Context: an optimization exercise on an open-source flow, tuned for small area and a short achievable clock period. The choices shown serve that exercise and are no tape-out recipe. RTL that was checked went through simulation tests only; none was proved equivalent to the original. Some runs may be left out. An edit can pass the tests and still lose a function that they never use. Function not checked in runs 2 to 10: the RTL went through the layout flow alone. No activity file was given, so power comes from the tool's default toggle rates.

==> design.v <==
module iitb_proc (clk, reset, i_mem_addr, i_mem_data, reg1, reg2, reg3, reg4, reg5, reg6, reg7);
input clk, reset;
output [15:0] i_mem_addr;
input [15:0] i_mem_data;
output [15:0] reg1, reg2, reg3, reg4, reg5, reg6, reg7;
reg         first;               
reg  [15:0] irf, pc_f;           
reg  [4:0]  d_op;                
reg  [2:0]  d_ra, d_rc;
reg  [8:0]  d_imm;               
reg         d_cimm;
reg  [15:0] pc_d;
reg  [4:0]  e_op;                
reg  [2:0]  e_rc;
reg         e_alu, e_compl;
reg  [15:0] out_d1, out_d2, brj;
reg         sig1_q, sig2_q;
reg  [15:0] frm_q;
reg  [15:0] alu_q;               
reg  [6:0]  m_addr;
reg         m_rd, m_wr, m_wb, m_alu;
reg  [2:0]  m_rc;
reg         fc, fz;
reg  [1:0]  wbdis;
reg  [15:0] rd_data;             
reg         w_wb, w_alu;
reg  [2:0]  w_rc;
reg  [15:0] R0;
reg  [15:0] R1, R2, R3, R4, R5, R6, R7;
assign i_mem_addr = R0;
assign reg1 = R1; assign reg2 = R2; assign reg3 = R3; assign reg4 = R4;
assign reg5 = R5; assign reg6 = R6; assign reg7 = R7;
always @(posedge clk or posedge reset)
	if (reset) begin
		first <= 1'b1;
		irf <= 16'd0;
		pc_f <= 16'd0;
	end else begin
		first <= 1'b0;
		irf <= first ? 16'd0 : i_mem_data;
		pc_f <= R0;
	end
wire [3:0] opc = irf[15:12];
wire [2:0] fn = irf[2:0];
wire d_hold = (opc == 4'b0010) && (fn[1:0] == 2'b11);
reg  [4:0] dn_op;
reg  [2:0] dn_ra, dn_rc;
reg        dn_cimm;
always @(*) begin
	dn_op = 5'd0;
	dn_ra = irf[11:9];
	dn_rc = irf[11:9];
	dn_cimm = 1'b0;
	case (opc)
	4'b0000: begin dn_op = 5'd0; dn_rc = irf[8:6]; dn_cimm = 1'b1; end
	4'b0001: begin
		dn_rc = irf[5:3];
		case (fn)
		3'b000: dn_op = 5'd1;
		3'b010: dn_op = 5'd2;
		3'b001: dn_op = 5'd3;
		3'b011: dn_op = 5'd4;
		3'b100: dn_op = 5'd5;
		3'b110: dn_op = 5'd6;
		3'b101: dn_op = 5'd7;
		default: dn_op = 5'd8;
		endcase
	end
	4'b0010: begin
		dn_rc = irf[5:3];
		case (fn)
		3'b000: dn_op = 5'd9;
		3'b010: dn_op = 5'd10;
		3'b001: dn_op = 5'd11;
		3'b100: dn_op = 5'd12;
		3'b110: dn_op = 5'd13;
		default: dn_op = 5'd14;
		endcase
	end
	4'b0011: begin dn_op = 5'd15; dn_ra = irf[8:6]; dn_cimm = 1'b1; end
	4'b0100: begin dn_op = 5'd16; dn_ra = irf[8:6]; dn_cimm = 1'b1; end
	4'b0101: begin dn_op = 5'd17; dn_cimm = 1'b1; end   
	4'b1000: dn_op = 5'd20;
	4'b1001: dn_op = 5'd21;
	4'b1010: dn_op = 5'd22;
	4'b1100: begin dn_op = 5'd23; dn_cimm = 1'b1; end
	4'b1101: dn_op = 5'd24;
	4'b1111: begin dn_op = 5'd25; dn_cimm = 1'b1; end
	default: dn_rc = irf[5:3];
	endcase
end
always @(posedge clk or posedge reset)
	if (reset) begin
		d_op <= 5'd0;
		d_ra <= 3'd0;
		d_rc <= 3'd0;
		d_imm <= 9'd0;
		d_cimm <= 1'b0;
		pc_d <= 16'd0;
	end else begin
		if (!d_hold) begin
			d_op <= dn_op;
			d_ra <= dn_ra;
			d_rc <= dn_rc;
			d_imm <= irf[8:0];
			d_cimm <= dn_cimm;
		end
		pc_d <= pc_f;
	end
wire [4:0]  f = d_op;
wire [2:0]  ra = d_ra, rb = d_imm[8:6];
wire        f_alu = (f != 5'd0) && (f < 5'd15);
wire        f_jump = (f == 5'd23) || (f == 5'd24) || (f == 5'd25);
wire        f_sw = (f == 5'd17);
wire        f_lli = (f == 5'd15);
wire        f_compl = (f == 5'd5) || (f == 5'd6) || (f == 5'd7) || (f == 5'd8) ||
                      (f == 5'd12) || (f == 5'd13) || (f == 5'd14);
wire [15:0] sext6 = {{10{d_imm[5]}}, d_imm[5:0]};
wire [15:0] zext9 = {7'd0, d_imm};
reg [15:0] rA, rB;
always @(*) begin
	case (ra)
	3'd0: rA = R0; 3'd1: rA = R1; 3'd2: rA = R2; 3'd3: rA = R3;
	3'd4: rA = R4; 3'd5: rA = R5; 3'd6: rA = R6; default: rA = R7;
	endcase
	case (rb)
	3'd0: rB = R0; 3'd1: rB = R1; 3'd2: rB = R2; 3'd3: rB = R3;
	3'd4: rB = R4; 3'd5: rB = R5; 3'd6: rB = R6; default: rB = R7;
	endcase
end
wire [15:0] alu_fwd;
wire        f_upd = f_alu && (e_alu || m_alu || w_alu);
wire [2:0]  fw_rc = w_alu ? w_rc : m_alu ? m_rc : e_rc;
wire [15:0] fw_val = w_alu ? rd_data : m_alu ? alu_q : alu_fwd;
wire        sig1 = f_upd ? (fw_rc == ra) : sig1_q;
wire        sig2 = f_upd ? (fw_rc == rb) : sig2_q;
wire [15:0] frm = f_upd ? fw_val : frm_q;
wire [15:0] d1n = sig1 ? frm : f_jump ? pc_d + 16'd2 : rA;
wire [15:0] d2n = sig2 ? frm : f_sw ? rB + sext6 : d_cimm ? (f_lli ? zext9 : sext6) : rB;
wire        bj;
wire [15:0] r0n = first ? 16'd0 :
                  bj ? brj :
                  (f == 5'd23) ? pc_d + {zext9[14:0], 1'b0} :
                  (f == 5'd24) ? rB :
                  (f == 5'd25) ? rA + {zext9[14:0], 1'b0} :
                  R0 + 16'd2;
always @(posedge clk or posedge reset)
	if (reset) begin
		e_op <= 5'd0;
		e_rc <= 3'd0;
		e_alu <= 1'b0;
		e_compl <= 1'b0;
		out_d1 <= 16'd0;
		out_d2 <= 16'd0;
		brj <= 16'd0;
		sig1_q <= 1'b0;
		sig2_q <= 1'b0;
		frm_q <= 16'd0;
		R0 <= 16'd0;
	end else begin
		e_op <= f;
		e_rc <= d_rc;
		e_alu <= f_alu;
		e_compl <= f_compl;
		out_d1 <= d1n;
		out_d2 <= d2n;
		brj <= pc_d + {sext6[14:0], 1'b0};
		sig1_q <= sig1;
		sig2_q <= sig2;
		frm_q <= frm;
		R0 <= r0n;
	end
wire [15:0] wd = rd_data;
always @(posedge clk) begin
	if (reset) R1 <= 16'd1; else if (w_wb && w_rc == 3'd1) R1 <= wd;
	if (reset) R2 <= 16'd2; else if (w_wb && w_rc == 3'd2) R2 <= wd;
	if (reset) R3 <= 16'd3; else if (w_wb && w_rc == 3'd3) R3 <= wd;
	if (reset) R4 <= 16'd4; else if (w_wb && w_rc == 3'd4) R4 <= wd;
	if (reset) R5 <= 16'd5; else if (w_wb && w_rc == 3'd5) R5 <= wd;
	if (reset) R6 <= 16'h8000; else if (w_wb && w_rc == 3'd6) R6 <= wd;
	if (reset) R7 <= 16'h8000; else if (w_wb && w_rc == 3'd7) R7 <= wd;
end
wire [4:0]  x = e_op;
wire [15:0] op1 = out_d1, op2 = out_d2;
wire        x_add = (x < 5'd9);
wire        x_nand = (x > 5'd8) && (x < 5'd15);
wire        x_jump = (x == 5'd23) || (x == 5'd24) || (x == 5'd25);
wire        x_cc = (x == 5'd2) || (x == 5'd6) || (x == 5'd10) || (x == 5'd13);
wire        x_cz = (x == 5'd3) || (x == 5'd7) || (x == 5'd11) || (x == 5'd14);
wire        x_unc = (x == 5'd0) || (x == 5'd1) || (x == 5'd4) || (x == 5'd5) || (x == 5'd8) ||
                    (x == 5'd9) || (x == 5'd12) || (x == 5'd15) || (x == 5'd16) ||
                    (x == 5'd23) || (x == 5'd24);
wire        cin = ((x == 5'd4) || (x == 5'd8)) && fc;
wire [15:0] opb = op2 ^ {16{e_compl}};
wire [16:0] sum = {1'b0, op1} + {1'b0, opb} + {16'd0, e_compl} + {16'd0, cin};
wire [15:0] opr2 = e_compl ? (~op2 + 16'd1) : op2;
wire [15:0] nand_out = ~(op1 & opr2);
assign alu_fwd = x_add ? sum[15:0] : nand_out;
wire [15:0] alu_n = x_add ? sum[15:0] : x_nand ? nand_out :
                    ((x == 5'd15) || (x == 5'd16)) ? op2 : op1;
wire        eq = (op1 == op2);
wire        lt = (op1 < op2);
assign bj = ((x == 5'd20) && eq) || ((x == 5'd21) && lt) || ((x == 5'd22) && (lt || eq));
wire        wb_n = (wbdis == 2'd0) && ((x_cc && fc) || (x_cz && fz) || x_unc);
wire        fc_n = (wbdis == 2'd0) ? (!e_compl && sum[16]) : fc;
wire        fz_n = (wbdis != 2'd0) ? fz :
                   x_add ? (sum[15:0] == 16'd0) :
                   x_nand ? (nand_out == 16'd0) : fz;
always @(posedge clk or posedge reset)
	if (reset) begin
		alu_q <= 16'd0;
		m_addr <= 7'd0;
		m_rd <= 1'b0;
		m_wr <= 1'b0;
		m_wb <= 1'b0;
		m_alu <= 1'b0;
		m_rc <= 3'd0;
		fc <= 1'b0;
		fz <= 1'b0;
		wbdis <= 2'd0;
	end else begin
		alu_q <= alu_n;
		m_addr <= (x == 5'd16) ? sum[6:0] : op2[6:0];
		m_rd <= (x == 5'd16);
		m_wr <= (x == 5'd17);
		m_wb <= wb_n;
		m_alu <= e_alu;
		m_rc <= e_rc;
		fc <= fc_n;
		fz <= fz_n;
		wbdis <= bj ? 2'd3 : x_jump ? 2'd2 : (wbdis != 2'd0) ? wbdis - 2'd1 : 2'd0;
	end
wire [5:0] oi = m_addr[6:1];
wire [5:0] ei = m_addr[6:1] + {5'd0, m_addr[0]};
wire [7:0] wd_e = m_addr[0] ? alu_q[15:8] : alu_q[7:0];
wire [7:0] wd_o = m_addr[0] ? alu_q[7:0] : alu_q[15:8];
localparam [47:0] INIT_E = 48'h33_84_03_02_01_06;    
localparam [47:0] INIT_O = 48'h99_40_20_80_40_00;    
reg [511:0] ebank, obank;
genvar j;
generate for (j = 0; j < 64; j = j + 1) begin : bank
	always @(posedge clk) begin
		if (reset || (m_wr && ei == j))
			ebank[8*j +: 8] <= reset ? ((j < 6) ? INIT_E[8*j +: 8] : 8'd0) : wd_e;
		if (reset || (m_wr && oi == j))
			obank[8*j +: 8] <= reset ? ((j < 6) ? INIT_O[8*j +: 8] : 8'd0) : wd_o;
	end
end endgenerate
wire [7:0] rd_e = ebank[8*ei +: 8];
wire [7:0] rd_o = obank[8*oi +: 8];
wire [15:0] rd_n = m_addr[0] ? {rd_e, rd_o} : {rd_o, rd_e};
always @(posedge clk or posedge reset)
	if (reset) begin
		rd_data <= 16'd0;
		w_wb <= 1'b0;
		w_alu <= 1'b0;
		w_rc <= 3'd0;
	end else begin
		rd_data <= m_rd ? rd_n : alu_q;
		w_wb <= m_wb;
		w_alu <= m_alu;
		w_rc <= m_rc;
	end
endmodule
==> run.sh <==
#!/bin/bash
# synth_recipe.tcl (not shown) runs the flow's synth.tcl, then flattens the netlist and writes it again
# the make line also repeats each setting of config.mk as NAME=value (left out here)
make -C /OpenROAD-flow-scripts/flow DESIGN_CONFIG=/design/flow/config.mk WORK_HOME=/design/flow/orfs CLKGATE_MAP_FILE= SYNTH_SCRIPT=/design/flow/synth_recipe.tcl finish
==> config.mk <==
export PLATFORM = sky130hd
export DESIGN_NAME = iitb_proc
export DESIGN_NICKNAME = iitb_proc
export VERILOG_FILES = /design/flow/design.v
export SDC_FILE = /design/flow/constraint.sdc
export NUM_CORES = 4
export LEC_CHECK = 0
export CAP_MARGIN = 20
export CORE_MARGIN = 2
export CORE_UTILIZATION = 30
export PLACE_DENSITY = 0.4
export SLEW_MARGIN = 20
==> constraint.sdc <==
create_clock -name core_clock -period 10.0 [get_ports {clk}]
set_input_delay 2.0000 -clock core_clock [delete_from_list [all_inputs] [get_ports {clk}]]
set_output_delay 2.0000 -clock core_clock [all_outputs]
set_load 0.01 [all_outputs]
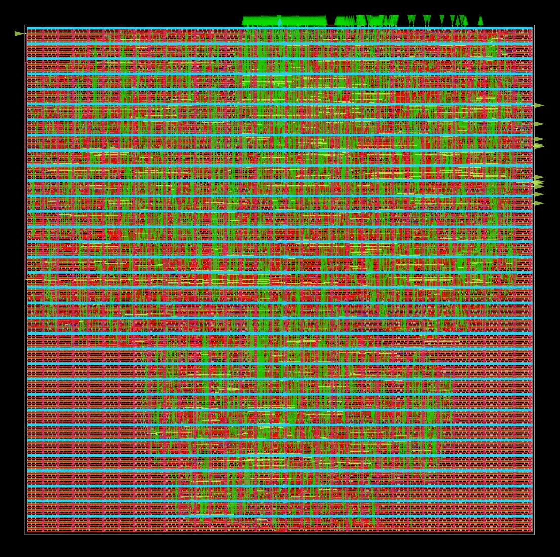
Figure 1: run 1, the whole layout, all layers.
post-layout instance count excluding filler cells: 7183
final wirelength: 201000 microns
width of the die: 454 microns

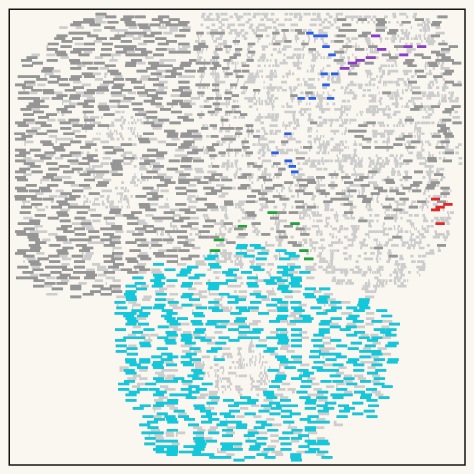
Figure 2: run 1, where the registers sit.
(1 px per micron) Other sequential cells in the stronger grey, the rest of the logic in the fainter grey.
Key: green = m_addr [sequential cells 7, where centre]; cyan = ebank [sequential cells 512]; red = e_op [sequential cells 5, where middle right]; purple = d_imm [sequential cells 9, where upper right]; blue = R7 [sequential cells 16]
Another 804 sequential cells are not coloured.

==> reports/summary.md, run 1 <==
### Worst hold path
• pc_f[1]$_DFF_PP0_ — critical hold path startpoint
• reg2reg — worst hold-check path type

### Pwr
• 22.3 mW — Total Power Consumption
• 314 nW/um^2 — power density cells
• 0.218 mV — maximum VDD drop

### Timing
• 5.08 ns — post-route minimum period
• 0.0418 ns — largest clock skew in the final design
• 197 MHz — maximum clock rate
• false — unrepaired setup endpoints after global routing
• 50.8% — final period utilization
• 0 — final hold viol count
• 25.0% — relative max-transition margin
• 1.12 ns — Worst Tran Pin Value
• 0 ns — setup total negative slack
• 0 — number of endpoints failing setup at the final stage
• 0 — pins over their slew limit

### Synth
• edfxtp_1 — Yosys top cell by area
• 50.6% — share of the synthesized area in the top cell type
• 60800 sq um — area of the mapped netlist
• 1353 — register bit count reported by yosys
• 63.2% — fraction of the yosys area taken by sequential cells
• edfxtp_1 — Main synth FF type
• edfxtp_1, mux4_2, dfrtp_1 — Area contributors post-synth
• 1 — Warnings, synthesis
• edfxtp_1 — most instantiated library cell after synthesis
• 14.4 sq um — synthesized area divided by synthesized cell count
• 1024 — Post-synth EDFFs
• 4341 — Mapped Nets

### Floorplan
• 206000 sq um — die footprint
• 165 — row count
• 30.1% — effective utilization at floorplan
• 146 — Top Ports

### Drt
• 0 — number of nets still failing antenna checks after routing
• 5.22 — routed via count divided by cell count
• 37500 — vias after detailed routing
• 5 — first-pass iteration count of the detailed router

### Clocking
• 4 — level count of the clock H-tree
• 0 — cts hold-fix bufs
• 0.06 ns — post-CTS clock slew at the launch and capture registers of the worst setup and hold paths
• clkbuf_16 — buffer type at the clock tree root
• 1353 — CTS sink cnt
• 159 — clock buffer count from CTS
• 0 — count of buffers added by post-CTS timing repair for setup
• 3 — maximum number of buffers from clock root to sink

### Worst setup path
• flop — type of origin of the critical path
• 10.68 ns — required time at the endpoint of the critical path
• 57 — maximum fanout count along the critical path
• 13 — path depth of the worst reg2reg path
• d_imm[7]$_DFFE_PP0N_ — beginning of the worst register-to-register path
• 5.76 ns — critical path data arrival time
• out_d2[15]$_DFF_PP0_ — Critical R2R Capture
• flop — crit end category
• 4.92 ns — worst-case register-to-register setup slack

### Finish
• 19500 — filler cell count
• 16.8% — area added between synthesis and finish
• 18.5% — proportion of layout cells with a drive suffix above 1

### Run status
• complete, no violations — outcome

### Placed design
• 135000 microns — half-perimeter wire length after placement
• 0.901 — Final Wtd Congestion

### Global routing
• 0 — sum of overflow across all layers after global routing
• 37500 — vias in the first global route

### Job
• 0 — Max Cap Viol

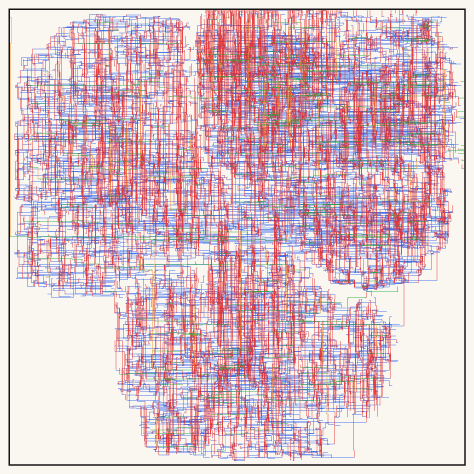
Figure 3: run 1, routed metal, one colour a layer.
(1 px per micron)
Key: blue = met1 [wire length 91.5 mm]; red = met2 [wire length 95.7 mm]; green = met3 [wire length 8730 microns]; orange = met4 [wire length 4600 microns]

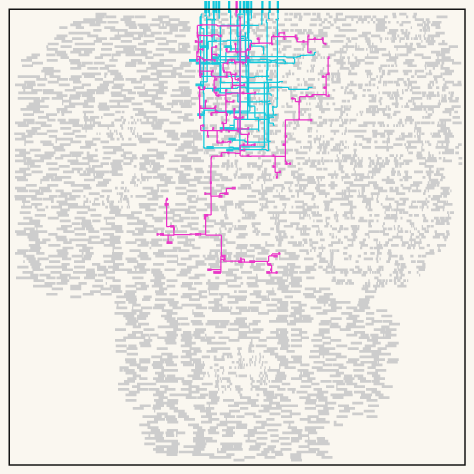
Figure 4: run 1, I/O nets highlighted.
(1 px per micron)
Key: magenta = reset [bits 1, direction input, end cells 136, wire 1690 microns]; cyan = reg1 [bits 16, direction output, end cells 16, wire 2770 microns]

run 1: area by class of cell:
class                   count  area (sq um)  area share [%]
flip-flops and latches   1353         38400            54.1
repair buffers            268          2440            3.44
multi-input cells        2518         21200            29.8
clock buffers             207          4340            6.11
diodes                      2          5.00         0.00704
well taps                2672          3340            4.71
clock inverters            90          1010            1.42
inverters                  73           282           0.396
run 1: worst max-delay path by stage:
stage                          from                      end  slack [ns]  cells past startpoint
2_1_floorplan                 reset  ebank[10]$_SDFFCE_PP0P_        2.96                      5
3_3_place_gp    m_addr[1]$_DFF_PP0_    rd_data[14]$_DFF_PP0_        4.78                      7
3_5_place_dp    m_addr[1]$_DFF_PP0_    rd_data[14]$_DFF_PP0_        4.80                      7
4_1_cts         m_addr[1]$_DFF_PP0_     rd_data[6]$_DFF_PP0_        4.77                      7
5_1_grt        d_imm[7]$_DFFE_PP0N_     out_d2[15]$_DFF_PP0_        4.65                     13
6_report       d_imm[7]$_DFFE_PP0N_     out_d2[15]$_DFF_PP0_        4.92                     13
run 1: placed cells by master, fill, tap and decap left out, types with 23 or more instances in the layout:
| master | synthesis | routed |
|---|---|---|
| mux2i_1 | 98 | 98 |
| inv_1 | 73 | 72 |
| ha_1 | 95 | 93 |
| clkinv_2 | 0 | 34 |
| clkdlybuf4s50_1 | 0 | 144 |
| a221oi_1 | 23 | 23 |
| xnor2_1 | 78 | 77 |
| dfxtp_1 | 112 | 112 |
| nand3_1 | 74 | 74 |
| clkbuf_1 | 187 | 28 |
| edfxtp_1 | 1024 | 1024 |
| nor2_1 | 236 | 218 |
| clkbuf_16 | 0 | 160 |
| nand2_1 | 561 | 561 |
| xor2_1 | 43 | 41 |
| mux4_2 | 347 | 347 |
| buf_4 | 3 | 119 |
| nor3_1 | 41 | 40 |
| o21ai_0 | 138 | 135 |
| nor2b_1 | 42 | 42 |
| a21o_1 | 29 | 29 |
| mux2_2 | 36 | 36 |
| a211oi_1 | 47 | 47 |
| o22ai_1 | 31 | 31 |
| dfrtp_1 | 216 | 206 |
| a21oi_1 | 248 | 248 |
run 1: power by group:
part           leakage, nW  total (mW)  internal, mW  switching (mW)
Clock                 2.62        5.89          3.42            2.47
Sequential            14.1        8.66          7.71           0.952
Combinational         8.67        7.76          3.38            4.38
run 1: through the flow:
stage | hold WS, ns | std cells | area [sq um] | setup slack, ns
2_1_floorplan | 0.331 | 4224 | 60800 | 2.96
3_3_place_gp | 0.331 | 6881 | 65600 | 4.78
3_5_place_dp | 0.335 | 6881 | 65600 | 4.80
4_1_cts | 0.325 | 7178 | 71000 | 4.77
5_1_grt | 0.331 | 7182 | 71000 | 4.65
6_report | 0.322 | 7183 | 71000 | 4.92
run 1: cells by family after synthesis:
group | Yosys count | synth area share [%]
other | 1 | 0.00617
AND/OR/NAND/NOR | 1097 | 7.89
buffers and inverters | 353 | 2.38
AO/OA/AOI/OAI | 718 | 7.56
adder cells (fa/ha/maj) | 100 | 2.10
XOR/XNOR | 121 | 1.74
flip-flops | 1353 | 63.2
multiplexers | 481 | 15.1
run 1: routing by layer:
layer | up-vias | track usage (%) | routed length (microns)
li1 | 16500 | - | -
met1 | 19700 | 27.4 | 91500
met2 | 985 | 31.1 | 95700
met3 | 236 | 2.50 | 8730
met4 | 0 | 5.12 | 4600
met5 | - | 0 | 0
run 1: critical path, stage by stage, from the launching register on:
cell	delay (ns)
dfrtp_2	0.33
buf_4	0.56
nand3_1	0.79
o22ai_1	0.65
inv_1	0.09
ha_1	0.21
nor3_1	0.34
a221oi_1	0.21
a2111oi_0	0.69
o31ai_1	0.26
a31oi_1	0.25
xnor2_1	0.14
a21oi_1	0.08
mux2_2	0.28
==> run 2, diff against run 1 <==
--- a/design.v
+++ b/design.v
@@ -172,13 +172,13 @@
 	end
 wire [15:0] wd = rd_data;
 always @(posedge clk) begin
-	if (reset) R1 <= 16'd1; else if (w_wb && w_rc == 3'd1) R1 <= wd;
-	if (reset) R2 <= 16'd2; else if (w_wb && w_rc == 3'd2) R2 <= wd;
-	if (reset) R3 <= 16'd3; else if (w_wb && w_rc == 3'd3) R3 <= wd;
-	if (reset) R4 <= 16'd4; else if (w_wb && w_rc == 3'd4) R4 <= wd;
-	if (reset) R5 <= 16'd5; else if (w_wb && w_rc == 3'd5) R5 <= wd;
-	if (reset) R6 <= 16'h8000; else if (w_wb && w_rc == 3'd6) R6 <= wd;
-	if (reset) R7 <= 16'h8000; else if (w_wb && w_rc == 3'd7) R7 <= wd;
+	if (reset || (w_wb && w_rc == 3'd1)) R1 <= reset ? 16'd1 : wd;
+	if (reset || (w_wb && w_rc == 3'd2)) R2 <= reset ? 16'd2 : wd;
+	if (reset || (w_wb && w_rc == 3'd3)) R3 <= reset ? 16'd3 : wd;
+	if (reset || (w_wb && w_rc == 3'd4)) R4 <= reset ? 16'd4 : wd;
+	if (reset || (w_wb && w_rc == 3'd5)) R5 <= reset ? 16'd5 : wd;
+	if (reset || (w_wb && w_rc == 3'd6)) R6 <= reset ? 16'h8000 : wd;
+	if (reset || (w_wb && w_rc == 3'd7)) R7 <= reset ? 16'h8000 : wd;
 end
 wire [4:0]  x = e_op;
 wire [15:0] op1 = out_d1, op2 = out_d2;
@@ -237,17 +237,27 @@
 localparam [47:0] INIT_E = 48'h33_84_03_02_01_06;    
 localparam [47:0] INIT_O = 48'h99_40_20_80_40_00;    
 reg [511:0] ebank, obank;
-genvar j;
+wire [63:0] dec_e = 64'd1 << ei;
+wire [63:0] dec_o = 64'd1 << oi;
+genvar j, b;
 generate for (j = 0; j < 64; j = j + 1) begin : bank
 	always @(posedge clk) begin
-		if (reset || (m_wr && ei == j))
+		if (reset || (m_wr && dec_e[j]))
 			ebank[8*j +: 8] <= reset ? ((j < 6) ? INIT_E[8*j +: 8] : 8'd0) : wd_e;
-		if (reset || (m_wr && oi == j))
+		if (reset || (m_wr && dec_o[j]))
 			obank[8*j +: 8] <= reset ? ((j < 6) ? INIT_O[8*j +: 8] : 8'd0) : wd_o;
 	end
 end endgenerate
-wire [7:0] rd_e = ebank[8*ei +: 8];
-wire [7:0] rd_o = obank[8*oi +: 8];
+wire [7:0] rd_e, rd_o;
+generate for (b = 0; b < 8; b = b + 1) begin : rdbit
+	wire [63:0] ecol, ocol;
+	for (j = 0; j < 64; j = j + 1) begin : col
+		assign ecol[j] = ebank[8*j + b];
+		assign ocol[j] = obank[8*j + b];
+	end
+	assign rd_e[b] = |(ecol & dec_e);
+	assign rd_o[b] = |(ocol & dec_o);
+end endgenerate
 wire [15:0] rd_n = m_addr[0] ? {rd_e, rd_o} : {rd_o, rd_e};
 always @(posedge clk or posedge reset)
 	if (reset) begin
--- a/config.mk
+++ b/config.mk
@@ -7,6 +7,6 @@
 export LEC_CHECK = 0
 export CAP_MARGIN = 20
 export CORE_MARGIN = 2
-export CORE_UTILIZATION = 30
-export PLACE_DENSITY = 0.4
+export CORE_UTILIZATION = 45
+export PLACE_DENSITY = 0.55
 export SLEW_MARGIN = 20
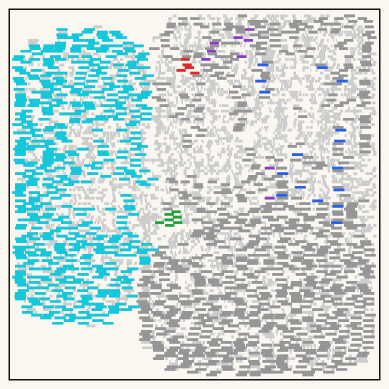
Figure 5: run 2, where the registers sit.
(1 px per micron) Other sequential cells in the stronger grey, the rest of the logic in the fainter grey.
Key: cyan = ebank [sequential cells 512]; red = e_op [sequential cells 5, where top centre]; green = m_addr [sequential cells 7, where centre]; blue = R7 [sequential cells 16]; purple = d_imm [sequential cells 9]
Another 804 sequential cells are not coloured.

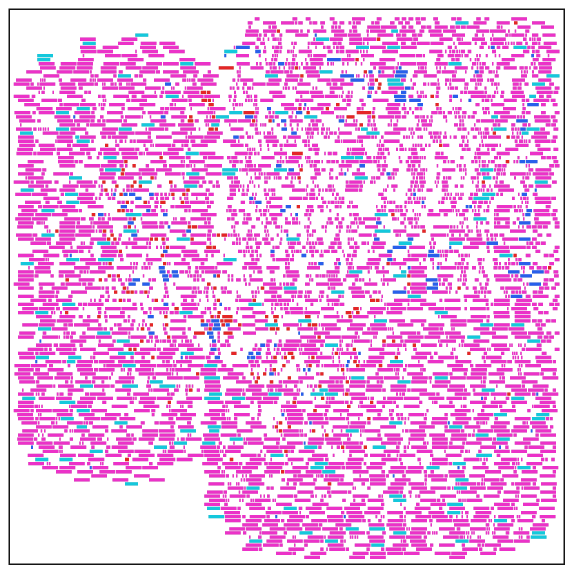
Figure 6: run 2, cell sizes after repair.
(1.5 px per micron)
Key: red = drive 3 to 4 [cells 208, share 4.2%, most used buf_4]; blue = drive 2 [cells 161, share 3.3%, most used mux2_2]; magenta = drive 1 or less [cells 4378, share 89%, most used edfxtp_1]; cyan = drive 6 and up [cells 182, share 3.7%, most used clkbuf_16]
Layout Cell Area excl Fill: 69100 sq um
post-route worst setup slack: 4.63 ns
Repair and plain buffers: 315
area added between synthesis and finish: 15.2%

==> run 2 against run 1 <==
  * Highest routed layer is now met5
  * Hold slack better by 0.018 ns
  * Total power decreased by 7.4%
  * Sequential share of layout area increased by 3.1 points
  * Clock-buffer cell count fell by 21
  * Still clean
  * Clock power is 5.8% lower
  * Synthesized cell count increased by 8.6%
  * Largest cell class unchanged
  * Final cell count decreased by 6.9%
  * Critical path type unchanged
  * Non-clock buffer count is 47 higher
==> reports/summary.md, run 2 <==
### Drt
• 43900 — vias after detailed routing
• 6.57 — routed via count divided by cell count
• 6 — first-pass iteration count of the detailed router
• 0 — number of nets still failing antenna checks after routing
• 229000 microns — final wirelength

### Clocking
• 4 — level count of the clock H-tree
• clkbuf_16 — buffer type at the clock tree root
• 0 — cts hold-fix bufs
• 0 — count of buffers added by post-CTS timing repair for setup
• 1353 — CTS sink cnt
• 145 — clock buffer count from CTS

### Worst setup path
• flop — crit end category
• rd_data[14]$_DFF_PP0_ — capture point of the critical path
• rd_data[14]$_DFF_PP0_ — Critical R2R Capture
• 11 — path depth of the worst reg2reg path
• 18 — maximum fanout count along the critical path
• a2111oi_0 — Critical Path Slowest Stage Cell
• m_addr[1]$_DFF_PP0_ — beginning of the worst register-to-register path

### Floorplan
• 136000 sq um — die footprint
• 369 microns — width of the die
• 146 — Top Ports
• 45.5% — effective utilization at floorplan

### Job
• 0 — Max Cap Viol

### Finish
• edfxtp_1 — most frequent standard cell in the layout excluding fill and tap cells

### Synth
• 66.0% — fraction of the yosys area taken by sequential cells
• edfxtp_1 — Main synth FF type
• edfxtp_1 — most instantiated library cell after synthesis
• edfxtp_1 — Yosys top cell by area
• 1 — Warnings, synthesis
• 60000 sq um — area of the mapped netlist

### Timing
• 0 — final hold viol count
• 1.16 ns — Worst Tran Pin Value
• 0.0284 ns — largest clock skew in the final design
• 5.37 ns — post-route minimum period
• 0 — number of endpoints failing setup at the final stage
• 53.7% — final period utilization

### Placed design
• 6417 — number of instances in the placed design
• 4.93 ns — post-place setup slack
• 156000 microns — half-perimeter wire length after placement
• 0.950 — Final Wtd Congestion

### Run status
• complete, no violations — outcome

### Global routing
• 0 — sum of overflow across all layers after global routing

[run 2: power by group]
part / internal, mW / total [mW] / switching [mW]
registers: 7.99 / 8.93 / 0.939
logic: 1.83 / 6.19 / 4.36
clock network: 3.20 / 5.55 / 2.34
total: 13.0 / 20.7 / 7.65
[run 2: logic make-up after synthesis]
family	synth area share, %
fa+ha+maj	2.13
xor+xnor	1.76
other cells	0.00625
compound gates	14.4
mux	2.55
buf+inv	2.27
flops	66.0
simple gates	10.9
[run 2: stage by stage]
| step | hold slack (ns) | power, mW |
|---|---|---|
| floorplan | 0.331 | 12.0 |
| global placement | 0.331 | 14.9 |
| detailed placement | 0.336 | 15.0 |
| CTS | 0.347 | 20.5 |
| global route | 0.348 | 21.3 |
| finish | 0.340 | 20.7 |
[run 2: cell type report]
cell class              count  area [sq um]
diodes                      2          5.00
well taps                1755          2200
flip-flops and latches   1353         39600
clock buffers             186          3900
multi-input cells        2900         19400
repair buffers            315          2730
fillers                 11200         62700
clock inverters            81          1000
inverters                  94           360
[run 2: worst min path at each step]
stage                     depth (start not counted)               from  slack (ns)                end
after global routing                              0  pc_f[2]$_DFF_PP0_        0.35  pc_d[2]$_DFF_PP0_
after floorplan                                   0  pc_f[0]$_DFF_PP0_        0.33  pc_d[0]$_DFF_PP0_
final                                             0  pc_f[2]$_DFF_PP0_        0.34  pc_d[2]$_DFF_PP0_
after detailed placement                          0  pc_f[0]$_DFF_PP0_        0.34  pc_d[0]$_DFF_PP0_
after global placement                            0  pc_f[6]$_DFF_PP0_        0.33  pc_d[6]$_DFF_PP0_
after CTS                                         0  pc_f[2]$_DFF_PP0_        0.35  pc_d[2]$_DFF_PP0_
[run 2: critical path, delay by kind of cell (launching register included)]
kind / cells / cell delay (ns)
AO/OA/AOI/OAI: 3 / 1.30
buffers and inverters: 1 / 0.23
flip-flops: 1 / 0.51
adder cells (fa/ha/maj): 2 / 1.18
AND/OR/NAND/NOR: 5 / 1.97
[run 2: per-layer routing]
metal | vias up | global-route usage [%] | routed length (microns)
met4 | 4 | 15.2 | 11600
li1 | 18400 | - | -
met5 | - | 0 | 101
met3 | 504 | 6.82 | 24300
met1 | 22100 | 46.1 | 91000
met2 | 2933 | 50.0 | 102000
==> run 3, diff against run 2 <==
--- a/config.mk
+++ b/config.mk
@@ -5,8 +5,10 @@
 export SDC_FILE = /design/flow/constraint.sdc
 export NUM_CORES = 4
 export LEC_CHECK = 0
+export ABC_CLOCK_PERIOD_IN_PS = 3500
 export CAP_MARGIN = 20
 export CORE_MARGIN = 2
 export CORE_UTILIZATION = 45
 export PLACE_DENSITY = 0.55
+export SETUP_SLACK_MARGIN = 5
 export SLEW_MARGIN = 20
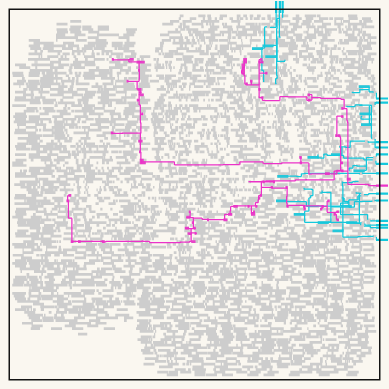
Figure 7: run 3, I/O nets highlighted.
(1 px per micron)
Key: cyan = reg1 [bits 16, direction output, end cells 16, wire 1200 microns]; magenta = reset [bits 1, direction input, end cells 80, wire 1440 microns]

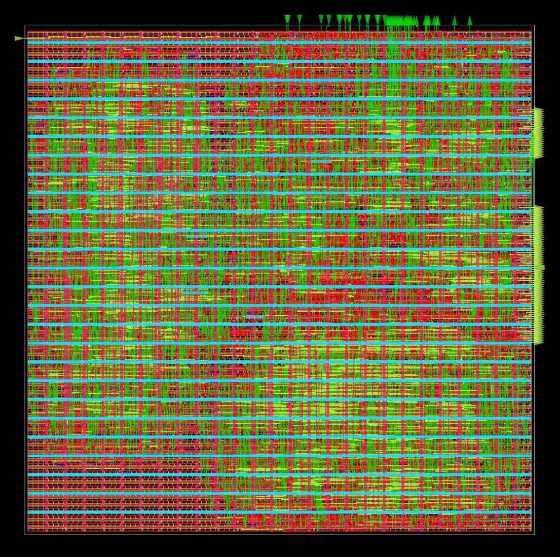
Figure 8: run 3, the whole layout, all layers.
row count: 133
width of the die: 369 microns

==> run 3 against run 2 <==
  * Still clean
  * Clock-buffer cell count down 1
  * Synthesized cell count did not move
  * Clock power decreased by 3%
  * Cell area barely moved
  * Synthesized area unchanged
  * Die area stayed put
  * Sequential power barely moved
  * Critical path type unchanged
==> reports/summary.md, run 3 <==
### Finish
• 15.2% — area added between synthesis and finish
• edfxtp_1, nand2_1, a22oi_1 — commonest cells after routing, fill and taps aside
• edfxtp_1 — most frequent standard cell in the layout excluding fill and tap cells
• 11300 — filler cell count

### Run status
• complete, no violations — outcome

### Worst setup path
• 10 — path depth of the worst reg2reg path
• rd_data[0]$_DFF_PP0_ — Critical R2R Capture
• 5.16 ns — worst-case register-to-register setup slack
• 10 — total stage count of the critical path
• or4_1 — Most common cell on crit path
• 0 — number of buffers and inverters on the critical path
• or4_1 — Critical Path Slowest Stage Cell
• m_addr[1]$_DFF_PP0_ — beginning of the worst register-to-register path
• ha_1 -> ha_2 -> and3_1 -> a2111o_2 -> and2_1 -> nor3_1 -> o2bb2ai_1 -> or4_1 -> or4_1 -> a221o_1 — Critical Path, Cell by Cell
• 5.52 ns — critical path data arrival time

### Synth
• edfxtp_1 — Main synth FF type
• edfxtp_1 — Yosys top cell by area
• edfxtp_1, dfrtp_1, a22oi_1 — Area contributors post-synth
• 60000 sq um — area of the mapped netlist
• 66.0% — fraction of the yosys area taken by sequential cells
• edfxtp_1 — most instantiated library cell after synthesis
• 1 — Warnings, synthesis
• 13.1 sq um — synthesized area divided by synthesized cell count
• 1136 — Post-synth EDFFs

### Pwr
• 7.72 mW — net switching power figure
• 0.185 mV — maximum VDD drop
• 26.2% — clock network fraction of total power

### Timing
• 0 — number of endpoints failing setup at the final stage
• 1.20 ns — Worst Tran Pin Value
• 4.84 ns — post-route minimum period
• 206 MHz — maximum clock rate

### Floorplan
• 45.5% — effective utilization at floorplan
• 136000 sq um — die footprint

### Clocking
• 0 — cts hold-fix bufs
• 146 — clock buffer count from CTS
• 4 — level count of the clock H-tree

### Global routing
• 0 — sum of overflow across all layers after global routing

### Drt
• 6.58 — routed via count divided by cell count
• 7 — first-pass iteration count of the detailed router
• 0 — number of nets still failing antenna checks after routing

### Placed design
• 4.93 ns — post-place setup slack

==> run 3: final cells by class <==
class                   instances  area, sq um  share of cell area (%)
flip-flops and latches       1353        39600                    57.3
multi-input cells            2900        19400                    28.1
clock buffers                 185         3890                    5.64
repair buffers                323         2820                    4.09
well taps                    1755         2200                    3.18
clock inverters                80          842                    1.22
inverters                      94          360                   0.522
diodes                          1         2.50                 0.00362
==> run 3: logic make-up (layout without fill, tap and decap cells) <==
logic type / Yosys count / in the layout / synth area share (%)
AOI/OAI and AO/OA: 1184 / 1184 / 14.4
xor gates and xnor gates: 119 / 119 / 1.76
adders and majority gates: 100 / 100 / 2.13
buffers and inverters: 334 / 682 / 2.27
DFF: 1353 / 1353 / 66.0
muxes: 124 / 124 / 2.55
other: 1 / 2 / 0.00625
and+or+nand+nor: 1372 / 1372 / 10.9
==> run 3: through the flow <==
step                instances  power, mW  utilization [%]  hold WS (ns)
floorplan                4587       12.0                -         0.331
global placement         6418       15.1             48.7         0.332
detailed placement       6419       15.1             48.7         0.336
CTS                      6684       20.5             52.3         0.346
global route             6690       21.3             52.4         0.354
finish                   6691       20.6             52.4         0.339
==> run 3: worst max-delay path by stage <==
stage / from / endpoint / slack, ns
6_report: m_addr[1]$_DFF_PP0_ / rd_data[0]$_DFF_PP0_ / 5.16
3_5_place_dp: m_addr[1]$_DFF_PP0_ / rd_data[15]$_DFF_PP0_ / 4.93
5_1_grt: d_imm[6]$_DFFE_PP0N_ / out_d2[14]$_DFF_PP0_ / 4.92
4_1_cts: m_addr[1]$_DFF_PP0_ / rd_data[14]$_DFF_PP0_ / 5.07
2_1_floorplan: d_ra[1]$_DFFE_PP0N_ / R0[15]$_DFF_PP0_ / 5.42
3_3_place_gp: d_imm[6]$_DFFE_PP0N_ / out_d2[14]$_DFF_PP0_ / 4.99
==> run 3: per-layer routing <==
metal | vias up | GRT usage (%) | share of wire [%]
met3 | 522 | 6.62 | 10
met2 | 2797 | 51.5 | 45
met4 | 8 | 13.8 | 4.6
met1 | 22300 | 46.6 | 40
met5 | - | 0 | 0.023
li1 | 18400 | - | -
==> run 3: power by group through the flow <==
stage / Clock (mW) / Sequential, mW / Combinational [mW]
finish: 5.39 / 8.96 / 6.27
global route: 5.66 / 9.05 / 6.59
CTS: 5.43 / 8.92 / 6.11
detailed placement: 0 / 9.02 / 6.08
global placement: 0 / 9.01 / 6.05
floorplan: 0 / 8.55 / 3.48
==> run 3: what timing repair did <==
| item | in CTS | in global routing |
|---|---|---|
| setup buffers | 0 | 4 |
| pin swaps | 0 | 2 |
| gates resized for setup | 3 | 11 |
| endpoints found under the setup margin | 5 | 13 |
| cloned | 0 | 0 |
==> run 3: worst register-to-register path: stages, from the launching register on <==
cell and delay, ns:
dfrtp_1 0.55, ha_1 0.39, ha_2 0.37, and3_1 0.29
a2111o_2 0.39, and2_1 0.44, nor3_1 0.21, o2bb2ai_1 0.27
or4_1 0.73, or4_1 0.71, a221o_1 0.38
==> run 4, diff against run 3 <==
--- a/design.v
+++ b/design.v
@@ -17,7 +17,8 @@
 reg         sig1_q, sig2_q;
 reg  [15:0] frm_q;
 reg  [15:0] alu_q;               
-reg  [6:0]  m_addr;
+reg  [5:0]  m_ei, m_oi;
+reg         m_a0;
 reg         m_rd, m_wr, m_wb, m_alu;
 reg  [2:0]  m_rc;
 reg         fc, fz;
@@ -34,12 +35,12 @@
 	if (reset) begin
 		first <= 1'b1;
 		irf <= 16'd0;
-		pc_f <= 16'd0;
 	end else begin
 		first <= 1'b0;
 		irf <= first ? 16'd0 : i_mem_data;
-		pc_f <= R0;
-	end
+	end
+always @(posedge clk)
+	pc_f <= R0;
 wire [3:0] opc = irf[15:12];
 wire [2:0] fn = irf[2:0];
 wire d_hold = (opc == 4'b0010) && (fn[1:0] == 2'b11);
@@ -92,21 +93,19 @@
 always @(posedge clk or posedge reset)
 	if (reset) begin
 		d_op <= 5'd0;
-		d_ra <= 3'd0;
 		d_rc <= 3'd0;
-		d_imm <= 9'd0;
-		d_cimm <= 1'b0;
-		pc_d <= 16'd0;
-	end else begin
-		if (!d_hold) begin
-			d_op <= dn_op;
-			d_ra <= dn_ra;
-			d_rc <= dn_rc;
-			d_imm <= irf[8:0];
-			d_cimm <= dn_cimm;
-		end
-		pc_d <= pc_f;
-	end
+	end else if (!d_hold) begin
+		d_op <= dn_op;
+		d_rc <= dn_rc;
+	end
+always @(posedge clk) begin
+	if (!d_hold) begin
+		d_ra <= dn_ra;
+		d_imm <= irf[8:0];
+		d_cimm <= dn_cimm;
+	end
+	pc_d <= pc_f;
+end
 wire [4:0]  f = d_op;
 wire [2:0]  ra = d_ra, rb = d_imm[8:6];
 wire        f_alu = (f != 5'd0) && (f < 5'd15);
@@ -138,9 +137,10 @@
 wire [15:0] d1n = sig1 ? frm : f_jump ? pc_d + 16'd2 : rA;
 wire [15:0] d2n = sig2 ? frm : f_sw ? rB + sext6 : d_cimm ? (f_lli ? zext9 : sext6) : rB;
 wire        bj;
+wire [15:0] pc_off = pc_d + {(f == 5'd23) ? zext9[14:0] : sext6[14:0], 1'b0};
 wire [15:0] r0n = first ? 16'd0 :
                   bj ? brj :
-                  (f == 5'd23) ? pc_d + {zext9[14:0], 1'b0} :
+                  (f == 5'd23) ? pc_off :
                   (f == 5'd24) ? rB :
                   (f == 5'd25) ? rA + {zext9[14:0], 1'b0} :
                   R0 + 16'd2;
@@ -150,26 +150,24 @@
 		e_rc <= 3'd0;
 		e_alu <= 1'b0;
 		e_compl <= 1'b0;
-		out_d1 <= 16'd0;
-		out_d2 <= 16'd0;
-		brj <= 16'd0;
 		sig1_q <= 1'b0;
 		sig2_q <= 1'b0;
-		frm_q <= 16'd0;
 		R0 <= 16'd0;
 	end else begin
 		e_op <= f;
 		e_rc <= d_rc;
 		e_alu <= f_alu;
 		e_compl <= f_compl;
-		out_d1 <= d1n;
-		out_d2 <= d2n;
-		brj <= pc_d + {sext6[14:0], 1'b0};
 		sig1_q <= sig1;
 		sig2_q <= sig2;
-		frm_q <= frm;
 		R0 <= r0n;
 	end
+always @(posedge clk) begin
+	out_d1 <= d1n;
+	out_d2 <= d2n;
+	brj <= pc_off;
+	frm_q <= frm;
+end
 wire [15:0] wd = rd_data;
 always @(posedge clk) begin
 	if (reset || (w_wb && w_rc == 3'd1)) R1 <= reset ? 16'd1 : wd;
@@ -206,34 +204,34 @@
 wire        fz_n = (wbdis != 2'd0) ? fz :
                    x_add ? (sum[15:0] == 16'd0) :
                    x_nand ? (nand_out == 16'd0) : fz;
-always @(posedge clk or posedge reset)
-	if (reset) begin
-		alu_q <= 16'd0;
-		m_addr <= 7'd0;
+wire [6:0]  maddr = (x == 5'd16) ? sum[6:0] : op2[6:0];
+always @(posedge clk or posedge reset)
+	if (reset) begin
 		m_rd <= 1'b0;
 		m_wr <= 1'b0;
 		m_wb <= 1'b0;
 		m_alu <= 1'b0;
-		m_rc <= 3'd0;
-		fc <= 1'b0;
-		fz <= 1'b0;
 		wbdis <= 2'd0;
 	end else begin
-		alu_q <= alu_n;
-		m_addr <= (x == 5'd16) ? sum[6:0] : op2[6:0];
 		m_rd <= (x == 5'd16);
 		m_wr <= (x == 5'd17);
 		m_wb <= wb_n;
 		m_alu <= e_alu;
-		m_rc <= e_rc;
-		fc <= fc_n;
-		fz <= fz_n;
 		wbdis <= bj ? 2'd3 : x_jump ? 2'd2 : (wbdis != 2'd0) ? wbdis - 2'd1 : 2'd0;
 	end
-wire [5:0] oi = m_addr[6:1];
-wire [5:0] ei = m_addr[6:1] + {5'd0, m_addr[0]};
-wire [7:0] wd_e = m_addr[0] ? alu_q[15:8] : alu_q[7:0];
-wire [7:0] wd_o = m_addr[0] ? alu_q[7:0] : alu_q[15:8];
+always @(posedge clk) begin
+	alu_q <= alu_n;
+	m_a0 <= maddr[0];
+	m_oi <= maddr[6:1];
+	m_ei <= maddr[6:1] + {5'd0, maddr[0]};
+	m_rc <= e_rc;
+	fc <= fc_n;
+	fz <= fz_n;
+end
+wire [5:0] oi = m_oi;
+wire [5:0] ei = m_ei;
+wire [7:0] wd_e = m_a0 ? alu_q[15:8] : alu_q[7:0];
+wire [7:0] wd_o = m_a0 ? alu_q[7:0] : alu_q[15:8];
 localparam [47:0] INIT_E = 48'h33_84_03_02_01_06;    
 localparam [47:0] INIT_O = 48'h99_40_20_80_40_00;    
 reg [511:0] ebank, obank;
@@ -258,17 +256,17 @@
 	assign rd_e[b] = |(ecol & dec_e);
 	assign rd_o[b] = |(ocol & dec_o);
 end endgenerate
-wire [15:0] rd_n = m_addr[0] ? {rd_e, rd_o} : {rd_o, rd_e};
-always @(posedge clk or posedge reset)
-	if (reset) begin
-		rd_data <= 16'd0;
+wire [15:0] rd_n = m_a0 ? {rd_e, rd_o} : {rd_o, rd_e};
+always @(posedge clk or posedge reset)
+	if (reset) begin
 		w_wb <= 1'b0;
 		w_alu <= 1'b0;
-		w_rc <= 3'd0;
-	end else begin
-		rd_data <= m_rd ? rd_n : alu_q;
+	end else begin
 		w_wb <= m_wb;
 		w_alu <= m_alu;
-		w_rc <= m_rc;
-	end
+	end
+always @(posedge clk) begin
+	rd_data <= m_rd ? rd_n : alu_q;
+	w_rc <= m_rc;
+end
 endmodule
==> flow/run.sh (new file) <==
#!/bin/bash
# Layout flow: the standard ORFS flow (standard synthesis unchanged), with
# timing repair aimed below the 10 ns period so that the achieved period is short.
set -euo pipefail
cd "$(dirname "$0")/.."
bash standard.sh SETUP_SLACK_MARGIN=6.5 finish > flow_orfs.log 2>&1
==> standard.sh (new file) <==
#!/bin/bash
# synth_recipe.tcl (not shown) runs the flow's synth.tcl, then flattens the netlist and writes it again
# the make line also repeats each setting of config.mk as NAME=value (left out here)
make -C /OpenROAD-flow-scripts/flow DESIGN_CONFIG=/design/flow/config.mk WORK_HOME=/design/flow/orfs CLKGATE_MAP_FILE= SYNTH_SCRIPT=/design/flow/synth_recipe.tcl "${@:-finish}"
--- a/config.mk
+++ b/config.mk
@@ -8,7 +8,6 @@
 export ABC_CLOCK_PERIOD_IN_PS = 3500
 export CAP_MARGIN = 20
 export CORE_MARGIN = 2
-export CORE_UTILIZATION = 45
-export PLACE_DENSITY = 0.55
-export SETUP_SLACK_MARGIN = 5
+export CORE_UTILIZATION = 30
+export PLACE_DENSITY = 0.4
 export SLEW_MARGIN = 20
removed: run.sh
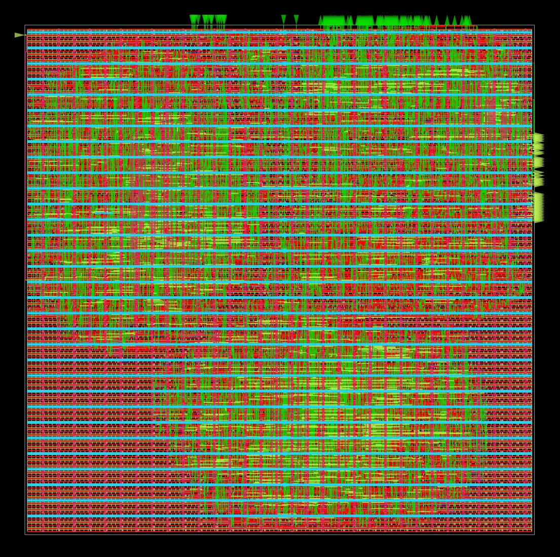
Figure 9: run 4, the whole layout, all layers.
post-layout instance count excluding filler cells: 7557
row count: 161
width of the die: 444 microns

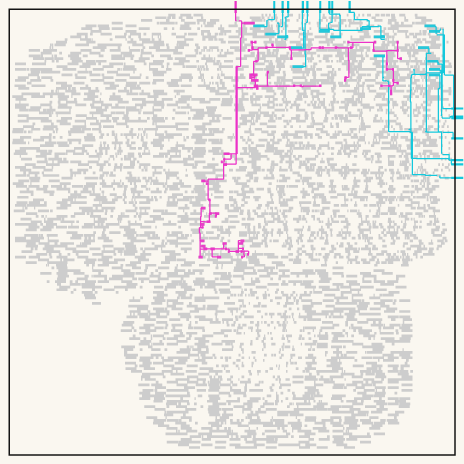
Figure 10: run 4, I/O nets highlighted.
(1 px per micron)
Key: cyan = reg1 [bits 16, direction output, end cells 16, wire 1270 microns]; magenta = reset [bits 1, direction input, end cells 74, wire 1030 microns]

==> run 4 against run 3 <==
  * Final cell count up 13%
  * Non-clock buffer count up 182
  * Cell area rose by 2.7%
  * First-iteration DRC count decreased by 25%
  * Clock-buffer cell count is 29 higher
  * Flip-flop and latch count is 6 higher
  * Via count down 3.6%
  * Die area rose by 45%
  * Sequential power rose by 4.1%
  * Combinational power rose by 1%
  * Synthesized cell count shrank 3.4%
  * Wire length rose by 12%
  * Critical endpoint is now rd_data[9]$_DFF_P_
  * Largest power group unchanged
==> reports/summary.md, run 4 <==
### Run status
• complete, no violations — outcome

### Worst setup path
• 9 — total stage count of the critical path
• 16 — maximum fanout count along the critical path
• or2_4 -> nor2_1 -> buf_4 -> a22oi_1 -> nand3_1 -> nor3_2 -> nand4_1 -> mux2_2 -> mux2_2 — Critical Path, Cell by Cell
• simple AND/OR/NAND/NOR gates — Worst path top cell family by delay
• 10.71 ns — required time at the endpoint of the critical path
• rd_data[9]$_DFF_P_ — Critical R2R Capture
• mux2_2 — Most common cell on crit path
• flop — crit end category
• m_ei[3]$_DFF_P_ — beginning of the worst register-to-register path
• reg2reg — Critical Setup Path Class
• 1 — number of buffers and inverters on the critical path
• 6.35 ns — worst-case register-to-register setup slack
• 0.57 ns — stage delay of the slowest cell on the critical path
• 9 — path depth of the worst reg2reg path
• flop — type of origin of the critical path
• 4.37 ns — critical path data arrival time
• rd_data[9]$_DFF_P_ — capture point of the critical path
• m_ei[3]$_DFF_P_ — crit path launch
• dfxtp_1 — Critical Path Slowest Stage Cell

### Finish
• ebank (512), obank (512) — biggest registers after layout
• edfxtp_1 — most frequent standard cell in the layout excluding fill and tap cells
• edfxtp_1, nand2_1, a22oi_1 — commonest cells after routing, fill and taps aside
• 21.1% — proportion of layout cells with a drive suffix above 1
• 19200 sq um — multi-input gate area in the final layout
• 5014 — nets@finish
• 39100 sq um — total area of sequential cells
• 36.8% — Finished Core Util
• 22.0% — area added between synthesis and finish
• 18700 — filler cell count

### Drt
• 0 — number of nets still failing antenna checks after routing
• 5.62 — routed via count divided by cell count
• 258000 microns — final wirelength
• 5181 — DRC violation total after the first TritonRoute iteration
• 0 — DRC violation count after routing
• 34.2 microns — final routed wire length divided by cell count
• 42400 — vias after detailed routing
• 6 — first-pass iteration count of the detailed router

### Timing
• 0 ns — setup total negative slack
• 0 — number of endpoints failing setup at the final stage
• 274 MHz — maximum clock rate
• 0.303 ns — worst hold slack
• 36.5% — final period utilization
• 20.9% — relative max-transition margin
• 6.35 ns — post-route worst setup slack
• 0 — pins over their slew limit
• 3.65 ns — post-route minimum period
• true — unrepaired setup endpoints after global routing
• 0.0530 ns — largest clock skew in the final design
• 0 — final hold viol count
• 1.18 ns — Worst Tran Pin Value

### Floorplan
• 146 — Top Ports
• 197000 sq um — die footprint
• 30.2% — effective utilization at floorplan
• 193000 sq um — Floorplan Core Area

### Global routing
• 0 — sum of overflow across all layers after global routing
• 87 — maximum number of pins on one net before global-route repair
• 349000 microns — wire length of the first global-routing pass
• 40700 — vias in the first global route
• 25.5% — Global Route Usage Sum
• 6 — initial antenna violation count

### Synth
• 98 — library cells used by synthesis
• 59.4% — share of the synthesized area in the top cell type
• 4.49% — share of flip-flops with an asynchronous set or reset after synthesis
• edfxtp_1 — Yosys top cell by area
• edfxtp_1, a22oi_1, dfxtp_1 — Area contributors post-synth
• 1151 — Post-synth EDFFs
• 67.1% — fraction of the yosys area taken by sequential cells
• 1 — Warnings, synthesis
• 58200 sq um — area of the mapped netlist
• 4432 — number of standard cells after synthesis
• 4546 — Mapped Nets
• edfxtp_1 — Main synth FF type
• 1359 — register bit count reported by yosys
• edfxtp_1, nand2_1, a22oi_1 — list of most frequent post-synthesis cells
• 13.1 sq um — synthesized area divided by synthesized cell count
• edfxtp_1 — most instantiated library cell after synthesis

### Clocking
• 0 — cts hold-fix bufs
• 0.06 ns — post-CTS clock slew at the launch and capture registers of the worst setup and hold paths
• 1359 — CTS sink cnt
• 3 — maximum number of buffers from clock root to sink
• yes — CTS tree
• 156 — clock buffer count from CTS
• 0.84 ns — worst skew pair latency
• clkbuf_16 — buffer type at the clock tree root
• 4 — level count of the clock H-tree

### Pwr
• 26.3 nW — Leak
• 301 nW/um^2 — power density cells
• 0.162 mV — maximum VDD drop

### Placed design
• 4.98 ns — post-place setup slack
• 145 — buffers added on ports
• 0.948 — Final Wtd Congestion
• 178000 microns — half-perimeter wire length after placement

### Worst hold path
• 0 — Hold Path Depth
• reg2reg — worst hold-check path type

### Job
• 0 — Max Cap Viol

## run 4: power breakdown
| group | internal, mW | total, mW | switching (mW) |
|---|---|---|---|
| logic | 2.14 | 6.36 | 4.21 |
| clock network | 3.19 | 5.66 | 2.47 |
| registers | 8.12 | 9.33 | 1.21 |
## run 4: routing by layer
| layer | up-vias | wire length [microns] | track usage (%) | share of wire, % |
|---|---|---|---|---|
| met5 | - | 13 | 0 | 0.0050 |
| met4 | 2 | 8500 | 8.07 | 3.3 |
| met3 | 346 | 19000 | 4.10 | 7.4 |
| met2 | 1871 | 115000 | 38.8 | 45 |
| met1 | 22100 | 116000 | 37.1 | 45 |
| li1 | 18200 | - | - | - |
## run 4: worst register-to-register path, stage by stage, from the launching register on
cell and delay, ns:
dfxtp_1 0.57, or2_4 0.39, nor2_1 0.13, buf_4 0.21
a22oi_1 0.46, nand3_1 0.33, nor3_2 0.42, nand4_1 0.37
mux2_2 0.38, mux2_2 0.26
## run 4: metrics by stage
| stage | power, mW | cell area [sq um] | std cells |
|---|---|---|---|
| floorplan | 11.9 | 58400 | 4432 |
| global placement | 15.1 | 63300 | 7054 |
| detailed placement | 15.0 | 63300 | 7054 |
| CTS | 21.1 | 69900 | 7496 |
| global route | 22.2 | 70900 | 7556 |
| finish | 21.4 | 70900 | 7557 |
## run 4: what timing repair did
item	in CTS	in global routing
buffers inserted	148	56
pin swaps	32	41
gates cloned	8	2
setup endpoints to repair	970	329
resized for setup	727	110
## run 4: logic make-up (layout without fill, tap and decap cells)
family                     count (synthesis)  count (layout)  synth area share, %
and+or+nand+nor                         1410            1410                 11.3
adders and majority gates                 96              96                 2.12
xor gates and xnor gates                 109             109                 1.64
muxes                                    138             138                 2.81
AOI/OAI and AO/OA                       1040            1040                 13.0
buffers and inverters                    279             875                 2.00
DFF                                     1359            1359                 67.1
other                                      1               4              0.00645
## run 4: cell type report
| type | instances | area share (%) |
|---|---|---|
| repair buffers | 505 | 5.88 |
| clock buffers | 214 | 6.00 |
| clock inverters | 72 | 1.06 |
| flip-flops and latches | 1359 | 55.1 |
| inverters | 84 | 0.497 |
| diodes | 3 | 0.0106 |
| multi-input cells | 2794 | 27.0 |
| well taps | 2526 | 4.46 |
## run 4: worst min path at each step
stage	startpoint	end	slack, ns
global route	pc_f[6]$_DFF_P_	pc_d[6]$_DFF_P_	0.32
global placement	pc_f[0]$_DFF_P_	pc_d[0]$_DFF_P_	0.31
CTS	pc_f[6]$_DFF_P_	pc_d[6]$_DFF_P_	0.30
floorplan	pc_f[0]$_DFF_P_	pc_d[0]$_DFF_P_	0.31
detailed placement	pc_f[4]$_DFF_P_	pc_d[4]$_DFF_P_	0.31
finish	pc_f[6]$_DFF_P_	pc_d[6]$_DFF_P_	0.30
==> run 5, diff against run 4 <==
--- a/config.mk
+++ b/config.mk
@@ -9,5 +9,7 @@
 export CAP_MARGIN = 20
 export CORE_MARGIN = 2
 export CORE_UTILIZATION = 30
+export CTS_CLUSTER_DIAMETER = 100
+export CTS_CLUSTER_SIZE = 30
 export PLACE_DENSITY = 0.4
 export SLEW_MARGIN = 20
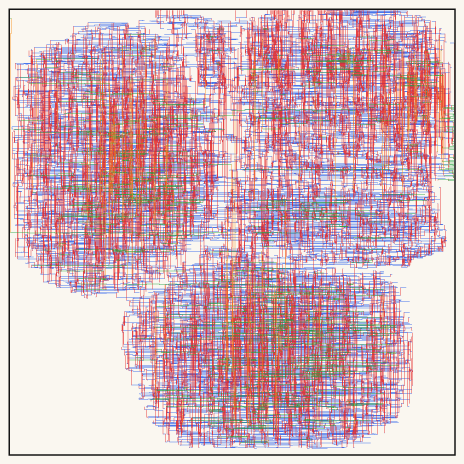
Figure 11: run 5, routed metal, one colour a layer.
(1 px per micron)
Key: blue = met1 [wire length 117 mm]; orange = met4 [wire length 8450 microns]; green = met3 [wire length 16000 microns]; red = met2 [wire length 115 mm]
final wirelength: 256000 microns
vias after detailed routing: 41700

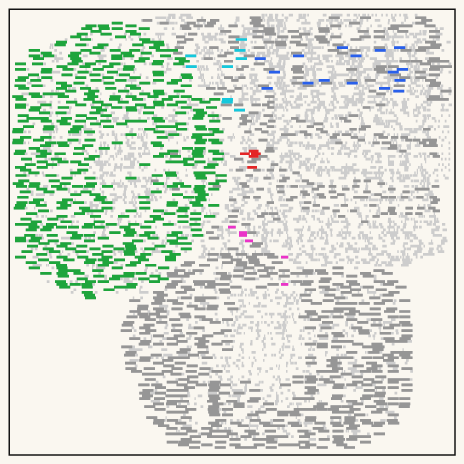
Figure 12: run 5, where the registers sit.
(1 px per micron) Other sequential cells in the stronger grey, the rest of the logic in the fainter grey.
Key: blue = R7 [sequential cells 16, where upper right]; green = ebank [sequential cells 512]; red = e_op [sequential cells 5]; magenta = m_oi [sequential cells 6, where centre]; cyan = d_imm [sequential cells 9, where top centre]

==> run 5 against run 4 <==
  * Largest cell class unchanged
  * Clock skew rose by 0.017 ns
  * Core utilization is 1.3 points lower
  * Still clean
  * Hold slack gained 0.032 ns
  * Final cell count decreased by 2.4%
  * Setup slack worse by 0.038 ns
  * First-iteration DRC count is 6.6% higher
  * Maximum frequency decreased by 1.0%
  * Sequential share of layout area is 2.0 points higher
==> reports/summary.md, run 5 <==
### Synth
• 1 — Warnings, synthesis
• 1359 — register bit count reported by yosys
• 4432 — number of standard cells after synthesis
• edfxtp_1, nand2_1, a22oi_1 — list of most frequent post-synthesis cells
• 67.1% — fraction of the yosys area taken by sequential cells
• 1151 — Post-synth EDFFs
• 58200 sq um — area of the mapped netlist
• 13.1 sq um — synthesized area divided by synthesized cell count
• edfxtp_1, a22oi_1, dfxtp_1 — Area contributors post-synth
• 4.49% — share of flip-flops with an asynchronous set or reset after synthesis
• edfxtp_1 — Yosys top cell by area
• 98 — library cells used by synthesis
• edfxtp_1 — Main synth FF type

### Finish
• 35.6% — Finished Core Util
• 17.7% — area added between synthesis and finish
• edfxtp_1 — most frequent standard cell in the layout excluding fill and tap cells
• 19.2% — proportion of layout cells with a drive suffix above 1
• ebank (512), obank (512) — biggest registers after layout
• 7377 — post-layout instance count excluding filler cells
• edfxtp_1, nand2_1, a22oi_1 — commonest cells after routing, fill and taps aside

### Drt
• 115000 microns — metal2 WL
• 5.65 — routed via count divided by cell count
• met4 — highest routed metal layer
• 0 — DRC violation count after routing
• 117000 microns — routed length on met1
• 34.8 microns — final routed wire length divided by cell count
• 5525 — DRC violation total after the first TritonRoute iteration
• 0 — number of nets still failing antenna checks after routing
• 6 — first-pass iteration count of the detailed router
• 16000 microns — met3 WL

### Timing
• 36.9% — final period utilization
• 0 ns — setup total negative slack
• 21.3% — relative max-transition margin
• 0 — pins over their slew limit
• 1.18 ns — Worst Tran Pin Value
• 0.0702 ns — largest clock skew in the final design
• 0 — number of endpoints failing setup at the final stage
• 271 MHz — maximum clock rate
• 0.335 ns — worst hold slack
• 3.69 ns — post-route minimum period
• true — unrepaired setup endpoints after global routing

### Worst setup path
• 12 — path depth of the worst reg2reg path
• 6.31 ns — worst-case register-to-register setup slack
• 20 — maximum fanout count along the critical path
• e_compl$_DFF_PP0_ — beginning of the worst register-to-register path
• 10.56 ns — required time at the endpoint of the critical path
• reg2reg — Critical Setup Path Class
• flop — type of origin of the critical path
• fz$_DFFE_PP_ — Critical R2R Capture

### Worst hold path
• pc_f[7]$_DFF_P_ — critical hold path startpoint
• pc_d[7]$_DFF_P_ — terminating pin of the worst hold path
• 0 — Hold Path Depth
• reg2reg — worst hold-check path type

### Floorplan
• 193000 sq um — Floorplan Core Area
• 444 microns — width of the die
• 30.2% — effective utilization at floorplan
• 161 — row count
• 146 — Top Ports

### Clocking
• 3 — level count of the clock H-tree
• 3 — maximum number of buffers from clock root to sink
• 0 — cts hold-fix bufs
• 0.77 ns — worst skew pair latency
• 66 — clock buffer count from CTS
• clkbuf_16 — buffer type at the clock tree root
• 1359 — CTS sink cnt
• 0.12 ns — post-CTS clock slew at the launch and capture registers of the worst setup and hold paths

### Global routing
• 0 — sum of overflow across all layers after global routing
• 87 — maximum number of pins on one net before global-route repair
• 4 — initial antenna violation count
• 346000 microns — wire length of the first global-routing pass
• 39700 — vias in the first global route

### Run status
• complete, no violations — outcome

### Placed design
• 145 — buffers added on ports
• 178000 microns — half-perimeter wire length after placement
• 7054 — number of instances in the placed design

### Job
• 0 — Max Cap Viol

### Pwr
• 19.2 mW — Total Power Consumption
• 25.0 nW — Leak
• 0.156 mV — maximum VDD drop

[run 5: through the flow]
step / cell area (sq um) / setup WS, ns
floorplan: 58400 / 6.19
global placement: 63300 / 5.04
detailed placement: 63300 / 4.98
CTS: 67300 / 6.31
global route: 68500 / 6.19
finish: 68500 / 6.31
[run 5: final cells by class]
type	count	area (sq um)	area share, %
flip-flops and latches	1359	39100	57.1
multi-input cells	2794	19400	28.4
repair buffers	497	4210	6.15
well taps	2526	3160	4.62
clock buffers	77	1740	2.53
clock inverters	34	495	0.724
inverters	84	350	0.512
diodes	5	12.5	0.0183
repair inverters	1	11.3	0.0164
[run 5: worst max-delay path by stage]
stage | slack, ns | cells past startpoint | startpoint | to
after global placement | 5.04 | 5 | reset | obank[485]$_DFFE_PP_
final | 6.31 | 12 | e_compl$_DFF_PP0_ | fz$_DFFE_PP_
after CTS | 6.31 | 12 | e_compl$_DFF_PP0_ | fz$_DFFE_PP_
after detailed placement | 4.98 | 5 | reset | obank[390]$_DFFE_PP_
after floorplan | 6.19 | 3 | reset | obank[105]$_DFFE_PP_
after global routing | 6.19 | 12 | e_compl$_DFF_PP0_ | fz$_DFFE_PP_
[run 5: power breakdown]
part	leakage (nW)	switching (mW)	total (mW)	internal, mW
registers	13.7	1.21	9.31	8.10
clock network	1.07	2.08	3.44	1.36
logic	10.2	4.26	6.42	2.16
[run 5: cell families after synthesis]
kind of cell	after synthesis	synth area share, %
AOI/OAI and AO/OA	1040	13.0
xor gates and xnor gates	109	1.64
adders and majority gates	96	2.12
buffers and inverters	279	2.00
DFF	1359	67.1
muxes	138	2.81
other	1	0.00645
and+or+nand+nor	1410	11.3
[run 5: timing repair]
action                                  4_1_cts  5_1_grt
gates resized for setup                     569      151
pin swaps                                    30       63
buffers inserted                            144       52
cloned                                        8        3
endpoints found under the setup margin      974      339
[run 5: critical path, stage by stage, from the launching register on]
cell and delay (ns):
dfrtp_2 0.44, buf_12 0.17, xor2_1 0.17, ha_1 0.34, ha_4 0.25, a211o_1 0.30, a21o_4 0.25, a2111oi_4 0.36
o21ai_2 0.10, a222oi_1 0.37, nand4_1 0.22, nor4_2 0.24, a21o_1 0.25
[run 5: per-layer routing]
layer / GRT usage, % / up-vias
met2: 38.6 / 1736
met4: 7.53 / 0
met3: 2.85 / 283
li1: - / 17800
met5: 0 / -
met1: 37.4 / 21800
==> run 6, diff against run 5 <==
--- a/design.v
+++ b/design.v
@@ -170,13 +170,13 @@
 end
 wire [15:0] wd = rd_data;
 always @(posedge clk) begin
-	if (reset || (w_wb && w_rc == 3'd1)) R1 <= reset ? 16'd1 : wd;
-	if (reset || (w_wb && w_rc == 3'd2)) R2 <= reset ? 16'd2 : wd;
-	if (reset || (w_wb && w_rc == 3'd3)) R3 <= reset ? 16'd3 : wd;
-	if (reset || (w_wb && w_rc == 3'd4)) R4 <= reset ? 16'd4 : wd;
-	if (reset || (w_wb && w_rc == 3'd5)) R5 <= reset ? 16'd5 : wd;
-	if (reset || (w_wb && w_rc == 3'd6)) R6 <= reset ? 16'h8000 : wd;
-	if (reset || (w_wb && w_rc == 3'd7)) R7 <= reset ? 16'h8000 : wd;
+	if (reset) R1 <= 16'd1; else if (w_wb && w_rc == 3'd1) R1 <= wd;
+	if (reset) R2 <= 16'd2; else if (w_wb && w_rc == 3'd2) R2 <= wd;
+	if (reset) R3 <= 16'd3; else if (w_wb && w_rc == 3'd3) R3 <= wd;
+	if (reset) R4 <= 16'd4; else if (w_wb && w_rc == 3'd4) R4 <= wd;
+	if (reset) R5 <= 16'd5; else if (w_wb && w_rc == 3'd5) R5 <= wd;
+	if (reset) R6 <= 16'h8000; else if (w_wb && w_rc == 3'd6) R6 <= wd;
+	if (reset) R7 <= 16'h8000; else if (w_wb && w_rc == 3'd7) R7 <= wd;
 end
 wire [4:0]  x = e_op;
 wire [15:0] op1 = out_d1, op2 = out_d2;
--- a/config.mk
+++ b/config.mk
@@ -9,7 +9,5 @@
 export CAP_MARGIN = 20
 export CORE_MARGIN = 2
 export CORE_UTILIZATION = 30
-export CTS_CLUSTER_DIAMETER = 100
-export CTS_CLUSTER_SIZE = 30
 export PLACE_DENSITY = 0.4
 export SLEW_MARGIN = 20
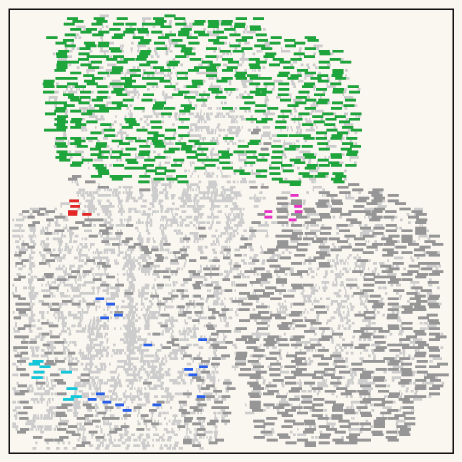
Figure 13: run 6, where the registers sit.
(1 px per micron) Other sequential cells in the stronger grey, the rest of the logic in the fainter grey.
Key: magenta = m_oi [sequential cells 6]; red = e_op [sequential cells 5, where middle left]; blue = R7 [sequential cells 16, where lower left]; cyan = d_imm [sequential cells 9, where lower left]; green = ebank [sequential cells 512]
Another 811 sequential cells are not coloured.

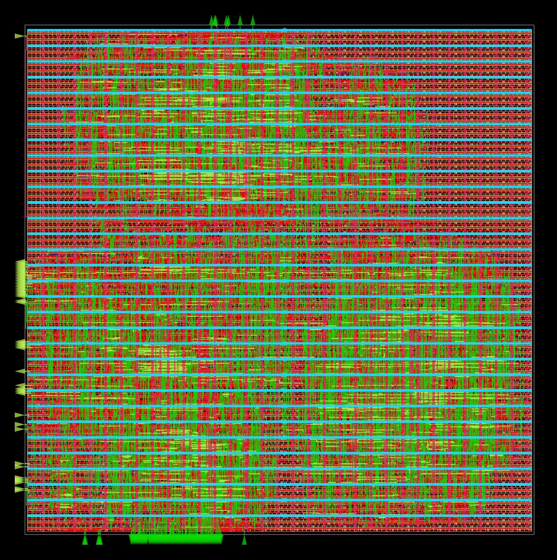
Figure 14: run 6, the whole layout, all layers.
Layout Cell Area excl Fill: 70800 sq um
post-layout instance count excluding filler cells: 7733

==> run 6 against run 5 <==
  * Setup slack worse by 0.039 ns
  * Synthesized area down 0.84%
  * Sequential power down 4.8%
  * Highest routed layer unchanged
  * Non-clock buffer count decreased by 39
  * Flip-flop and latch count is the same
  * Largest cell class unchanged
  * First-iteration DRC count shrank 8.4%
  * Hold slack worse by 0.018 ns
  * Maximum frequency fell by 1.0%
  * Still clean on timing, DRC and antenna
  * Global-route usage up 0.12 points
==> reports/summary.md, run 6 <==
### Run status
• complete, no violations — outcome

### Drt
• 33.0 microns — final routed wire length divided by cell count
• 5062 — DRC violation total after the first TritonRoute iteration
• 0 — number of nets still failing antenna checks after routing
• 0 — DRC violation count after routing
• 5.58 — routed via count divided by cell count
• 43100 — vias after detailed routing

### Synth
• 57700 sq um — area of the mapped netlist
• edfxtp_1 — Main synth FF type
• 4818 — Mapped Nets
• edfxtp_1, nand2_1, a22oi_1 — list of most frequent post-synthesis cells
• edfxtp_1 — most instantiated library cell after synthesis
• 83 — library cells used by synthesis
• 54.1% — share of the synthesized area in the top cell type
• 1359 — register bit count reported by yosys
• edfxtp_1, dfxtp_1, a22oi_1 — Area contributors post-synth
• 4.49% — share of flip-flops with an asynchronous set or reset after synthesis

### Finish
• 38300 sq um — total area of sequential cells
• 18600 — filler cell count
• edfxtp_1 — most frequent standard cell in the layout excluding fill and tap cells
• edfxtp_1, nand2_1, a22oi_1 — commonest cells after routing, fill and taps aside
• 22.8% — area added between synthesis and finish
• 21.0% — proportion of layout cells with a drive suffix above 1
• ebank (512), obank (512) — biggest registers after layout

### Worst setup path
• out_d2[15]$_DFF_P_ — Critical R2R Capture
• ha_4 — Most common cell on crit path
• 10.67 ns — required time at the endpoint of the critical path
• buf_12 -> xor2_2 -> ha_4 -> ha_4 -> a2111oi_4 -> o21ai_2 -> a221o_1 -> a31o_4 -> o41ai_4 -> mux2i_2 -> o31ai_1 -> a22o_1 -> mux2_4 — Critical Path, Cell by Cell
• 0.45 ns — stage delay of the slowest cell on the critical path
• reg2reg — Critical Setup Path Class
• dfrtp_2 — Critical Path Slowest Stage Cell

### Global routing
• 41000 — vias in the first global route
• 25.4% — Global Route Usage Sum
• 6 — initial antenna violation count

### Worst hold path
• pc_f[15]$_DFF_P_ — critical hold path startpoint
• reg2reg — worst hold-check path type
• pc_d[15]$_DFF_P_ — terminating pin of the worst hold path

### Timing
• 0.318 ns — worst hold slack
• 0 — number of endpoints failing setup at the final stage
• 0 — pins over their slew limit
• 21.0% — relative max-transition margin
• 268 MHz — maximum clock rate
• 1.18 ns — Worst Tran Pin Value
• 37.3% — final period utilization
• 3.73 ns — post-route minimum period
• true — unrepaired setup endpoints after global routing
• 0.0463 ns — largest clock skew in the final design
• 0 — final hold viol count

### Floorplan
• 160 — row count
• 30.3% — effective utilization at floorplan
• 146 — Top Ports
• 191000 sq um — Floorplan Core Area
• 442 microns — width of the die

### Clocking
• 157 — clock buffer count from CTS
• 1359 — CTS sink cnt
• clkbuf_16 — buffer type at the clock tree root
• 0.83 ns — worst skew pair latency
• yes — CTS tree
• 0.06 ns — post-CTS clock slew at the launch and capture registers of the worst setup and hold paths

### Placed design
• 173000 microns — half-perimeter wire length after placement
• 62800 sq um — post-placement cell area
• 7275 — number of instances in the placed design
• 145 — buffers added on ports
• 0.933 — Final Wtd Congestion

==> run 6: how the worst max path moves through the flow <==
stage                        from              endpoint  slack, ns  depth (start not counted)
6_report        e_compl$_DFF_PP0_    out_d2[15]$_DFF_P_       6.27                         13
5_1_grt        d_imm[7]$_DFFE_PN_    out_d2[15]$_DFF_P_       6.11                         15
4_1_cts         e_compl$_DFF_PP0_    out_d2[15]$_DFF_P_       6.20                         13
3_5_place_dp                reset  obank[422]$_DFFE_PP_       5.31                          4
3_3_place_gp                reset  obank[497]$_DFFE_PP_       5.36                          4
2_1_floorplan   e_compl$_DFF_PP0_    out_d2[15]$_DFF_P_       6.27                         15
==> run 6: repair_timing <==
item,CTS,global route
setup endpoints to repair,598,170
resized for setup,826,110
gates cloned,10,1
buffers inserted,113,40
pin swaps,44,48
==> run 6: where the power goes <==
group / internal [mW] / switching (mW) / total, mW
Combinational: 1.64 / 3.54 / 5.18
Clock: 3.23 / 2.49 / 5.72
Sequential: 7.83 / 1.03 / 8.86
Total: 12.7 / 7.06 / 19.8
==> run 6: cells by family after synthesis <==
kind of cell,share of synthesized area [%]
and+or+nand+nor,11.8
DFF,65.7
AOI/OAI and AO/OA,13.7
buffers and inverters,2.01
muxes,2.85
xor gates and xnor gates,1.79
adders and majority gates,2.13
other,0.00650
==> run 6: area by class of cell <==
cell class              count  share of cell area [%]
flip-flops and latches   1359                    54.1
multi-input cells        3046                    28.1
clock buffers             208                    6.06
repair buffers            458                    5.78
well taps                2511                    4.43
clock inverters            84                    1.11
inverters                  66                   0.373
diodes                      1                 0.00353
==> run 6: routing by layer <==
layer / GRT usage [%] / routed length, microns / vias to the layer above
li1: - / - / 18600
met4: 7.24 / 7680 / 0
met3: 3.66 / 16800 / 318
met2: 39.8 / 116000 / 1957
met1: 36.3 / 114000 / 22200
met5: 0 / 0 / -
==> run 6: critical path: cells and delay by family, from the launching register on <==
| kind | cells | cell delay [ns] |
|---|---|---|
| xor gates and xnor gates | 1 | 0.18 |
| buffers and inverters | 1 | 0.17 |
| adders and majority gates | 2 | 0.50 |
| AOI/OAI and AO/OA | 7 | 1.70 |
| DFF | 1 | 0.45 |
| muxes | 2 | 0.57 |
==> run 6: stage by stage <==
stage | setup WS (ns) | util (%) | power [mW]
2_1_floorplan | 6.27 | - | 11.0
3_3_place_gp | 5.36 | 32.9 | 13.6
3_5_place_dp | 5.31 | 33.0 | 13.6
4_1_cts | 6.20 | 36.7 | 19.5
5_1_grt | 6.11 | 37.2 | 20.5
6_report | 6.27 | 37.2 | 19.8
==> run 7, diff against run 6 <==
--- a/config.mk
+++ b/config.mk
@@ -9,5 +9,7 @@
 export CAP_MARGIN = 20
 export CORE_MARGIN = 2
 export CORE_UTILIZATION = 30
+export CTS_CLUSTER_DIAMETER = 80
+export CTS_CLUSTER_SIZE = 20
 export PLACE_DENSITY = 0.4
 export SLEW_MARGIN = 20
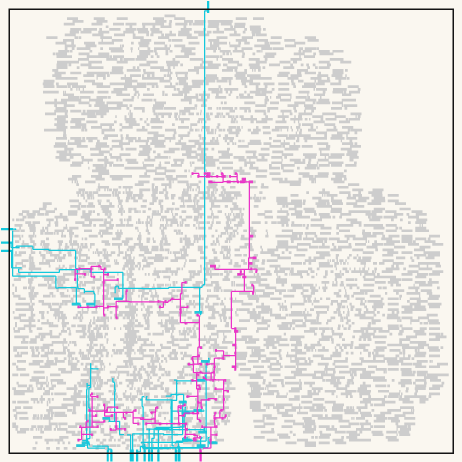
Figure 15: run 7, I/O nets highlighted.
(1 px per micron)
Key: cyan = reg1 [bits 16, direction output, end cells 16, wire 2190 microns]; magenta = reset [bits 1, direction input, end cells 136, wire 1620 microns]

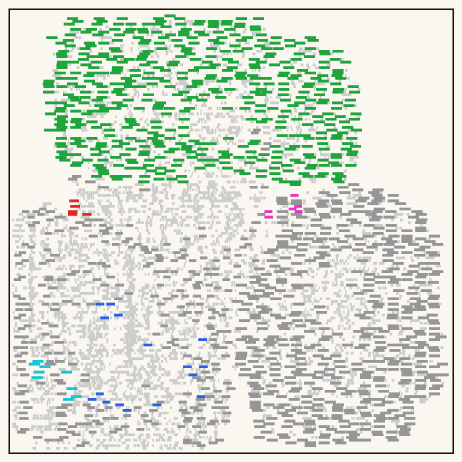
Figure 16: run 7, where the registers sit.
(1 px per micron) Other sequential cells in the stronger grey, the rest of the logic in the fainter grey.
Key: red = e_op [sequential cells 5, where middle left]; blue = R7 [sequential cells 16, where lower left]; cyan = d_imm [sequential cells 9, where lower left]; green = ebank [sequential cells 512]; magenta = m_oi [sequential cells 6]
Another 811 sequential cells are not coloured.

==> run 7 against run 6 <==
  * Sequential power barely moved
  * Maximum frequency grew 0.14%
  * Clock skew fell by 0.0030 ns
  * Final cell count down 1.8%
  * Hold slack got worse by 0.0040 ns
  * Global-route usage fell by 0.17 points
  * Flip-flop and latch count did not move
  * Register-to-register slack hardly changed
  * Synthesized cell count stayed put
  * Core utilization shrank 1.1 points
  * Critical path depth unchanged
  * Wire length shrank 0.64%
  * Largest power group unchanged
==> reports/summary.md, run 7 <==
### Synth
• 57700 sq um — area of the mapped netlist
• edfxtp_1, dfxtp_1, a22oi_1 — Area contributors post-synth
• 54.1% — share of the synthesized area in the top cell type
• 83 — library cells used by synthesis
• edfxtp_1 — Main synth FF type
• 1.79% — share of the synthesized netlist area taken by xor and xnor gates
• 1359 — register bit count reported by yosys
• edfxtp_1, nand2_1, a22oi_1 — list of most frequent post-synthesis cells
• 4704 — number of standard cells after synthesis
• 13.7% — compound-gate portion of the synthesized area
• edfxtp_1 — Yosys top cell by area
• 4818 — Mapped Nets
• edfxtp_1 — most instantiated library cell after synthesis
• 12.3 sq um — synthesized area divided by synthesized cell count
• 11.8% — Post-Synth Simple-Gate Area
• compound AO/OA/AOI/OAI gates — main combinational cell family by area after synthesis
• 2.13% — synthesized-area fraction occupied by adder cells

### Pwr
• 37.5% — Sw Ratio
• 48.7% — Sequential Power Share
• 25.0 nW — Leak
• 264 nW/um^2 — power density cells
• 11.4 mW — internal power consumption
• 23.4% — clock network fraction of total power
• 6.82 mW — net switching power figure
• 27.9% — Comb pwr share

### Drt
• 0 — DRC violation count after routing
• 5.61 — routed via count divided by cell count
• met4 — highest routed metal layer
• 42600 — vias after detailed routing
• 115000 microns — metal2 WL
• 33.4 microns — final routed wire length divided by cell count
• 16400 microns — met3 WL
• 5 — first-pass iteration count of the detailed router
• 0 — number of nets still failing antenna checks after routing
• 253000 microns — final wirelength
• 5347 — DRC violation total after the first TritonRoute iteration
• 113000 microns — routed length on met1

### Worst setup path
• 0.47 ns — stage delay of the slowest cell on the critical path
• buf_12 -> xor2_2 -> ha_4 -> ha_4 -> a2111oi_4 -> o21ai_2 -> a221o_1 -> a31o_4 -> o41ai_4 -> mux2i_2 -> o31ai_1 -> a22o_1 -> mux2_4 — Critical Path, Cell by Cell
• 6 — maximum fanout count along the critical path
• ha_4 — Most common cell on crit path
• 4.41 ns — critical path data arrival time
• flop — type of origin of the critical path
• flop — crit end category
• dfrtp_2 — Critical Path Slowest Stage Cell
• 10.68 ns — required time at the endpoint of the critical path

### Placed design
• 0.933 — Final Wtd Congestion
• 7275 — number of instances in the placed design
• 173000 microns — half-perimeter wire length after placement
• 5.31 ns — post-place setup slack

### Timing
• 0 ns — setup total negative slack
• 0.0433 ns — largest clock skew in the final design
• 6.28 ns — post-route worst setup slack
• 0 — number of endpoints failing setup at the final stage
• true — unrepaired setup endpoints after global routing
• 0 — pins over their slew limit
• 268 MHz — maximum clock rate
• 0 — final hold viol count
• 3.72 ns — post-route minimum period
• 37.2% — final period utilization
• 1.19 ns — Worst Tran Pin Value
• 20.2% — relative max-transition margin

### Clocking
• yes — CTS tree
• 3 — maximum number of buffers from clock root to sink
• 1359 — CTS sink cnt
• 98 — clock buffer count from CTS
• clkbuf_16 — buffer type at the clock tree root
• 0.07 ns — post-CTS clock slew at the launch and capture registers of the worst setup and hold paths
• 3 — level count of the clock H-tree

### Finish
• 19.2% — proportion of layout cells with a drive suffix above 1
• 5120 — nets@finish
• edfxtp_1 — most frequent standard cell in the layout excluding fill and tap cells
• 19.3% — area added between synthesis and finish
• ebank (512), obank (512) — biggest registers after layout

### Run status
• complete, no violations — outcome

### Floorplan
• 30.3% — effective utilization at floorplan
• 146 — Top Ports
• 191000 sq um — Floorplan Core Area
• 442 microns — width of the die

### Worst hold path
• reg2reg — worst hold-check path type

### Job
• 0 — Max Cap Viol

### Global routing
• 347000 microns — wire length of the first global-routing pass
• 40400 — vias in the first global route
• 25.2% — Global Route Usage Sum
• 91 — maximum number of pins on one net before global-route repair

-- run 7: repair_timing --
item,4_1_cts,5_1_grt
hold buffers,0,0
resized for setup,766,105
pin swaps,44,51
gates cloned,9,1
endpoints found under the setup margin,597,160
buffers inserted,106,26
-- run 7: cell type report --
type / instances / area [sq um]
Antenna cell: 3 / 7.51
Clock buffer: 113 / 2550
Clock inverter: 57 / 688
Fill cell: 18700 / 122000
Inverter: 66 / 264
Multi-Input combinational cell: 3046 / 19900
Sequential cell: 1359 / 38300
Tap cell: 2511 / 3140
Timing Repair Buffer: 435 / 3930
-- run 7: final timing paths --
kind | cells after the start | to | slack [ns] | startpoint
worst min-delay path | 0 | pc_d[13]$_DFF_P_ | 0.31 | pc_f[13]$_DFF_P_
worst min register to register | 0 | pc_d[13]$_DFF_P_ | 0.31 | pc_f[13]$_DFF_P_
max in group asynchronous | 3 | d_op[4]$_DFFE_PP0N_ | 7.40 | reset
min in group asynchronous | 2 | m_rd$_DFF_PP0_ | 1.54 | reset
worst max-delay path | 13 | out_d2[15]$_DFF_P_ | 6.28 | e_compl$_DFF_PP0_
worst max register to register | 13 | out_d2[15]$_DFF_P_ | 6.28 | e_compl$_DFF_PP0_
-- run 7: logic make-up after synthesis --
logic type	after synthesis
compound gates	1151
xor+xnor	118
fa+ha+maj	96
buf+inv	299
flops	1359
mux	134
other cells	1
simple gates	1546
-- run 7: per-layer routing --
layer,global-route usage (%),up-vias
met1,36.4,22000
met5,0,-
met2,39.4,1857
li1,-,18400
met3,3.21,271
met4,7.33,0
-- run 7: worst max-delay path, delay by kind of cell (launching register included) --
| kind | cells | cell delay (ns) |
|---|---|---|
| AO/OA/AOI/OAI | 7 | 1.71 |
| multiplexers | 2 | 0.57 |
| adder cells (fa/ha/maj) | 2 | 0.50 |
| flip-flops | 1 | 0.47 |
| XOR/XNOR | 1 | 0.18 |
| buffers and inverters | 1 | 0.17 |
-- run 7: power by group through the flow --
stage / clock [mW] / combinational (mW) / sequential, mW
final: 4.26 / 5.08 / 8.85
after global routing: 4.53 / 5.40 / 8.94
after CTS: 4.35 / 4.88 / 8.82
after detailed placement: 0 / 4.60 / 8.95
after global placement: 0 / 4.64 / 8.99
after floorplan: 0 / 2.73 / 8.24
-- run 7: metrics by stage --
stage          total power [mW]  hold WS (ns)  instance area [sq um]
6_report                   18.2         0.314                  68800
2_1_floorplan              11.0         0.310                  58000
5_1_grt                    18.9         0.318                  68800
3_5_place_dp               13.6         0.312                  62800
3_3_place_gp               13.6         0.310                  62800
4_1_cts                    18.0         0.312                  68000
==> run 8, diff against run 7 <==
--- a/design.v
+++ b/design.v
@@ -19,7 +19,8 @@
 reg  [15:0] alu_q;               
 reg  [5:0]  m_ei, m_oi;
 reg         m_a0;
-reg         m_rd, m_wr, m_wb, m_alu;
+reg         m_wr, m_wb, m_alu;
+reg         m_selo, m_sele, m_sela;    
 reg  [2:0]  m_rc;
 reg         fc, fz;
 reg  [1:0]  wbdis;
@@ -130,12 +131,15 @@
 wire [15:0] alu_fwd;
 wire        f_upd = f_alu && (e_alu || m_alu || w_alu);
 wire [2:0]  fw_rc = w_alu ? w_rc : m_alu ? m_rc : e_rc;
-wire [15:0] fw_val = w_alu ? rd_data : m_alu ? alu_q : alu_fwd;
 wire        sig1 = f_upd ? (fw_rc == ra) : sig1_q;
 wire        sig2 = f_upd ? (fw_rc == rb) : sig2_q;
-wire [15:0] frm = f_upd ? fw_val : frm_q;
-wire [15:0] d1n = sig1 ? frm : f_jump ? pc_d + 16'd2 : rA;
-wire [15:0] d2n = sig2 ? frm : f_sw ? rB + sext6 : d_cimm ? (f_lli ? zext9 : sext6) : rB;
+wire        fw_e = f_upd && !w_alu && !m_alu;
+wire [15:0] frm_early = !f_upd ? frm_q : w_alu ? rd_data : alu_q;
+wire [15:0] frm = fw_e ? alu_fwd : frm_early;
+wire [15:0] d1_early = sig1 ? frm_early : f_jump ? pc_d + 16'd2 : rA;
+wire [15:0] d2_early = sig2 ? frm_early : f_sw ? rB + sext6 : d_cimm ? (f_lli ? zext9 : sext6) : rB;
+wire [15:0] d1n = (fw_e && sig1) ? alu_fwd : d1_early;
+wire [15:0] d2n = (fw_e && sig2) ? alu_fwd : d2_early;
 wire        bj;
 wire [15:0] pc_off = pc_d + {(f == 5'd23) ? zext9[14:0] : sext6[14:0], 1'b0};
 wire [15:0] r0n = first ? 16'd0 :
@@ -190,7 +194,7 @@
                     (x == 5'd23) || (x == 5'd24);
 wire        cin = ((x == 5'd4) || (x == 5'd8)) && fc;
 wire [15:0] opb = op2 ^ {16{e_compl}};
-wire [16:0] sum = {1'b0, op1} + {1'b0, opb} + {16'd0, e_compl} + {16'd0, cin};
+wire [16:0] sum = {1'b0, op1} + {1'b0, opb} + {15'd0, e_compl & cin, e_compl ^ cin};
 wire [15:0] opr2 = e_compl ? (~op2 + 16'd1) : op2;
 wire [15:0] nand_out = ~(op1 & opr2);
 assign alu_fwd = x_add ? sum[15:0] : nand_out;
@@ -207,13 +211,11 @@
 wire [6:0]  maddr = (x == 5'd16) ? sum[6:0] : op2[6:0];
 always @(posedge clk or posedge reset)
 	if (reset) begin
-		m_rd <= 1'b0;
 		m_wr <= 1'b0;
 		m_wb <= 1'b0;
 		m_alu <= 1'b0;
 		wbdis <= 2'd0;
 	end else begin
-		m_rd <= (x == 5'd16);
 		m_wr <= (x == 5'd17);
 		m_wb <= wb_n;
 		m_alu <= e_alu;
@@ -221,6 +223,9 @@
 	end
 always @(posedge clk) begin
 	alu_q <= alu_n;
+	m_sele <= (x == 5'd16) && !maddr[0];
+	m_selo <= (x == 5'd16) && maddr[0];
+	m_sela <= (x != 5'd16);
 	m_a0 <= maddr[0];
 	m_oi <= maddr[6:1];
 	m_ei <= maddr[6:1] + {5'd0, maddr[0]};
@@ -256,7 +261,8 @@
 	assign rd_e[b] = |(ecol & dec_e);
 	assign rd_o[b] = |(ocol & dec_o);
 end endgenerate
-wire [15:0] rd_n = m_a0 ? {rd_e, rd_o} : {rd_o, rd_e};
+wire [15:0] rd_n = ({rd_o, rd_e} & {16{m_sele}}) | ({rd_e, rd_o} & {16{m_selo}}) |
+                   (alu_q & {16{m_sela}});
 always @(posedge clk or posedge reset)
 	if (reset) begin
 		w_wb <= 1'b0;
@@ -266,7 +272,7 @@
 		w_alu <= m_alu;
 	end
 always @(posedge clk) begin
-	rd_data <= m_rd ? rd_n : alu_q;
+	rd_data <= rd_n;
 	w_rc <= m_rc;
 end
 endmodule
--- a/config.mk
+++ b/config.mk
@@ -9,7 +9,5 @@
 export CAP_MARGIN = 20
 export CORE_MARGIN = 2
 export CORE_UTILIZATION = 30
-export CTS_CLUSTER_DIAMETER = 80
-export CTS_CLUSTER_SIZE = 20
 export PLACE_DENSITY = 0.4
 export SLEW_MARGIN = 20
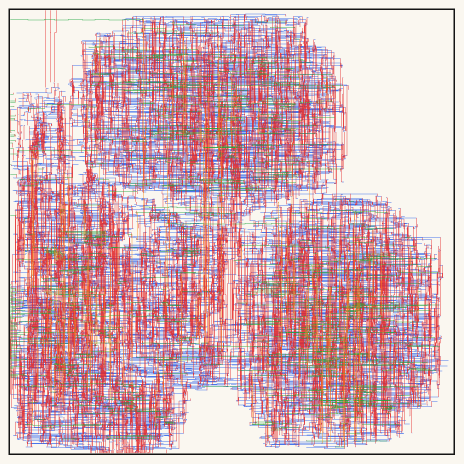
Figure 17: run 8, routed metal, one colour a layer.
(1 px per micron)
Key: orange = met4 [wire length 9820 microns]; green = met3 [wire length 16900 microns]; blue = met1 [wire length 111 mm]; red = met2 [wire length 122 mm]

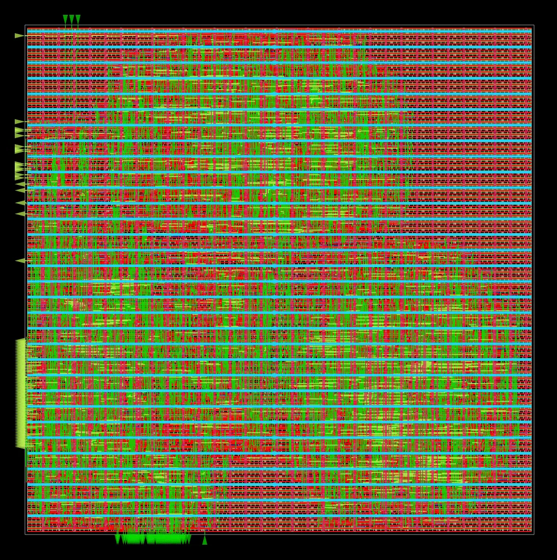
Figure 18: run 8, the whole layout, all layers.
post-layout instance count excluding filler cells: 7751
Layout Cell Area excl Fill: 70900 sq um

==> run 8 against run 7 <==
  * Still clean on timing, DRC and antenna
  * Setup slack got worse by 0.20 ns
  * Maximum frequency fell by 5.2%
  * Total power rose by 10%
  * Hold slack improved by 0.011 ns
  * Synthesized area rose by 0.49%
  * Highest routed layer unchanged
==> reports/summary.md, run 8 <==
### Floorplan
• 192000 sq um — Floorplan Core Area
• 161 — row count
• 444 microns — width of the die
• 146 — Top Ports
• 30.2% — effective utilization at floorplan
• 444 microns — die height
• 197000 sq um — die footprint

### Worst setup path
• 18 — total stage count of the critical path
• flop — type of origin of the critical path
• 2 — number of buffers and inverters on the critical path
• R0[15]$_DFF_PP0_ — capture point of the critical path
• d_ra[1]$_DFFE_PN_ — crit path launch
• R0[15]$_DFF_PP0_ — Critical R2R Capture
• compound AO/OA/AOI/OAI gates — Worst path top cell family by delay
• 4.61 ns — critical path data arrival time
• 10.69 ns — required time at the endpoint of the critical path
• edfxtp_1 — Critical Path Slowest Stage Cell
• 18 — path depth of the worst reg2reg path
• 0.44 ns — stage delay of the slowest cell on the critical path
• 6.07 ns — worst-case register-to-register setup slack
• reg2reg — Critical Setup Path Class
• buf_12 -> nor2b_4 -> a22oi_2 -> nor2_1 -> a311o_1 -> o21ai_1 -> a21oi_2 -> ha_2 -> inv_2 -> fa_2 -> nand2b_4 -> a21oi_4 -> o31a_1 -> o21ai_2 -> nor4b_2 -> xor2_1 -> a211o_1 -> a311oi_1 — Critical Path, Cell by Cell
• 6 — maximum fanout count along the critical path
• d_ra[1]$_DFFE_PN_ — beginning of the worst register-to-register path
• flop — crit end category

### Clocking
• yes — CTS tree
• 0 — cts hold-fix bufs
• 0.06 ns — post-CTS clock slew at the launch and capture registers of the worst setup and hold paths
• 3 — maximum number of buffers from clock root to sink
• 4 — level count of the clock H-tree
• 157 — clock buffer count from CTS
• clkbuf_16 — buffer type at the clock tree root
• 0.80 ns — worst skew pair latency
• 1361 — CTS sink cnt

### Timing
• 0 ns — setup total negative slack
• 0 — pins over their slew limit
• 3.93 ns — post-route minimum period
• true — unrepaired setup endpoints after global routing
• 22.7% — relative max-transition margin
• 0 — final hold viol count
• 1.15 ns — Worst Tran Pin Value
• 0 — number of endpoints failing setup at the final stage
• 39.3% — final period utilization
• 255 MHz — maximum clock rate
• 0.0386 ns — largest clock skew in the final design

### Drt
• 5444 — DRC violation total after the first TritonRoute iteration
• 260000 microns — final wirelength
• 43900 — vias after detailed routing
• 5.67 — routed via count divided by cell count
• 33.6 microns — final routed wire length divided by cell count
• 0 — DRC violation count after routing
• 8 — first-pass iteration count of the detailed router
• 0 — number of nets still failing antenna checks after routing

### Global routing
• 100 — maximum number of pins on one net before global-route repair
• 41900 — vias in the first global route
• 25.7% — Global Route Usage Sum
• 0 — sum of overflow across all layers after global routing
• 355000 microns — wire length of the first global-routing pass
• 2 — initial antenna violation count

### Synth
• 65.5% — fraction of the yosys area taken by sequential cells
• edfxtp_1 — Yosys top cell by area
• 58000 sq um — area of the mapped netlist
• edfxtp_1, nand2_1, a22oi_1 — list of most frequent post-synthesis cells
• 1 — Warnings, synthesis
• edfxtp_1 — Main synth FF type
• 1361 — register bit count reported by yosys
• 53.8% — share of the synthesized area in the top cell type
• 4.41% — share of flip-flops with an asynchronous set or reset after synthesis
• edfxtp_1 — most instantiated library cell after synthesis
• 4753 — number of standard cells after synthesis
• 1039 — Post-synth EDFFs
• edfxtp_1, dfxtp_1, a22oi_1 — Area contributors post-synth
• 12.2 sq um — synthesized area divided by synthesized cell count
• 90 — library cells used by synthesis
• 4867 — Mapped Nets

### Finish
• edfxtp_1 — most frequent standard cell in the layout excluding fill and tap cells
• 22.3% — area added between synthesis and finish
• 5206 — nets@finish
• 36.9% — Finished Core Util
• 18800 — filler cell count
• 19.2% — proportion of layout cells with a drive suffix above 1
• ebank (512), obank (512) — biggest registers after layout
• edfxtp_1, nand2_1, a22oi_1 — commonest cells after routing, fill and taps aside

### Worst hold path
• reg2reg — worst hold-check path type

### Job
• 0 — Max Cap Viol

### Run status
• complete, no violations — outcome

### Pwr
• 20.0 mW — Total Power Consumption
• 282 nW/um^2 — power density cells
• 0.187 mV — maximum VDD drop
• 25.6 nW — Leak

### Placed design
• 0.924 — Final Wtd Congestion
• 178000 microns — half-perimeter wire length after placement
• 145 — buffers added on ports

[run 8: changes by cell type after synthesis, sizes merged, moves of 8 or more]
cell,change
nand2,+53
a21oi,-38
o21ai,+38
nor2,-34
o211ai,+33
o221ai,+21
a211oi,-18
nand4,-15
mux2,-14
mux2i,-12
nor4,+12
a222oi,+10
a21o,-8
buf,+8
[run 8: metrics by stage]
| step | cell area (sq um) | setup slack, ns | hold WS, ns | std cells |
|---|---|---|---|---|
| after floorplan | 58200 | 6.25 | 0.310 | 4753 |
| after global placement | 63200 | 5.45 | 0.311 | 7351 |
| after detailed placement | 63200 | 5.40 | 0.312 | 7351 |
| after CTS | 69900 | 6.16 | 0.325 | 7715 |
| after global routing | 70900 | 5.96 | 0.327 | 7746 |
| final | 70900 | 6.07 | 0.324 | 7751 |
[run 8: worst reg2reg max path, stage by stage (launching register included)]
cell,delay [ns]
edfxtp_1,0.44
buf_12,0.18
nor2b_4,0.15
a22oi_2,0.09
nor2_1,0.15
a311o_1,0.14
o21ai_1,0.08
a21oi_2,0.28
ha_2,0.26
inv_2,0.04
fa_2,0.35
nand2b_4,0.16
a21oi_4,0.14
o31a_1,0.26
o21ai_2,0.10
nor4b_2,0.30
xor2_1,0.11
a211o_1,0.30
a311oi_1,0.29
[run 8: timing repair]
item,4_1_cts,5_1_grt
endpoints found under the setup margin,429,87
buffers inserted,70,30
pin swaps,79,59
resized for setup,704,156
gates cloned,7,1
[run 8: cell type report]
cell class | count | area (sq um) | area share (%)
inverters | 68 | 268 | 0.378
clock inverters | 74 | 792 | 1.12
repair buffers | 417 | 3850 | 5.43
well taps | 2526 | 3160 | 4.46
clock buffers | 213 | 4180 | 5.90
multi-input cells | 3087 | 20400 | 28.8
flip-flops and latches | 1361 | 38200 | 53.9
diodes | 5 | 12.5 | 0.0177
[run 8: worst min path at each step]
stage	start	endpoint	slack [ns]	depth (start not counted)
floorplan	pc_f[0]$_DFF_P_	pc_d[0]$_DFF_P_	0.31	0
finish	pc_f[3]$_DFF_P_	pc_d[3]$_DFF_P_	0.32	0
detailed placement	pc_f[4]$_DFF_P_	pc_d[4]$_DFF_P_	0.31	0
global placement	pc_f[2]$_DFF_P_	pc_d[2]$_DFF_P_	0.31	0
CTS	pc_f[4]$_DFF_P_	pc_d[4]$_DFF_P_	0.32	0
global route	pc_f[4]$_DFF_P_	pc_d[4]$_DFF_P_	0.33	0
[run 8: routing by layer]
metal | vias up | share of wire (%) | global-route usage (%) | routed length, microns
met3 | 381 | 6.5 | 3.49 | 16900
li1 | 18800 | - | - | -
met5 | - | 0 | 0 | 0
met4 | 0 | 3.8 | 8.82 | 9820
met1 | 22600 | 43 | 35.1 | 111000
met2 | 2114 | 47 | 41.9 | 122000
[run 8: power by group]
group          total [mW]  switching [mW]  internal (mW)
sequential           8.86            1.03           7.83
clock                5.66            2.46           3.19
combinational        5.49            3.72           1.77
[run 8: cells by family (layout without fill, tap and decap cells)]
| logic type | after synthesis | after routing | synth area share (%) |
|---|---|---|---|
| compound gates | 1204 | 1204 | 14.4 |
| simple gates | 1569 | 1569 | 12.0 |
| xor+xnor | 115 | 115 | 1.74 |
| mux | 102 | 102 | 2.12 |
| buf+inv | 305 | 772 | 2.10 |
| fa+ha+maj | 96 | 96 | 2.15 |
| other cells | 1 | 6 | 0.00647 |
| flops | 1361 | 1361 | 65.5 |
==> run 9, diff against run 8 <==
--- a/design.v
+++ b/design.v
@@ -194,7 +194,12 @@
                     (x == 5'd23) || (x == 5'd24);
 wire        cin = ((x == 5'd4) || (x == 5'd8)) && fc;
 wire [15:0] opb = op2 ^ {16{e_compl}};
-wire [16:0] sum = {1'b0, op1} + {1'b0, opb} + {15'd0, e_compl & cin, e_compl ^ cin};
+wire [15:0] cs_r = {14'd0, e_compl & cin, e_compl ^ cin};
+wire [15:0] cs_s = op1 ^ opb ^ cs_r;
+wire [16:0] cs_c = {(op1 & opb) | (op1 & cs_r) | (opb & cs_r), 1'b0};
+wire [16:0] sum = {1'b0, cs_s} + cs_c;
+wire [15:0] cs_p = cs_s ^ cs_c[15:0];
+wire        sum_zero = (cs_p == {cs_s[14:0] | cs_c[14:0], 1'b0});
 wire [15:0] opr2 = e_compl ? (~op2 + 16'd1) : op2;
 wire [15:0] nand_out = ~(op1 & opr2);
 assign alu_fwd = x_add ? sum[15:0] : nand_out;
@@ -205,9 +210,10 @@
 assign bj = ((x == 5'd20) && eq) || ((x == 5'd21) && lt) || ((x == 5'd22) && (lt || eq));
 wire        wb_n = (wbdis == 2'd0) && ((x_cc && fc) || (x_cz && fz) || x_unc);
 wire        fc_n = (wbdis == 2'd0) ? (!e_compl && sum[16]) : fc;
+wire        nand_zero = (op1 == 16'hffff) && (e_compl ? (op2 == 16'd1) : (op2 == 16'hffff));
 wire        fz_n = (wbdis != 2'd0) ? fz :
-                   x_add ? (sum[15:0] == 16'd0) :
-                   x_nand ? (nand_out == 16'd0) : fz;
+                   x_add ? sum_zero :
+                   x_nand ? nand_zero : fz;
 wire [6:0]  maddr = (x == 5'd16) ? sum[6:0] : op2[6:0];
 always @(posedge clk or posedge reset)
 	if (reset) begin
--- a/config.mk
+++ b/config.mk
@@ -9,5 +9,7 @@
 export CAP_MARGIN = 20
 export CORE_MARGIN = 2
 export CORE_UTILIZATION = 30
+export CTS_CLUSTER_DIAMETER = 80
+export CTS_CLUSTER_SIZE = 20
 export PLACE_DENSITY = 0.4
 export SLEW_MARGIN = 20
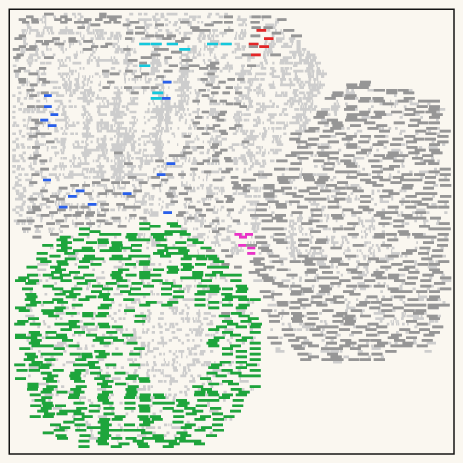
Figure 19: run 9, where the registers sit.
(1 px per micron) Other sequential cells in the stronger grey, the rest of the logic in the fainter grey.
Key: cyan = d_imm [sequential cells 9]; magenta = m_oi [sequential cells 6, where centre]; green = ebank [sequential cells 512]; red = e_op [sequential cells 5, where top centre]; blue = R7 [sequential cells 16]
Another 813 sequential cells are not coloured.
Finished Core Util: 36.3%
total area of sequential cells: 38300 sq um

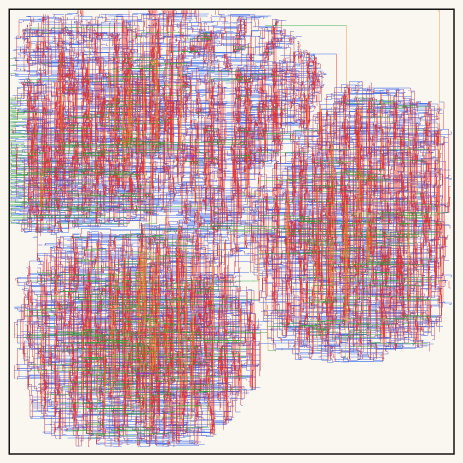
Figure 20: run 9, routed metal, one colour a layer.
(1 px per micron)
Key: green = met3 [wire length 18900 microns]; red = met2 [wire length 119 mm]; blue = met1 [wire length 115 mm]; orange = met4 [wire length 10300 microns]; purple = met5 [wire length 50.6 microns]
final routed wire length divided by cell count: 35.0 microns
final wirelength: 264000 microns

==> run 9 against run 8 <==
  * Combinational power shrank 3%
  * Wire length grew 1.5%
  * Total power shrank 6.3%
  * Still clean
==> reports/summary.md, run 9 <==
### Worst setup path
• 3 — maximum fanout count along the critical path
• 4.45 ns — critical path data arrival time
• nand2b_4 -> nor4_4 -> ha_4 -> fa_2 -> ha_4 -> fa_2 -> a211oi_2 -> nor2_2 -> o41ai_2 -> o21ai_2 -> a21o_1 -> a21oi_2 -> xor2_2 -> o2bb2ai_4 -> o221ai_2 — Critical Path, Cell by Cell
• flop — crit end category
• flop — type of origin of the critical path
• 6.16 ns — worst-case register-to-register setup slack
• 10.61 ns — required time at the endpoint of the critical path

### Drt
• 5367 — DRC violation total after the first TritonRoute iteration
• 5.72 — routed via count divided by cell count
• 43100 — vias after detailed routing
• 0 — DRC violation count after routing
• 0 — number of nets still failing antenna checks after routing

### Run status
• complete, no violations — outcome

### Global routing
• 0 — sum of overflow across all layers after global routing
• 40.8% — grt met2 use
• 4.20% — met3 Resource Use GR
• 36.2% — GRT met1 Usage
• 12 — initial antenna violation count
• 40800 — vias in the first global route
• 85 — maximum number of pins on one net before global-route repair
• 25.9% — Global Route Usage Sum
• met2 — grt peak-use layer

### Timing
• 1.18 ns — Worst Tran Pin Value
• 0 — pins over their slew limit
• 0.0532 ns — largest clock skew in the final design
• 38.4% — final period utilization
• 261 MHz — maximum clock rate
• 20.9% — relative max-transition margin
• 3.84 ns — post-route minimum period
• 0 — number of endpoints failing setup at the final stage
• 0 — final hold viol count
• 0 ns — setup total negative slack

### Pwr
• 269 nW/um^2 — power density cells
• 28.4% — Comb pwr share
• 7.11 mW — net switching power figure
• 23.8% — clock network fraction of total power
• 47.8% — Sequential Power Share
• 37.9% — Sw Ratio
• 0.145 mV — maximum VDD drop
• 25.0 nW — Leak

### Clocking
• 1361 — CTS sink cnt
• 0 — cts hold-fix bufs
• 99 — clock buffer count from CTS
• yes — CTS tree
• 0.79 ns — worst skew pair latency
• 3 — maximum number of buffers from clock root to sink
• clkbuf_16 — buffer type at the clock tree root
• 0.09 ns — post-CTS clock slew at the launch and capture registers of the worst setup and hold paths

### Floorplan
• 197000 sq um — die footprint
• 192000 sq um — Floorplan Core Area
• 146 — Top Ports
• 443 microns — width of the die
• 30.1% — effective utilization at floorplan
• 161 — row count

### Synth
• edfxtp_1 — Yosys top cell by area
• 1 — Warnings, synthesis
• edfxtp_1 — Main synth FF type
• 4615 — number of standard cells after synthesis
• 1039 — Post-synth EDFFs
• 57900 sq um — area of the mapped netlist
• 65.5% — fraction of the yosys area taken by sequential cells
• 12.5 sq um — synthesized area divided by synthesized cell count
• 53.9% — share of the synthesized area in the top cell type
• 4.41% — share of flip-flops with an asynchronous set or reset after synthesis
• edfxtp_1 — most instantiated library cell after synthesis
• edfxtp_1, dfxtp_1, nand2_1 — Area contributors post-synth
• 4744 — Mapped Nets
• 1361 — register bit count reported by yosys

### Finish
• 20.5% — area added between synthesis and finish
• 18700 — filler cell count
• edfxtp_1, nand2_1, buf_4 — commonest cells after routing, fill and taps aside
• 5065 — nets@finish
• edfxtp_1 — most frequent standard cell in the layout excluding fill and tap cells

### Placed design
• 182000 microns — half-perimeter wire length after placement
• 0.985 — Final Wtd Congestion
• 145 — buffers added on ports

### Worst hold path
• reg2reg — worst hold-check path type

==> run 9: worst paths after layout <==
kind,start,endpoint,depth (start not counted)
worst min-delay path,pc_f[11]$_DFF_P_,pc_d[11]$_DFF_P_,0
max in group asynchronous,reset,m_wr$_DFF_PP0_,3
worst min register to register,pc_f[11]$_DFF_P_,pc_d[11]$_DFF_P_,0
worst max register to register,e_op[4]$_DFF_PP0_,out_d1[15]$_DFF_P_,15
worst max-delay path,e_op[4]$_DFF_PP0_,out_d1[15]$_DFF_P_,15
min in group asynchronous,reset,e_rc[1]$_DFF_PP0_,3
==> run 9: cell families after synthesis <==
logic type,Yosys count,synth area share [%]
AO/OA/AOI/OAI,1152,14.4
other,1,0.00648
buffers and inverters,315,2.21
XOR/XNOR,135,2.04
flip-flops,1361,65.5
adder cells (fa/ha/maj),113,2.51
AND/OR/NAND/NOR,1427,11.0
multiplexers,111,2.31
==> run 9: critical path, delay by kind of cell, from the launching register on <==
family          cells  cell delay [ns]
flops               1             0.42
compound gates      7             1.26
fa+ha+maj           4             1.24
xor+xnor            1             0.28
simple gates        3             0.49
==> run 9: power by group through the flow <==
stage / Clock [mW] / Combinational (mW) / Sequential (mW)
after floorplan: 0 / 2.72 / 8.23
after global placement: 0 / 4.66 / 9.07
after detailed placement: 0 / 4.64 / 9.03
after CTS: 4.53 / 4.90 / 8.92
after global routing: 4.72 / 5.62 / 9.03
final: 4.46 / 5.32 / 8.96
==> run 9: cell type report <==
type,count,area [sq um],share of cell area (%)
repair buffers,457,4210,6.04
flip-flops and latches,1361,38300,54.9
diodes,2,5.00,0.00717
clock buffers,121,2620,3.76
clock inverters,58,816,1.17
well taps,2526,3160,4.53
multi-input cells,2939,20300,29.2
inverters,78,308,0.441
==> run 9: routing by layer <==
layer / share of wire, % / wire, microns / up-vias
li1: - / - / 18400
met4: 3.9 / 10300 / 8
met1: 44 / 115000 / 22300
met2: 45 / 119000 / 1983
met5: 0.019 / 50 / -
met3: 7.2 / 18900 / 396
==> run 9: what timing repair did <==
item / in CTS / in global routing
gates resized for setup: 626 / 182
buffers inserted: 59 / 71
cloned: 7 / 3
pin swaps: 53 / 97
endpoints found under the setup margin: 729 / 74
==> run 9: per-stage QoR <==
step | worst slack [ns] | cells | area [sq um] | hold WS, ns | power, mW
after floorplan | 6.31 | 4615 | 58200 | 0.310 | 11.0
after global placement | 5.24 | 7221 | 63100 | 0.311 | 13.7
after detailed placement | 5.15 | 7221 | 63100 | 0.312 | 13.7
after CTS | 6.17 | 7466 | 68200 | 0.329 | 18.3
after global routing | 6.00 | 7542 | 69800 | 0.335 | 19.4
final | 6.16 | 7542 | 69800 | 0.322 | 18.7
==> run 10, diff against run 9 <==
==> flow/run.sh (replaced) <==
#!/bin/bash
# Layout flow: the standard ORFS flow (standard synthesis unchanged), with
# timing repair aimed below the 10 ns period so that the achieved period is short,
# and clock tree synthesis without dummy loads.
set -euo pipefail
cd "$(dirname "$0")/.."
bash standard.sh SETUP_SLACK_MARGIN=6.5 \
  "CTS_ARGS=-sink_clustering_enable -repair_clock_nets -sink_clustering_size 20 -sink_clustering_max_diameter 80 -dont_use_dummy_load" \
  finish > flow_orfs.log 2>&1
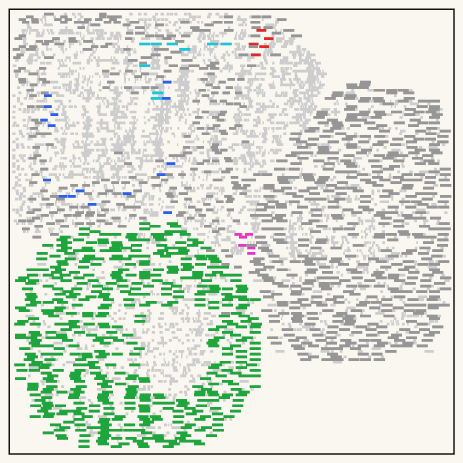
Figure 21: run 10, where the registers sit.
(1 px per micron) Other sequential cells in the stronger grey, the rest of the logic in the fainter grey.
Key: red = e_op [sequential cells 5, where top centre]; green = ebank [sequential cells 512]; magenta = m_oi [sequential cells 6, where centre]; blue = R7 [sequential cells 16]; cyan = d_imm [sequential cells 9]
Another 813 sequential cells are not coloured.

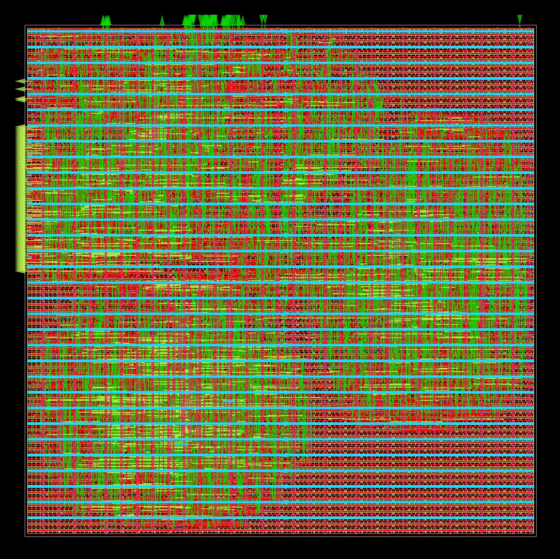
Figure 22: run 10, the whole layout, all layers.
post-layout instance count excluding filler cells: 7436
width of the die: 443 microns
Finished Core Util: 35.5%
Top Ports: 146
die height: 443 microns

==> run 10 against run 9 <==
  * Still clean
  * Clock-buffer cell count down 22
  * Core utilization down 0.80 points
  * Register-to-register slack lost 0.02 ns
  * Critical path type unchanged
  * Largest cell class unchanged
==> reports/summary.md, run 10 <==
### Worst setup path
• d_imm[6]$_DFFE_PN_ — crit path launch
• flop — type of origin of the critical path
• 10.65 ns — required time at the endpoint of the critical path
• 7 — maximum fanout count along the critical path
• 4.52 ns — critical path data arrival time
• reg2reg — Critical Setup Path Class
• d_imm[6]$_DFFE_PN_ — beginning of the worst register-to-register path
• 6.14 ns — worst-case register-to-register setup slack
• flop — crit end category

### Clocking
• yes — CTS tree
• 0 — cts hold-fix bufs
• 3 — level count of the clock H-tree
• 1361 — CTS sink cnt
• 0.08 ns — post-CTS clock slew at the launch and capture registers of the worst setup and hold paths
• 99 — clock buffer count from CTS
• clkbuf_16 — buffer type at the clock tree root
• 0.78 ns — worst skew pair latency
• 3 — maximum number of buffers from clock root to sink

### Drt
• 35.4 microns — final routed wire length divided by cell count
• 0 — DRC violation count after routing
• 5.74 — routed via count divided by cell count
• 6 — first-pass iteration count of the detailed router
• 263000 microns — final wirelength
• 0 — number of nets still failing antenna checks after routing
• 42700 — vias after detailed routing
• 5341 — DRC violation total after the first TritonRoute iteration

### Global routing
• 25.9% — Global Route Usage Sum
• 85 — maximum number of pins on one net before global-route repair
• 40500 — vias in the first global route
• 19 — initial antenna violation count
• 355000 microns — wire length of the first global-routing pass
• 0 — sum of overflow across all layers after global routing

### Pwr
• 11.2 mW — internal power consumption
• 29.5% — Comb pwr share
• 6.76 mW — net switching power figure
• 20.6% — clock network fraction of total power
• 0.145 mV — maximum VDD drop
• 263 nW/um^2 — power density cells
• 18.0 mW — Total Power Consumption
• 37.6% — Sw Ratio
• 49.9% — Sequential Power Share
• 24.6 nW — Leak

### Timing
• true — unrepaired setup endpoints after global routing
• 6.14 ns — post-route worst setup slack
• 0 ns — setup total negative slack
• 0 — pins over their slew limit
• 0 — final hold viol count
• 259 MHz — maximum clock rate
• 21.6% — relative max-transition margin
• 0.0934 ns — largest clock skew in the final design
• 3.86 ns — post-route minimum period
• 38.6% — final period utilization
• 1.17 ns — Worst Tran Pin Value
• 0 — number of endpoints failing setup at the final stage

### Synth
• edfxtp_1 — Main synth FF type
• compound AO/OA/AOI/OAI gates — main combinational cell family by area after synthesis
• 1039 — Post-synth EDFFs
• 53.9% — share of the synthesized area in the top cell type
• 57900 sq um — area of the mapped netlist
• edfxtp_1, nand2_1, dfxtp_1 — list of most frequent post-synthesis cells
• 2.51% — synthesized-area fraction occupied by adder cells
• 12.5 sq um — synthesized area divided by synthesized cell count
• 1 — Warnings, synthesis
• 14.4% — compound-gate portion of the synthesized area
• 82 — library cells used by synthesis
• 4744 — Mapped Nets
• 65.5% — fraction of the yosys area taken by sequential cells
• edfxtp_1 — most instantiated library cell after synthesis
• 4615 — number of standard cells after synthesis
• 1361 — register bit count reported by yosys
• 11.0% — Post-Synth Simple-Gate Area
• 2.04% — share of the synthesized netlist area taken by xor and xnor gates
• 2.31% — multiplexer fraction of the synthesized cell area
• edfxtp_1, dfxtp_1, nand2_1 — Area contributors post-synth
• edfxtp_1 — Yosys top cell by area
• 4.41% — share of flip-flops with an asynchronous set or reset after synthesis

### Placed design
• 0.985 — Final Wtd Congestion
• 182000 microns — half-perimeter wire length after placement
• 145 — buffers added on ports
• 5.15 ns — post-place setup slack

### Worst hold path
• pc_f[11]$_DFF_P_ — critical hold path startpoint
• reg2reg — worst hold-check path type

### Floorplan
• 30.1% — effective utilization at floorplan
• 161 — row count
• 197000 sq um — die footprint
• 192000 sq um — Floorplan Core Area

### Finish
• 18800 — filler cell count
• 17.8% — area added between synthesis and finish
• ebank (512), obank (512) — biggest registers after layout
• edfxtp_1 — most frequent standard cell in the layout excluding fill and tap cells
• edfxtp_1, nand2_1, buf_4 — commonest cells after routing, fill and taps aside
• 16.5% — proportion of layout cells with a drive suffix above 1
• 5036 — nets@finish

### Job
• 0 — Max Cap Viol

### Run status
• complete, no violations — outcome

## run 10: cell types whose count changed in the layout (fill, tap and decap cells not counted), moves of 7 or more
cell and delta:
clkinv_4 -8, clkinvlp_4 -7, bufinv_16 -7, dfxtp_1 +9
clkdlybuf4s15_1 -50, clkbuf_1 -17, inv_6 -7, clkdlybuf4s15_2 -25
buf_4 -25, dfxtp_2 +9, dlygate4sd2_1 +79, dfxtp_4 -18
## run 10: per-layer routing
| metal | vias up | global-route usage [%] | part of all wire (%) |
|---|---|---|---|
| met2 | 1977 | 40.8 | 45 |
| met1 | 22100 | 36.4 | 44 |
| met4 | 4 | 8.28 | 3.6 |
| met5 | - | 0 | 0.0065 |
| li1 | 18200 | - | - |
| met3 | 346 | 3.92 | 7.2 |
## run 10: cell families (layout without fill, tap and decap cells)
logic type / count (synthesis) / in the layout
AOI/OAI and AO/OA: 1152 / 1152
and+or+nand+nor: 1427 / 1427
muxes: 111 / 111
adders and majority gates: 113 / 113
DFF: 1361 / 1361
buffers and inverters: 315 / 605
xor gates and xnor gates: 135 / 135
other: 1 / 6
## run 10: layout make-up
cell class              instances  area, sq um  share of cell area [%]
diodes                          5         12.5                  0.0183
clock buffers                  99         2480                    3.63
inverters                      78          308                   0.451
multi-input cells            2939        20200                    29.6
flip-flops and latches       1361        38200                    56.0
well taps                    2526         3160                    4.63
repair buffers                428         3830                    5.62
## run 10: repair_timing
item	CTS	global route
setup endpoints to repair	730	72
gates cloned	8	2
gates resized for setup	475	164
pin swaps	31	73
buffers inserted	54	47
## run 10: critical path, cell delays in order, from the launching register on
cell and delay [ns]:
edfxtp_1 0.45, buf_12 0.19, buf_6 0.13, buf_4 0.14, mux2i_2 0.14, nor3_2 0.18, o22a_2 0.21, ha_4 0.21
a211o_1 0.34, a2111oi_4 0.43, o31ai_2 0.15, o211ai_1 0.31, o21ai_2 0.17, a2111oi_4 0.33, a41oi_2 0.06, o211ai_1 0.23
o2bb2ai_1 0.13
## run 10: per-stage QoR
step           instance area (sq um)  hold WS (ns)  cells
2_1_floorplan                  58200         0.310   4615
3_3_place_gp                   63100         0.311   7221
3_5_place_dp                   63100         0.312   7221
4_1_cts                        67000         0.322   7382
5_1_grt                        68200         0.333   7434
6_report                       68200         0.316   7436
## run 10: path summary, 6_finish.rpt
kind,end,cells after the start
worst max-delay path,out_d2[15]$_DFF_P_,16
worst min-delay path,pc_d[11]$_DFF_P_,0
worst max register to register,out_d2[15]$_DFF_P_,16
worst min register to register,pc_d[11]$_DFF_P_,0
max in group asynchronous,d_op[4]$_DFFE_PP0N_,3
min in group asynchronous,w_alu$_DFF_PP0_,3
## run 10: power by group through the flow
| stage | Clock, mW | Sequential (mW) | Combinational, mW |
|---|---|---|---|
| 6_report | 3.71 | 8.96 | 5.30 |
| 5_1_grt | 3.96 | 9.03 | 5.60 |
| 4_1_cts | 3.78 | 8.92 | 4.92 |
| 3_5_place_dp | 0 | 9.03 | 4.64 |
| 3_3_place_gp | 0 | 9.07 | 4.66 |
| 2_1_floorplan | 0 | 8.23 | 2.72 |

==> gallery <==
Routed metal, one colour a layer.
(1 px per micron)
(a)
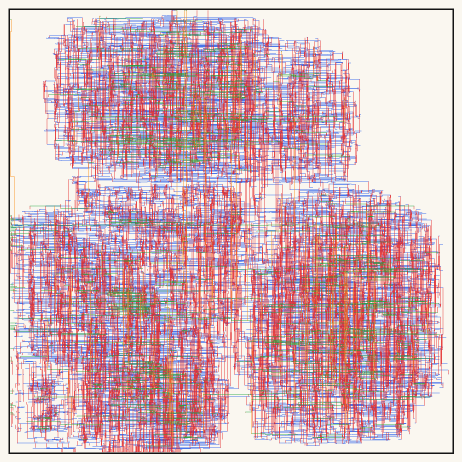
(b)
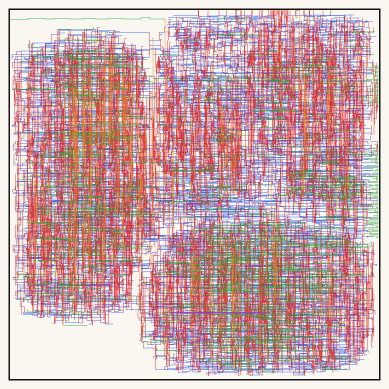
(c)
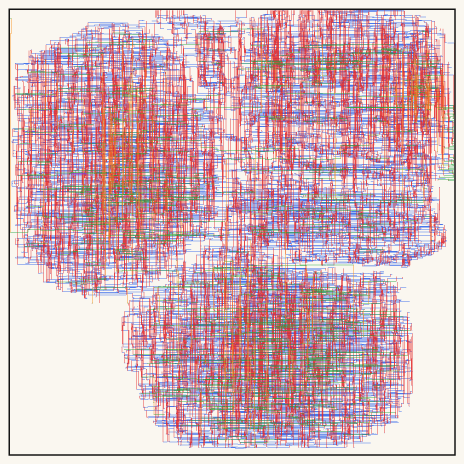
(d)
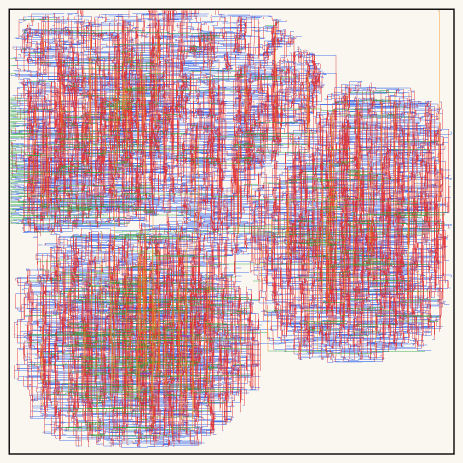
(a): run 6
(d): run 10
(b): run 2
(c): run 4
The one with the smallest die is (b).


==> notes/layouts.md <==
Pictures saved along the way, in no particular order.

The whole layout, all layers.
Plate I
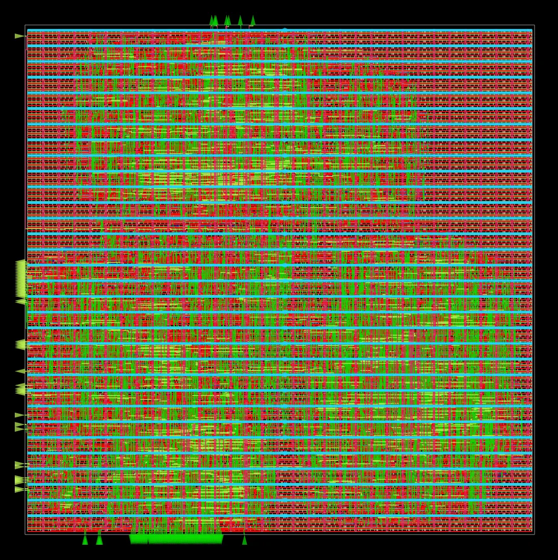
Plate II
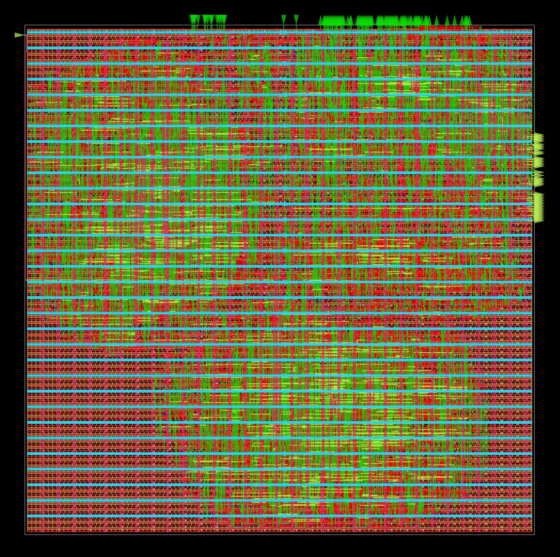
Plate III
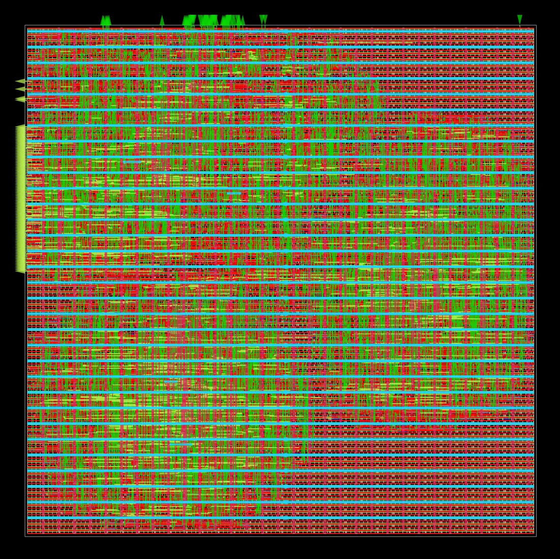
Plate IV
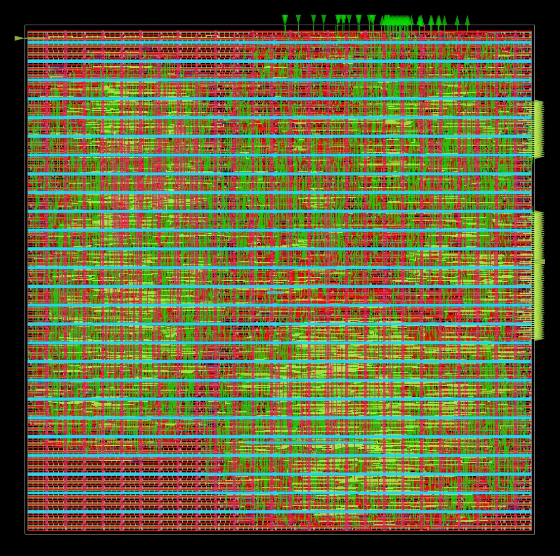
Run 7 is Plate I.
Run 9 is Plate III.
Run 5 is Plate II.
Run 2 is Plate IV.
Of these, highest utilization: Plate IV

afterwards: timing with drivers on the ports:
Ports are ideal in the flow. The routed layouts listed here were re-timed in OpenROAD. Step 1 sets driving cells, clkbuf_16 on the clock port and buf_2 on the other inputs (assumed; they add their load-dependent delay and slew). Step 2 moves the port delays by t, midway between the first and last clock arrival at a register: inputs arrive t later, outputs are due t later. That takes back most of the time a late clock gives input paths. Slacks: ideal / step 1 / step 2; pairs: ideal / step 1.
| run | t (ns) | setup slack, ns | cell pins on the clock port's net |
|---|---|---|---|
| run 1 | 0.879 | 4.925 / 4.925 / 4.925 | 1 |
| run 2 | 0.873 | 4.631 / 4.631 / 4.631 | 1 |
| run 3 | 0.869 | 5.156 / 5.156 / 5.156 | 1 |
| run 4 | 0.901 | 6.348 / 6.345 / 5.731 | 1 |
| run 5 | 0.824 | 6.309 / 6.309 / 5.877 | 1 |
| run 6 | 0.889 | 6.270 / 6.270 / 5.730 | 1 |
| run 7 | 0.859 | 6.276 / 6.276 / 5.737 | 1 |
| run 8 | 0.872 | 6.072 / 6.072 / 5.698 | 1 |
| run 9 | 0.867 | 6.161 / 6.161 / 5.709 | 1 |
| run 10 | 0.837 | 6.137 / 6.137 / 5.720 | 1 |
After both steps setup and hold are still met in every run listed. The setup slack of run 4, which loses most, moves by -0.003 ns with the drivers and by -0.617 ns with both steps.
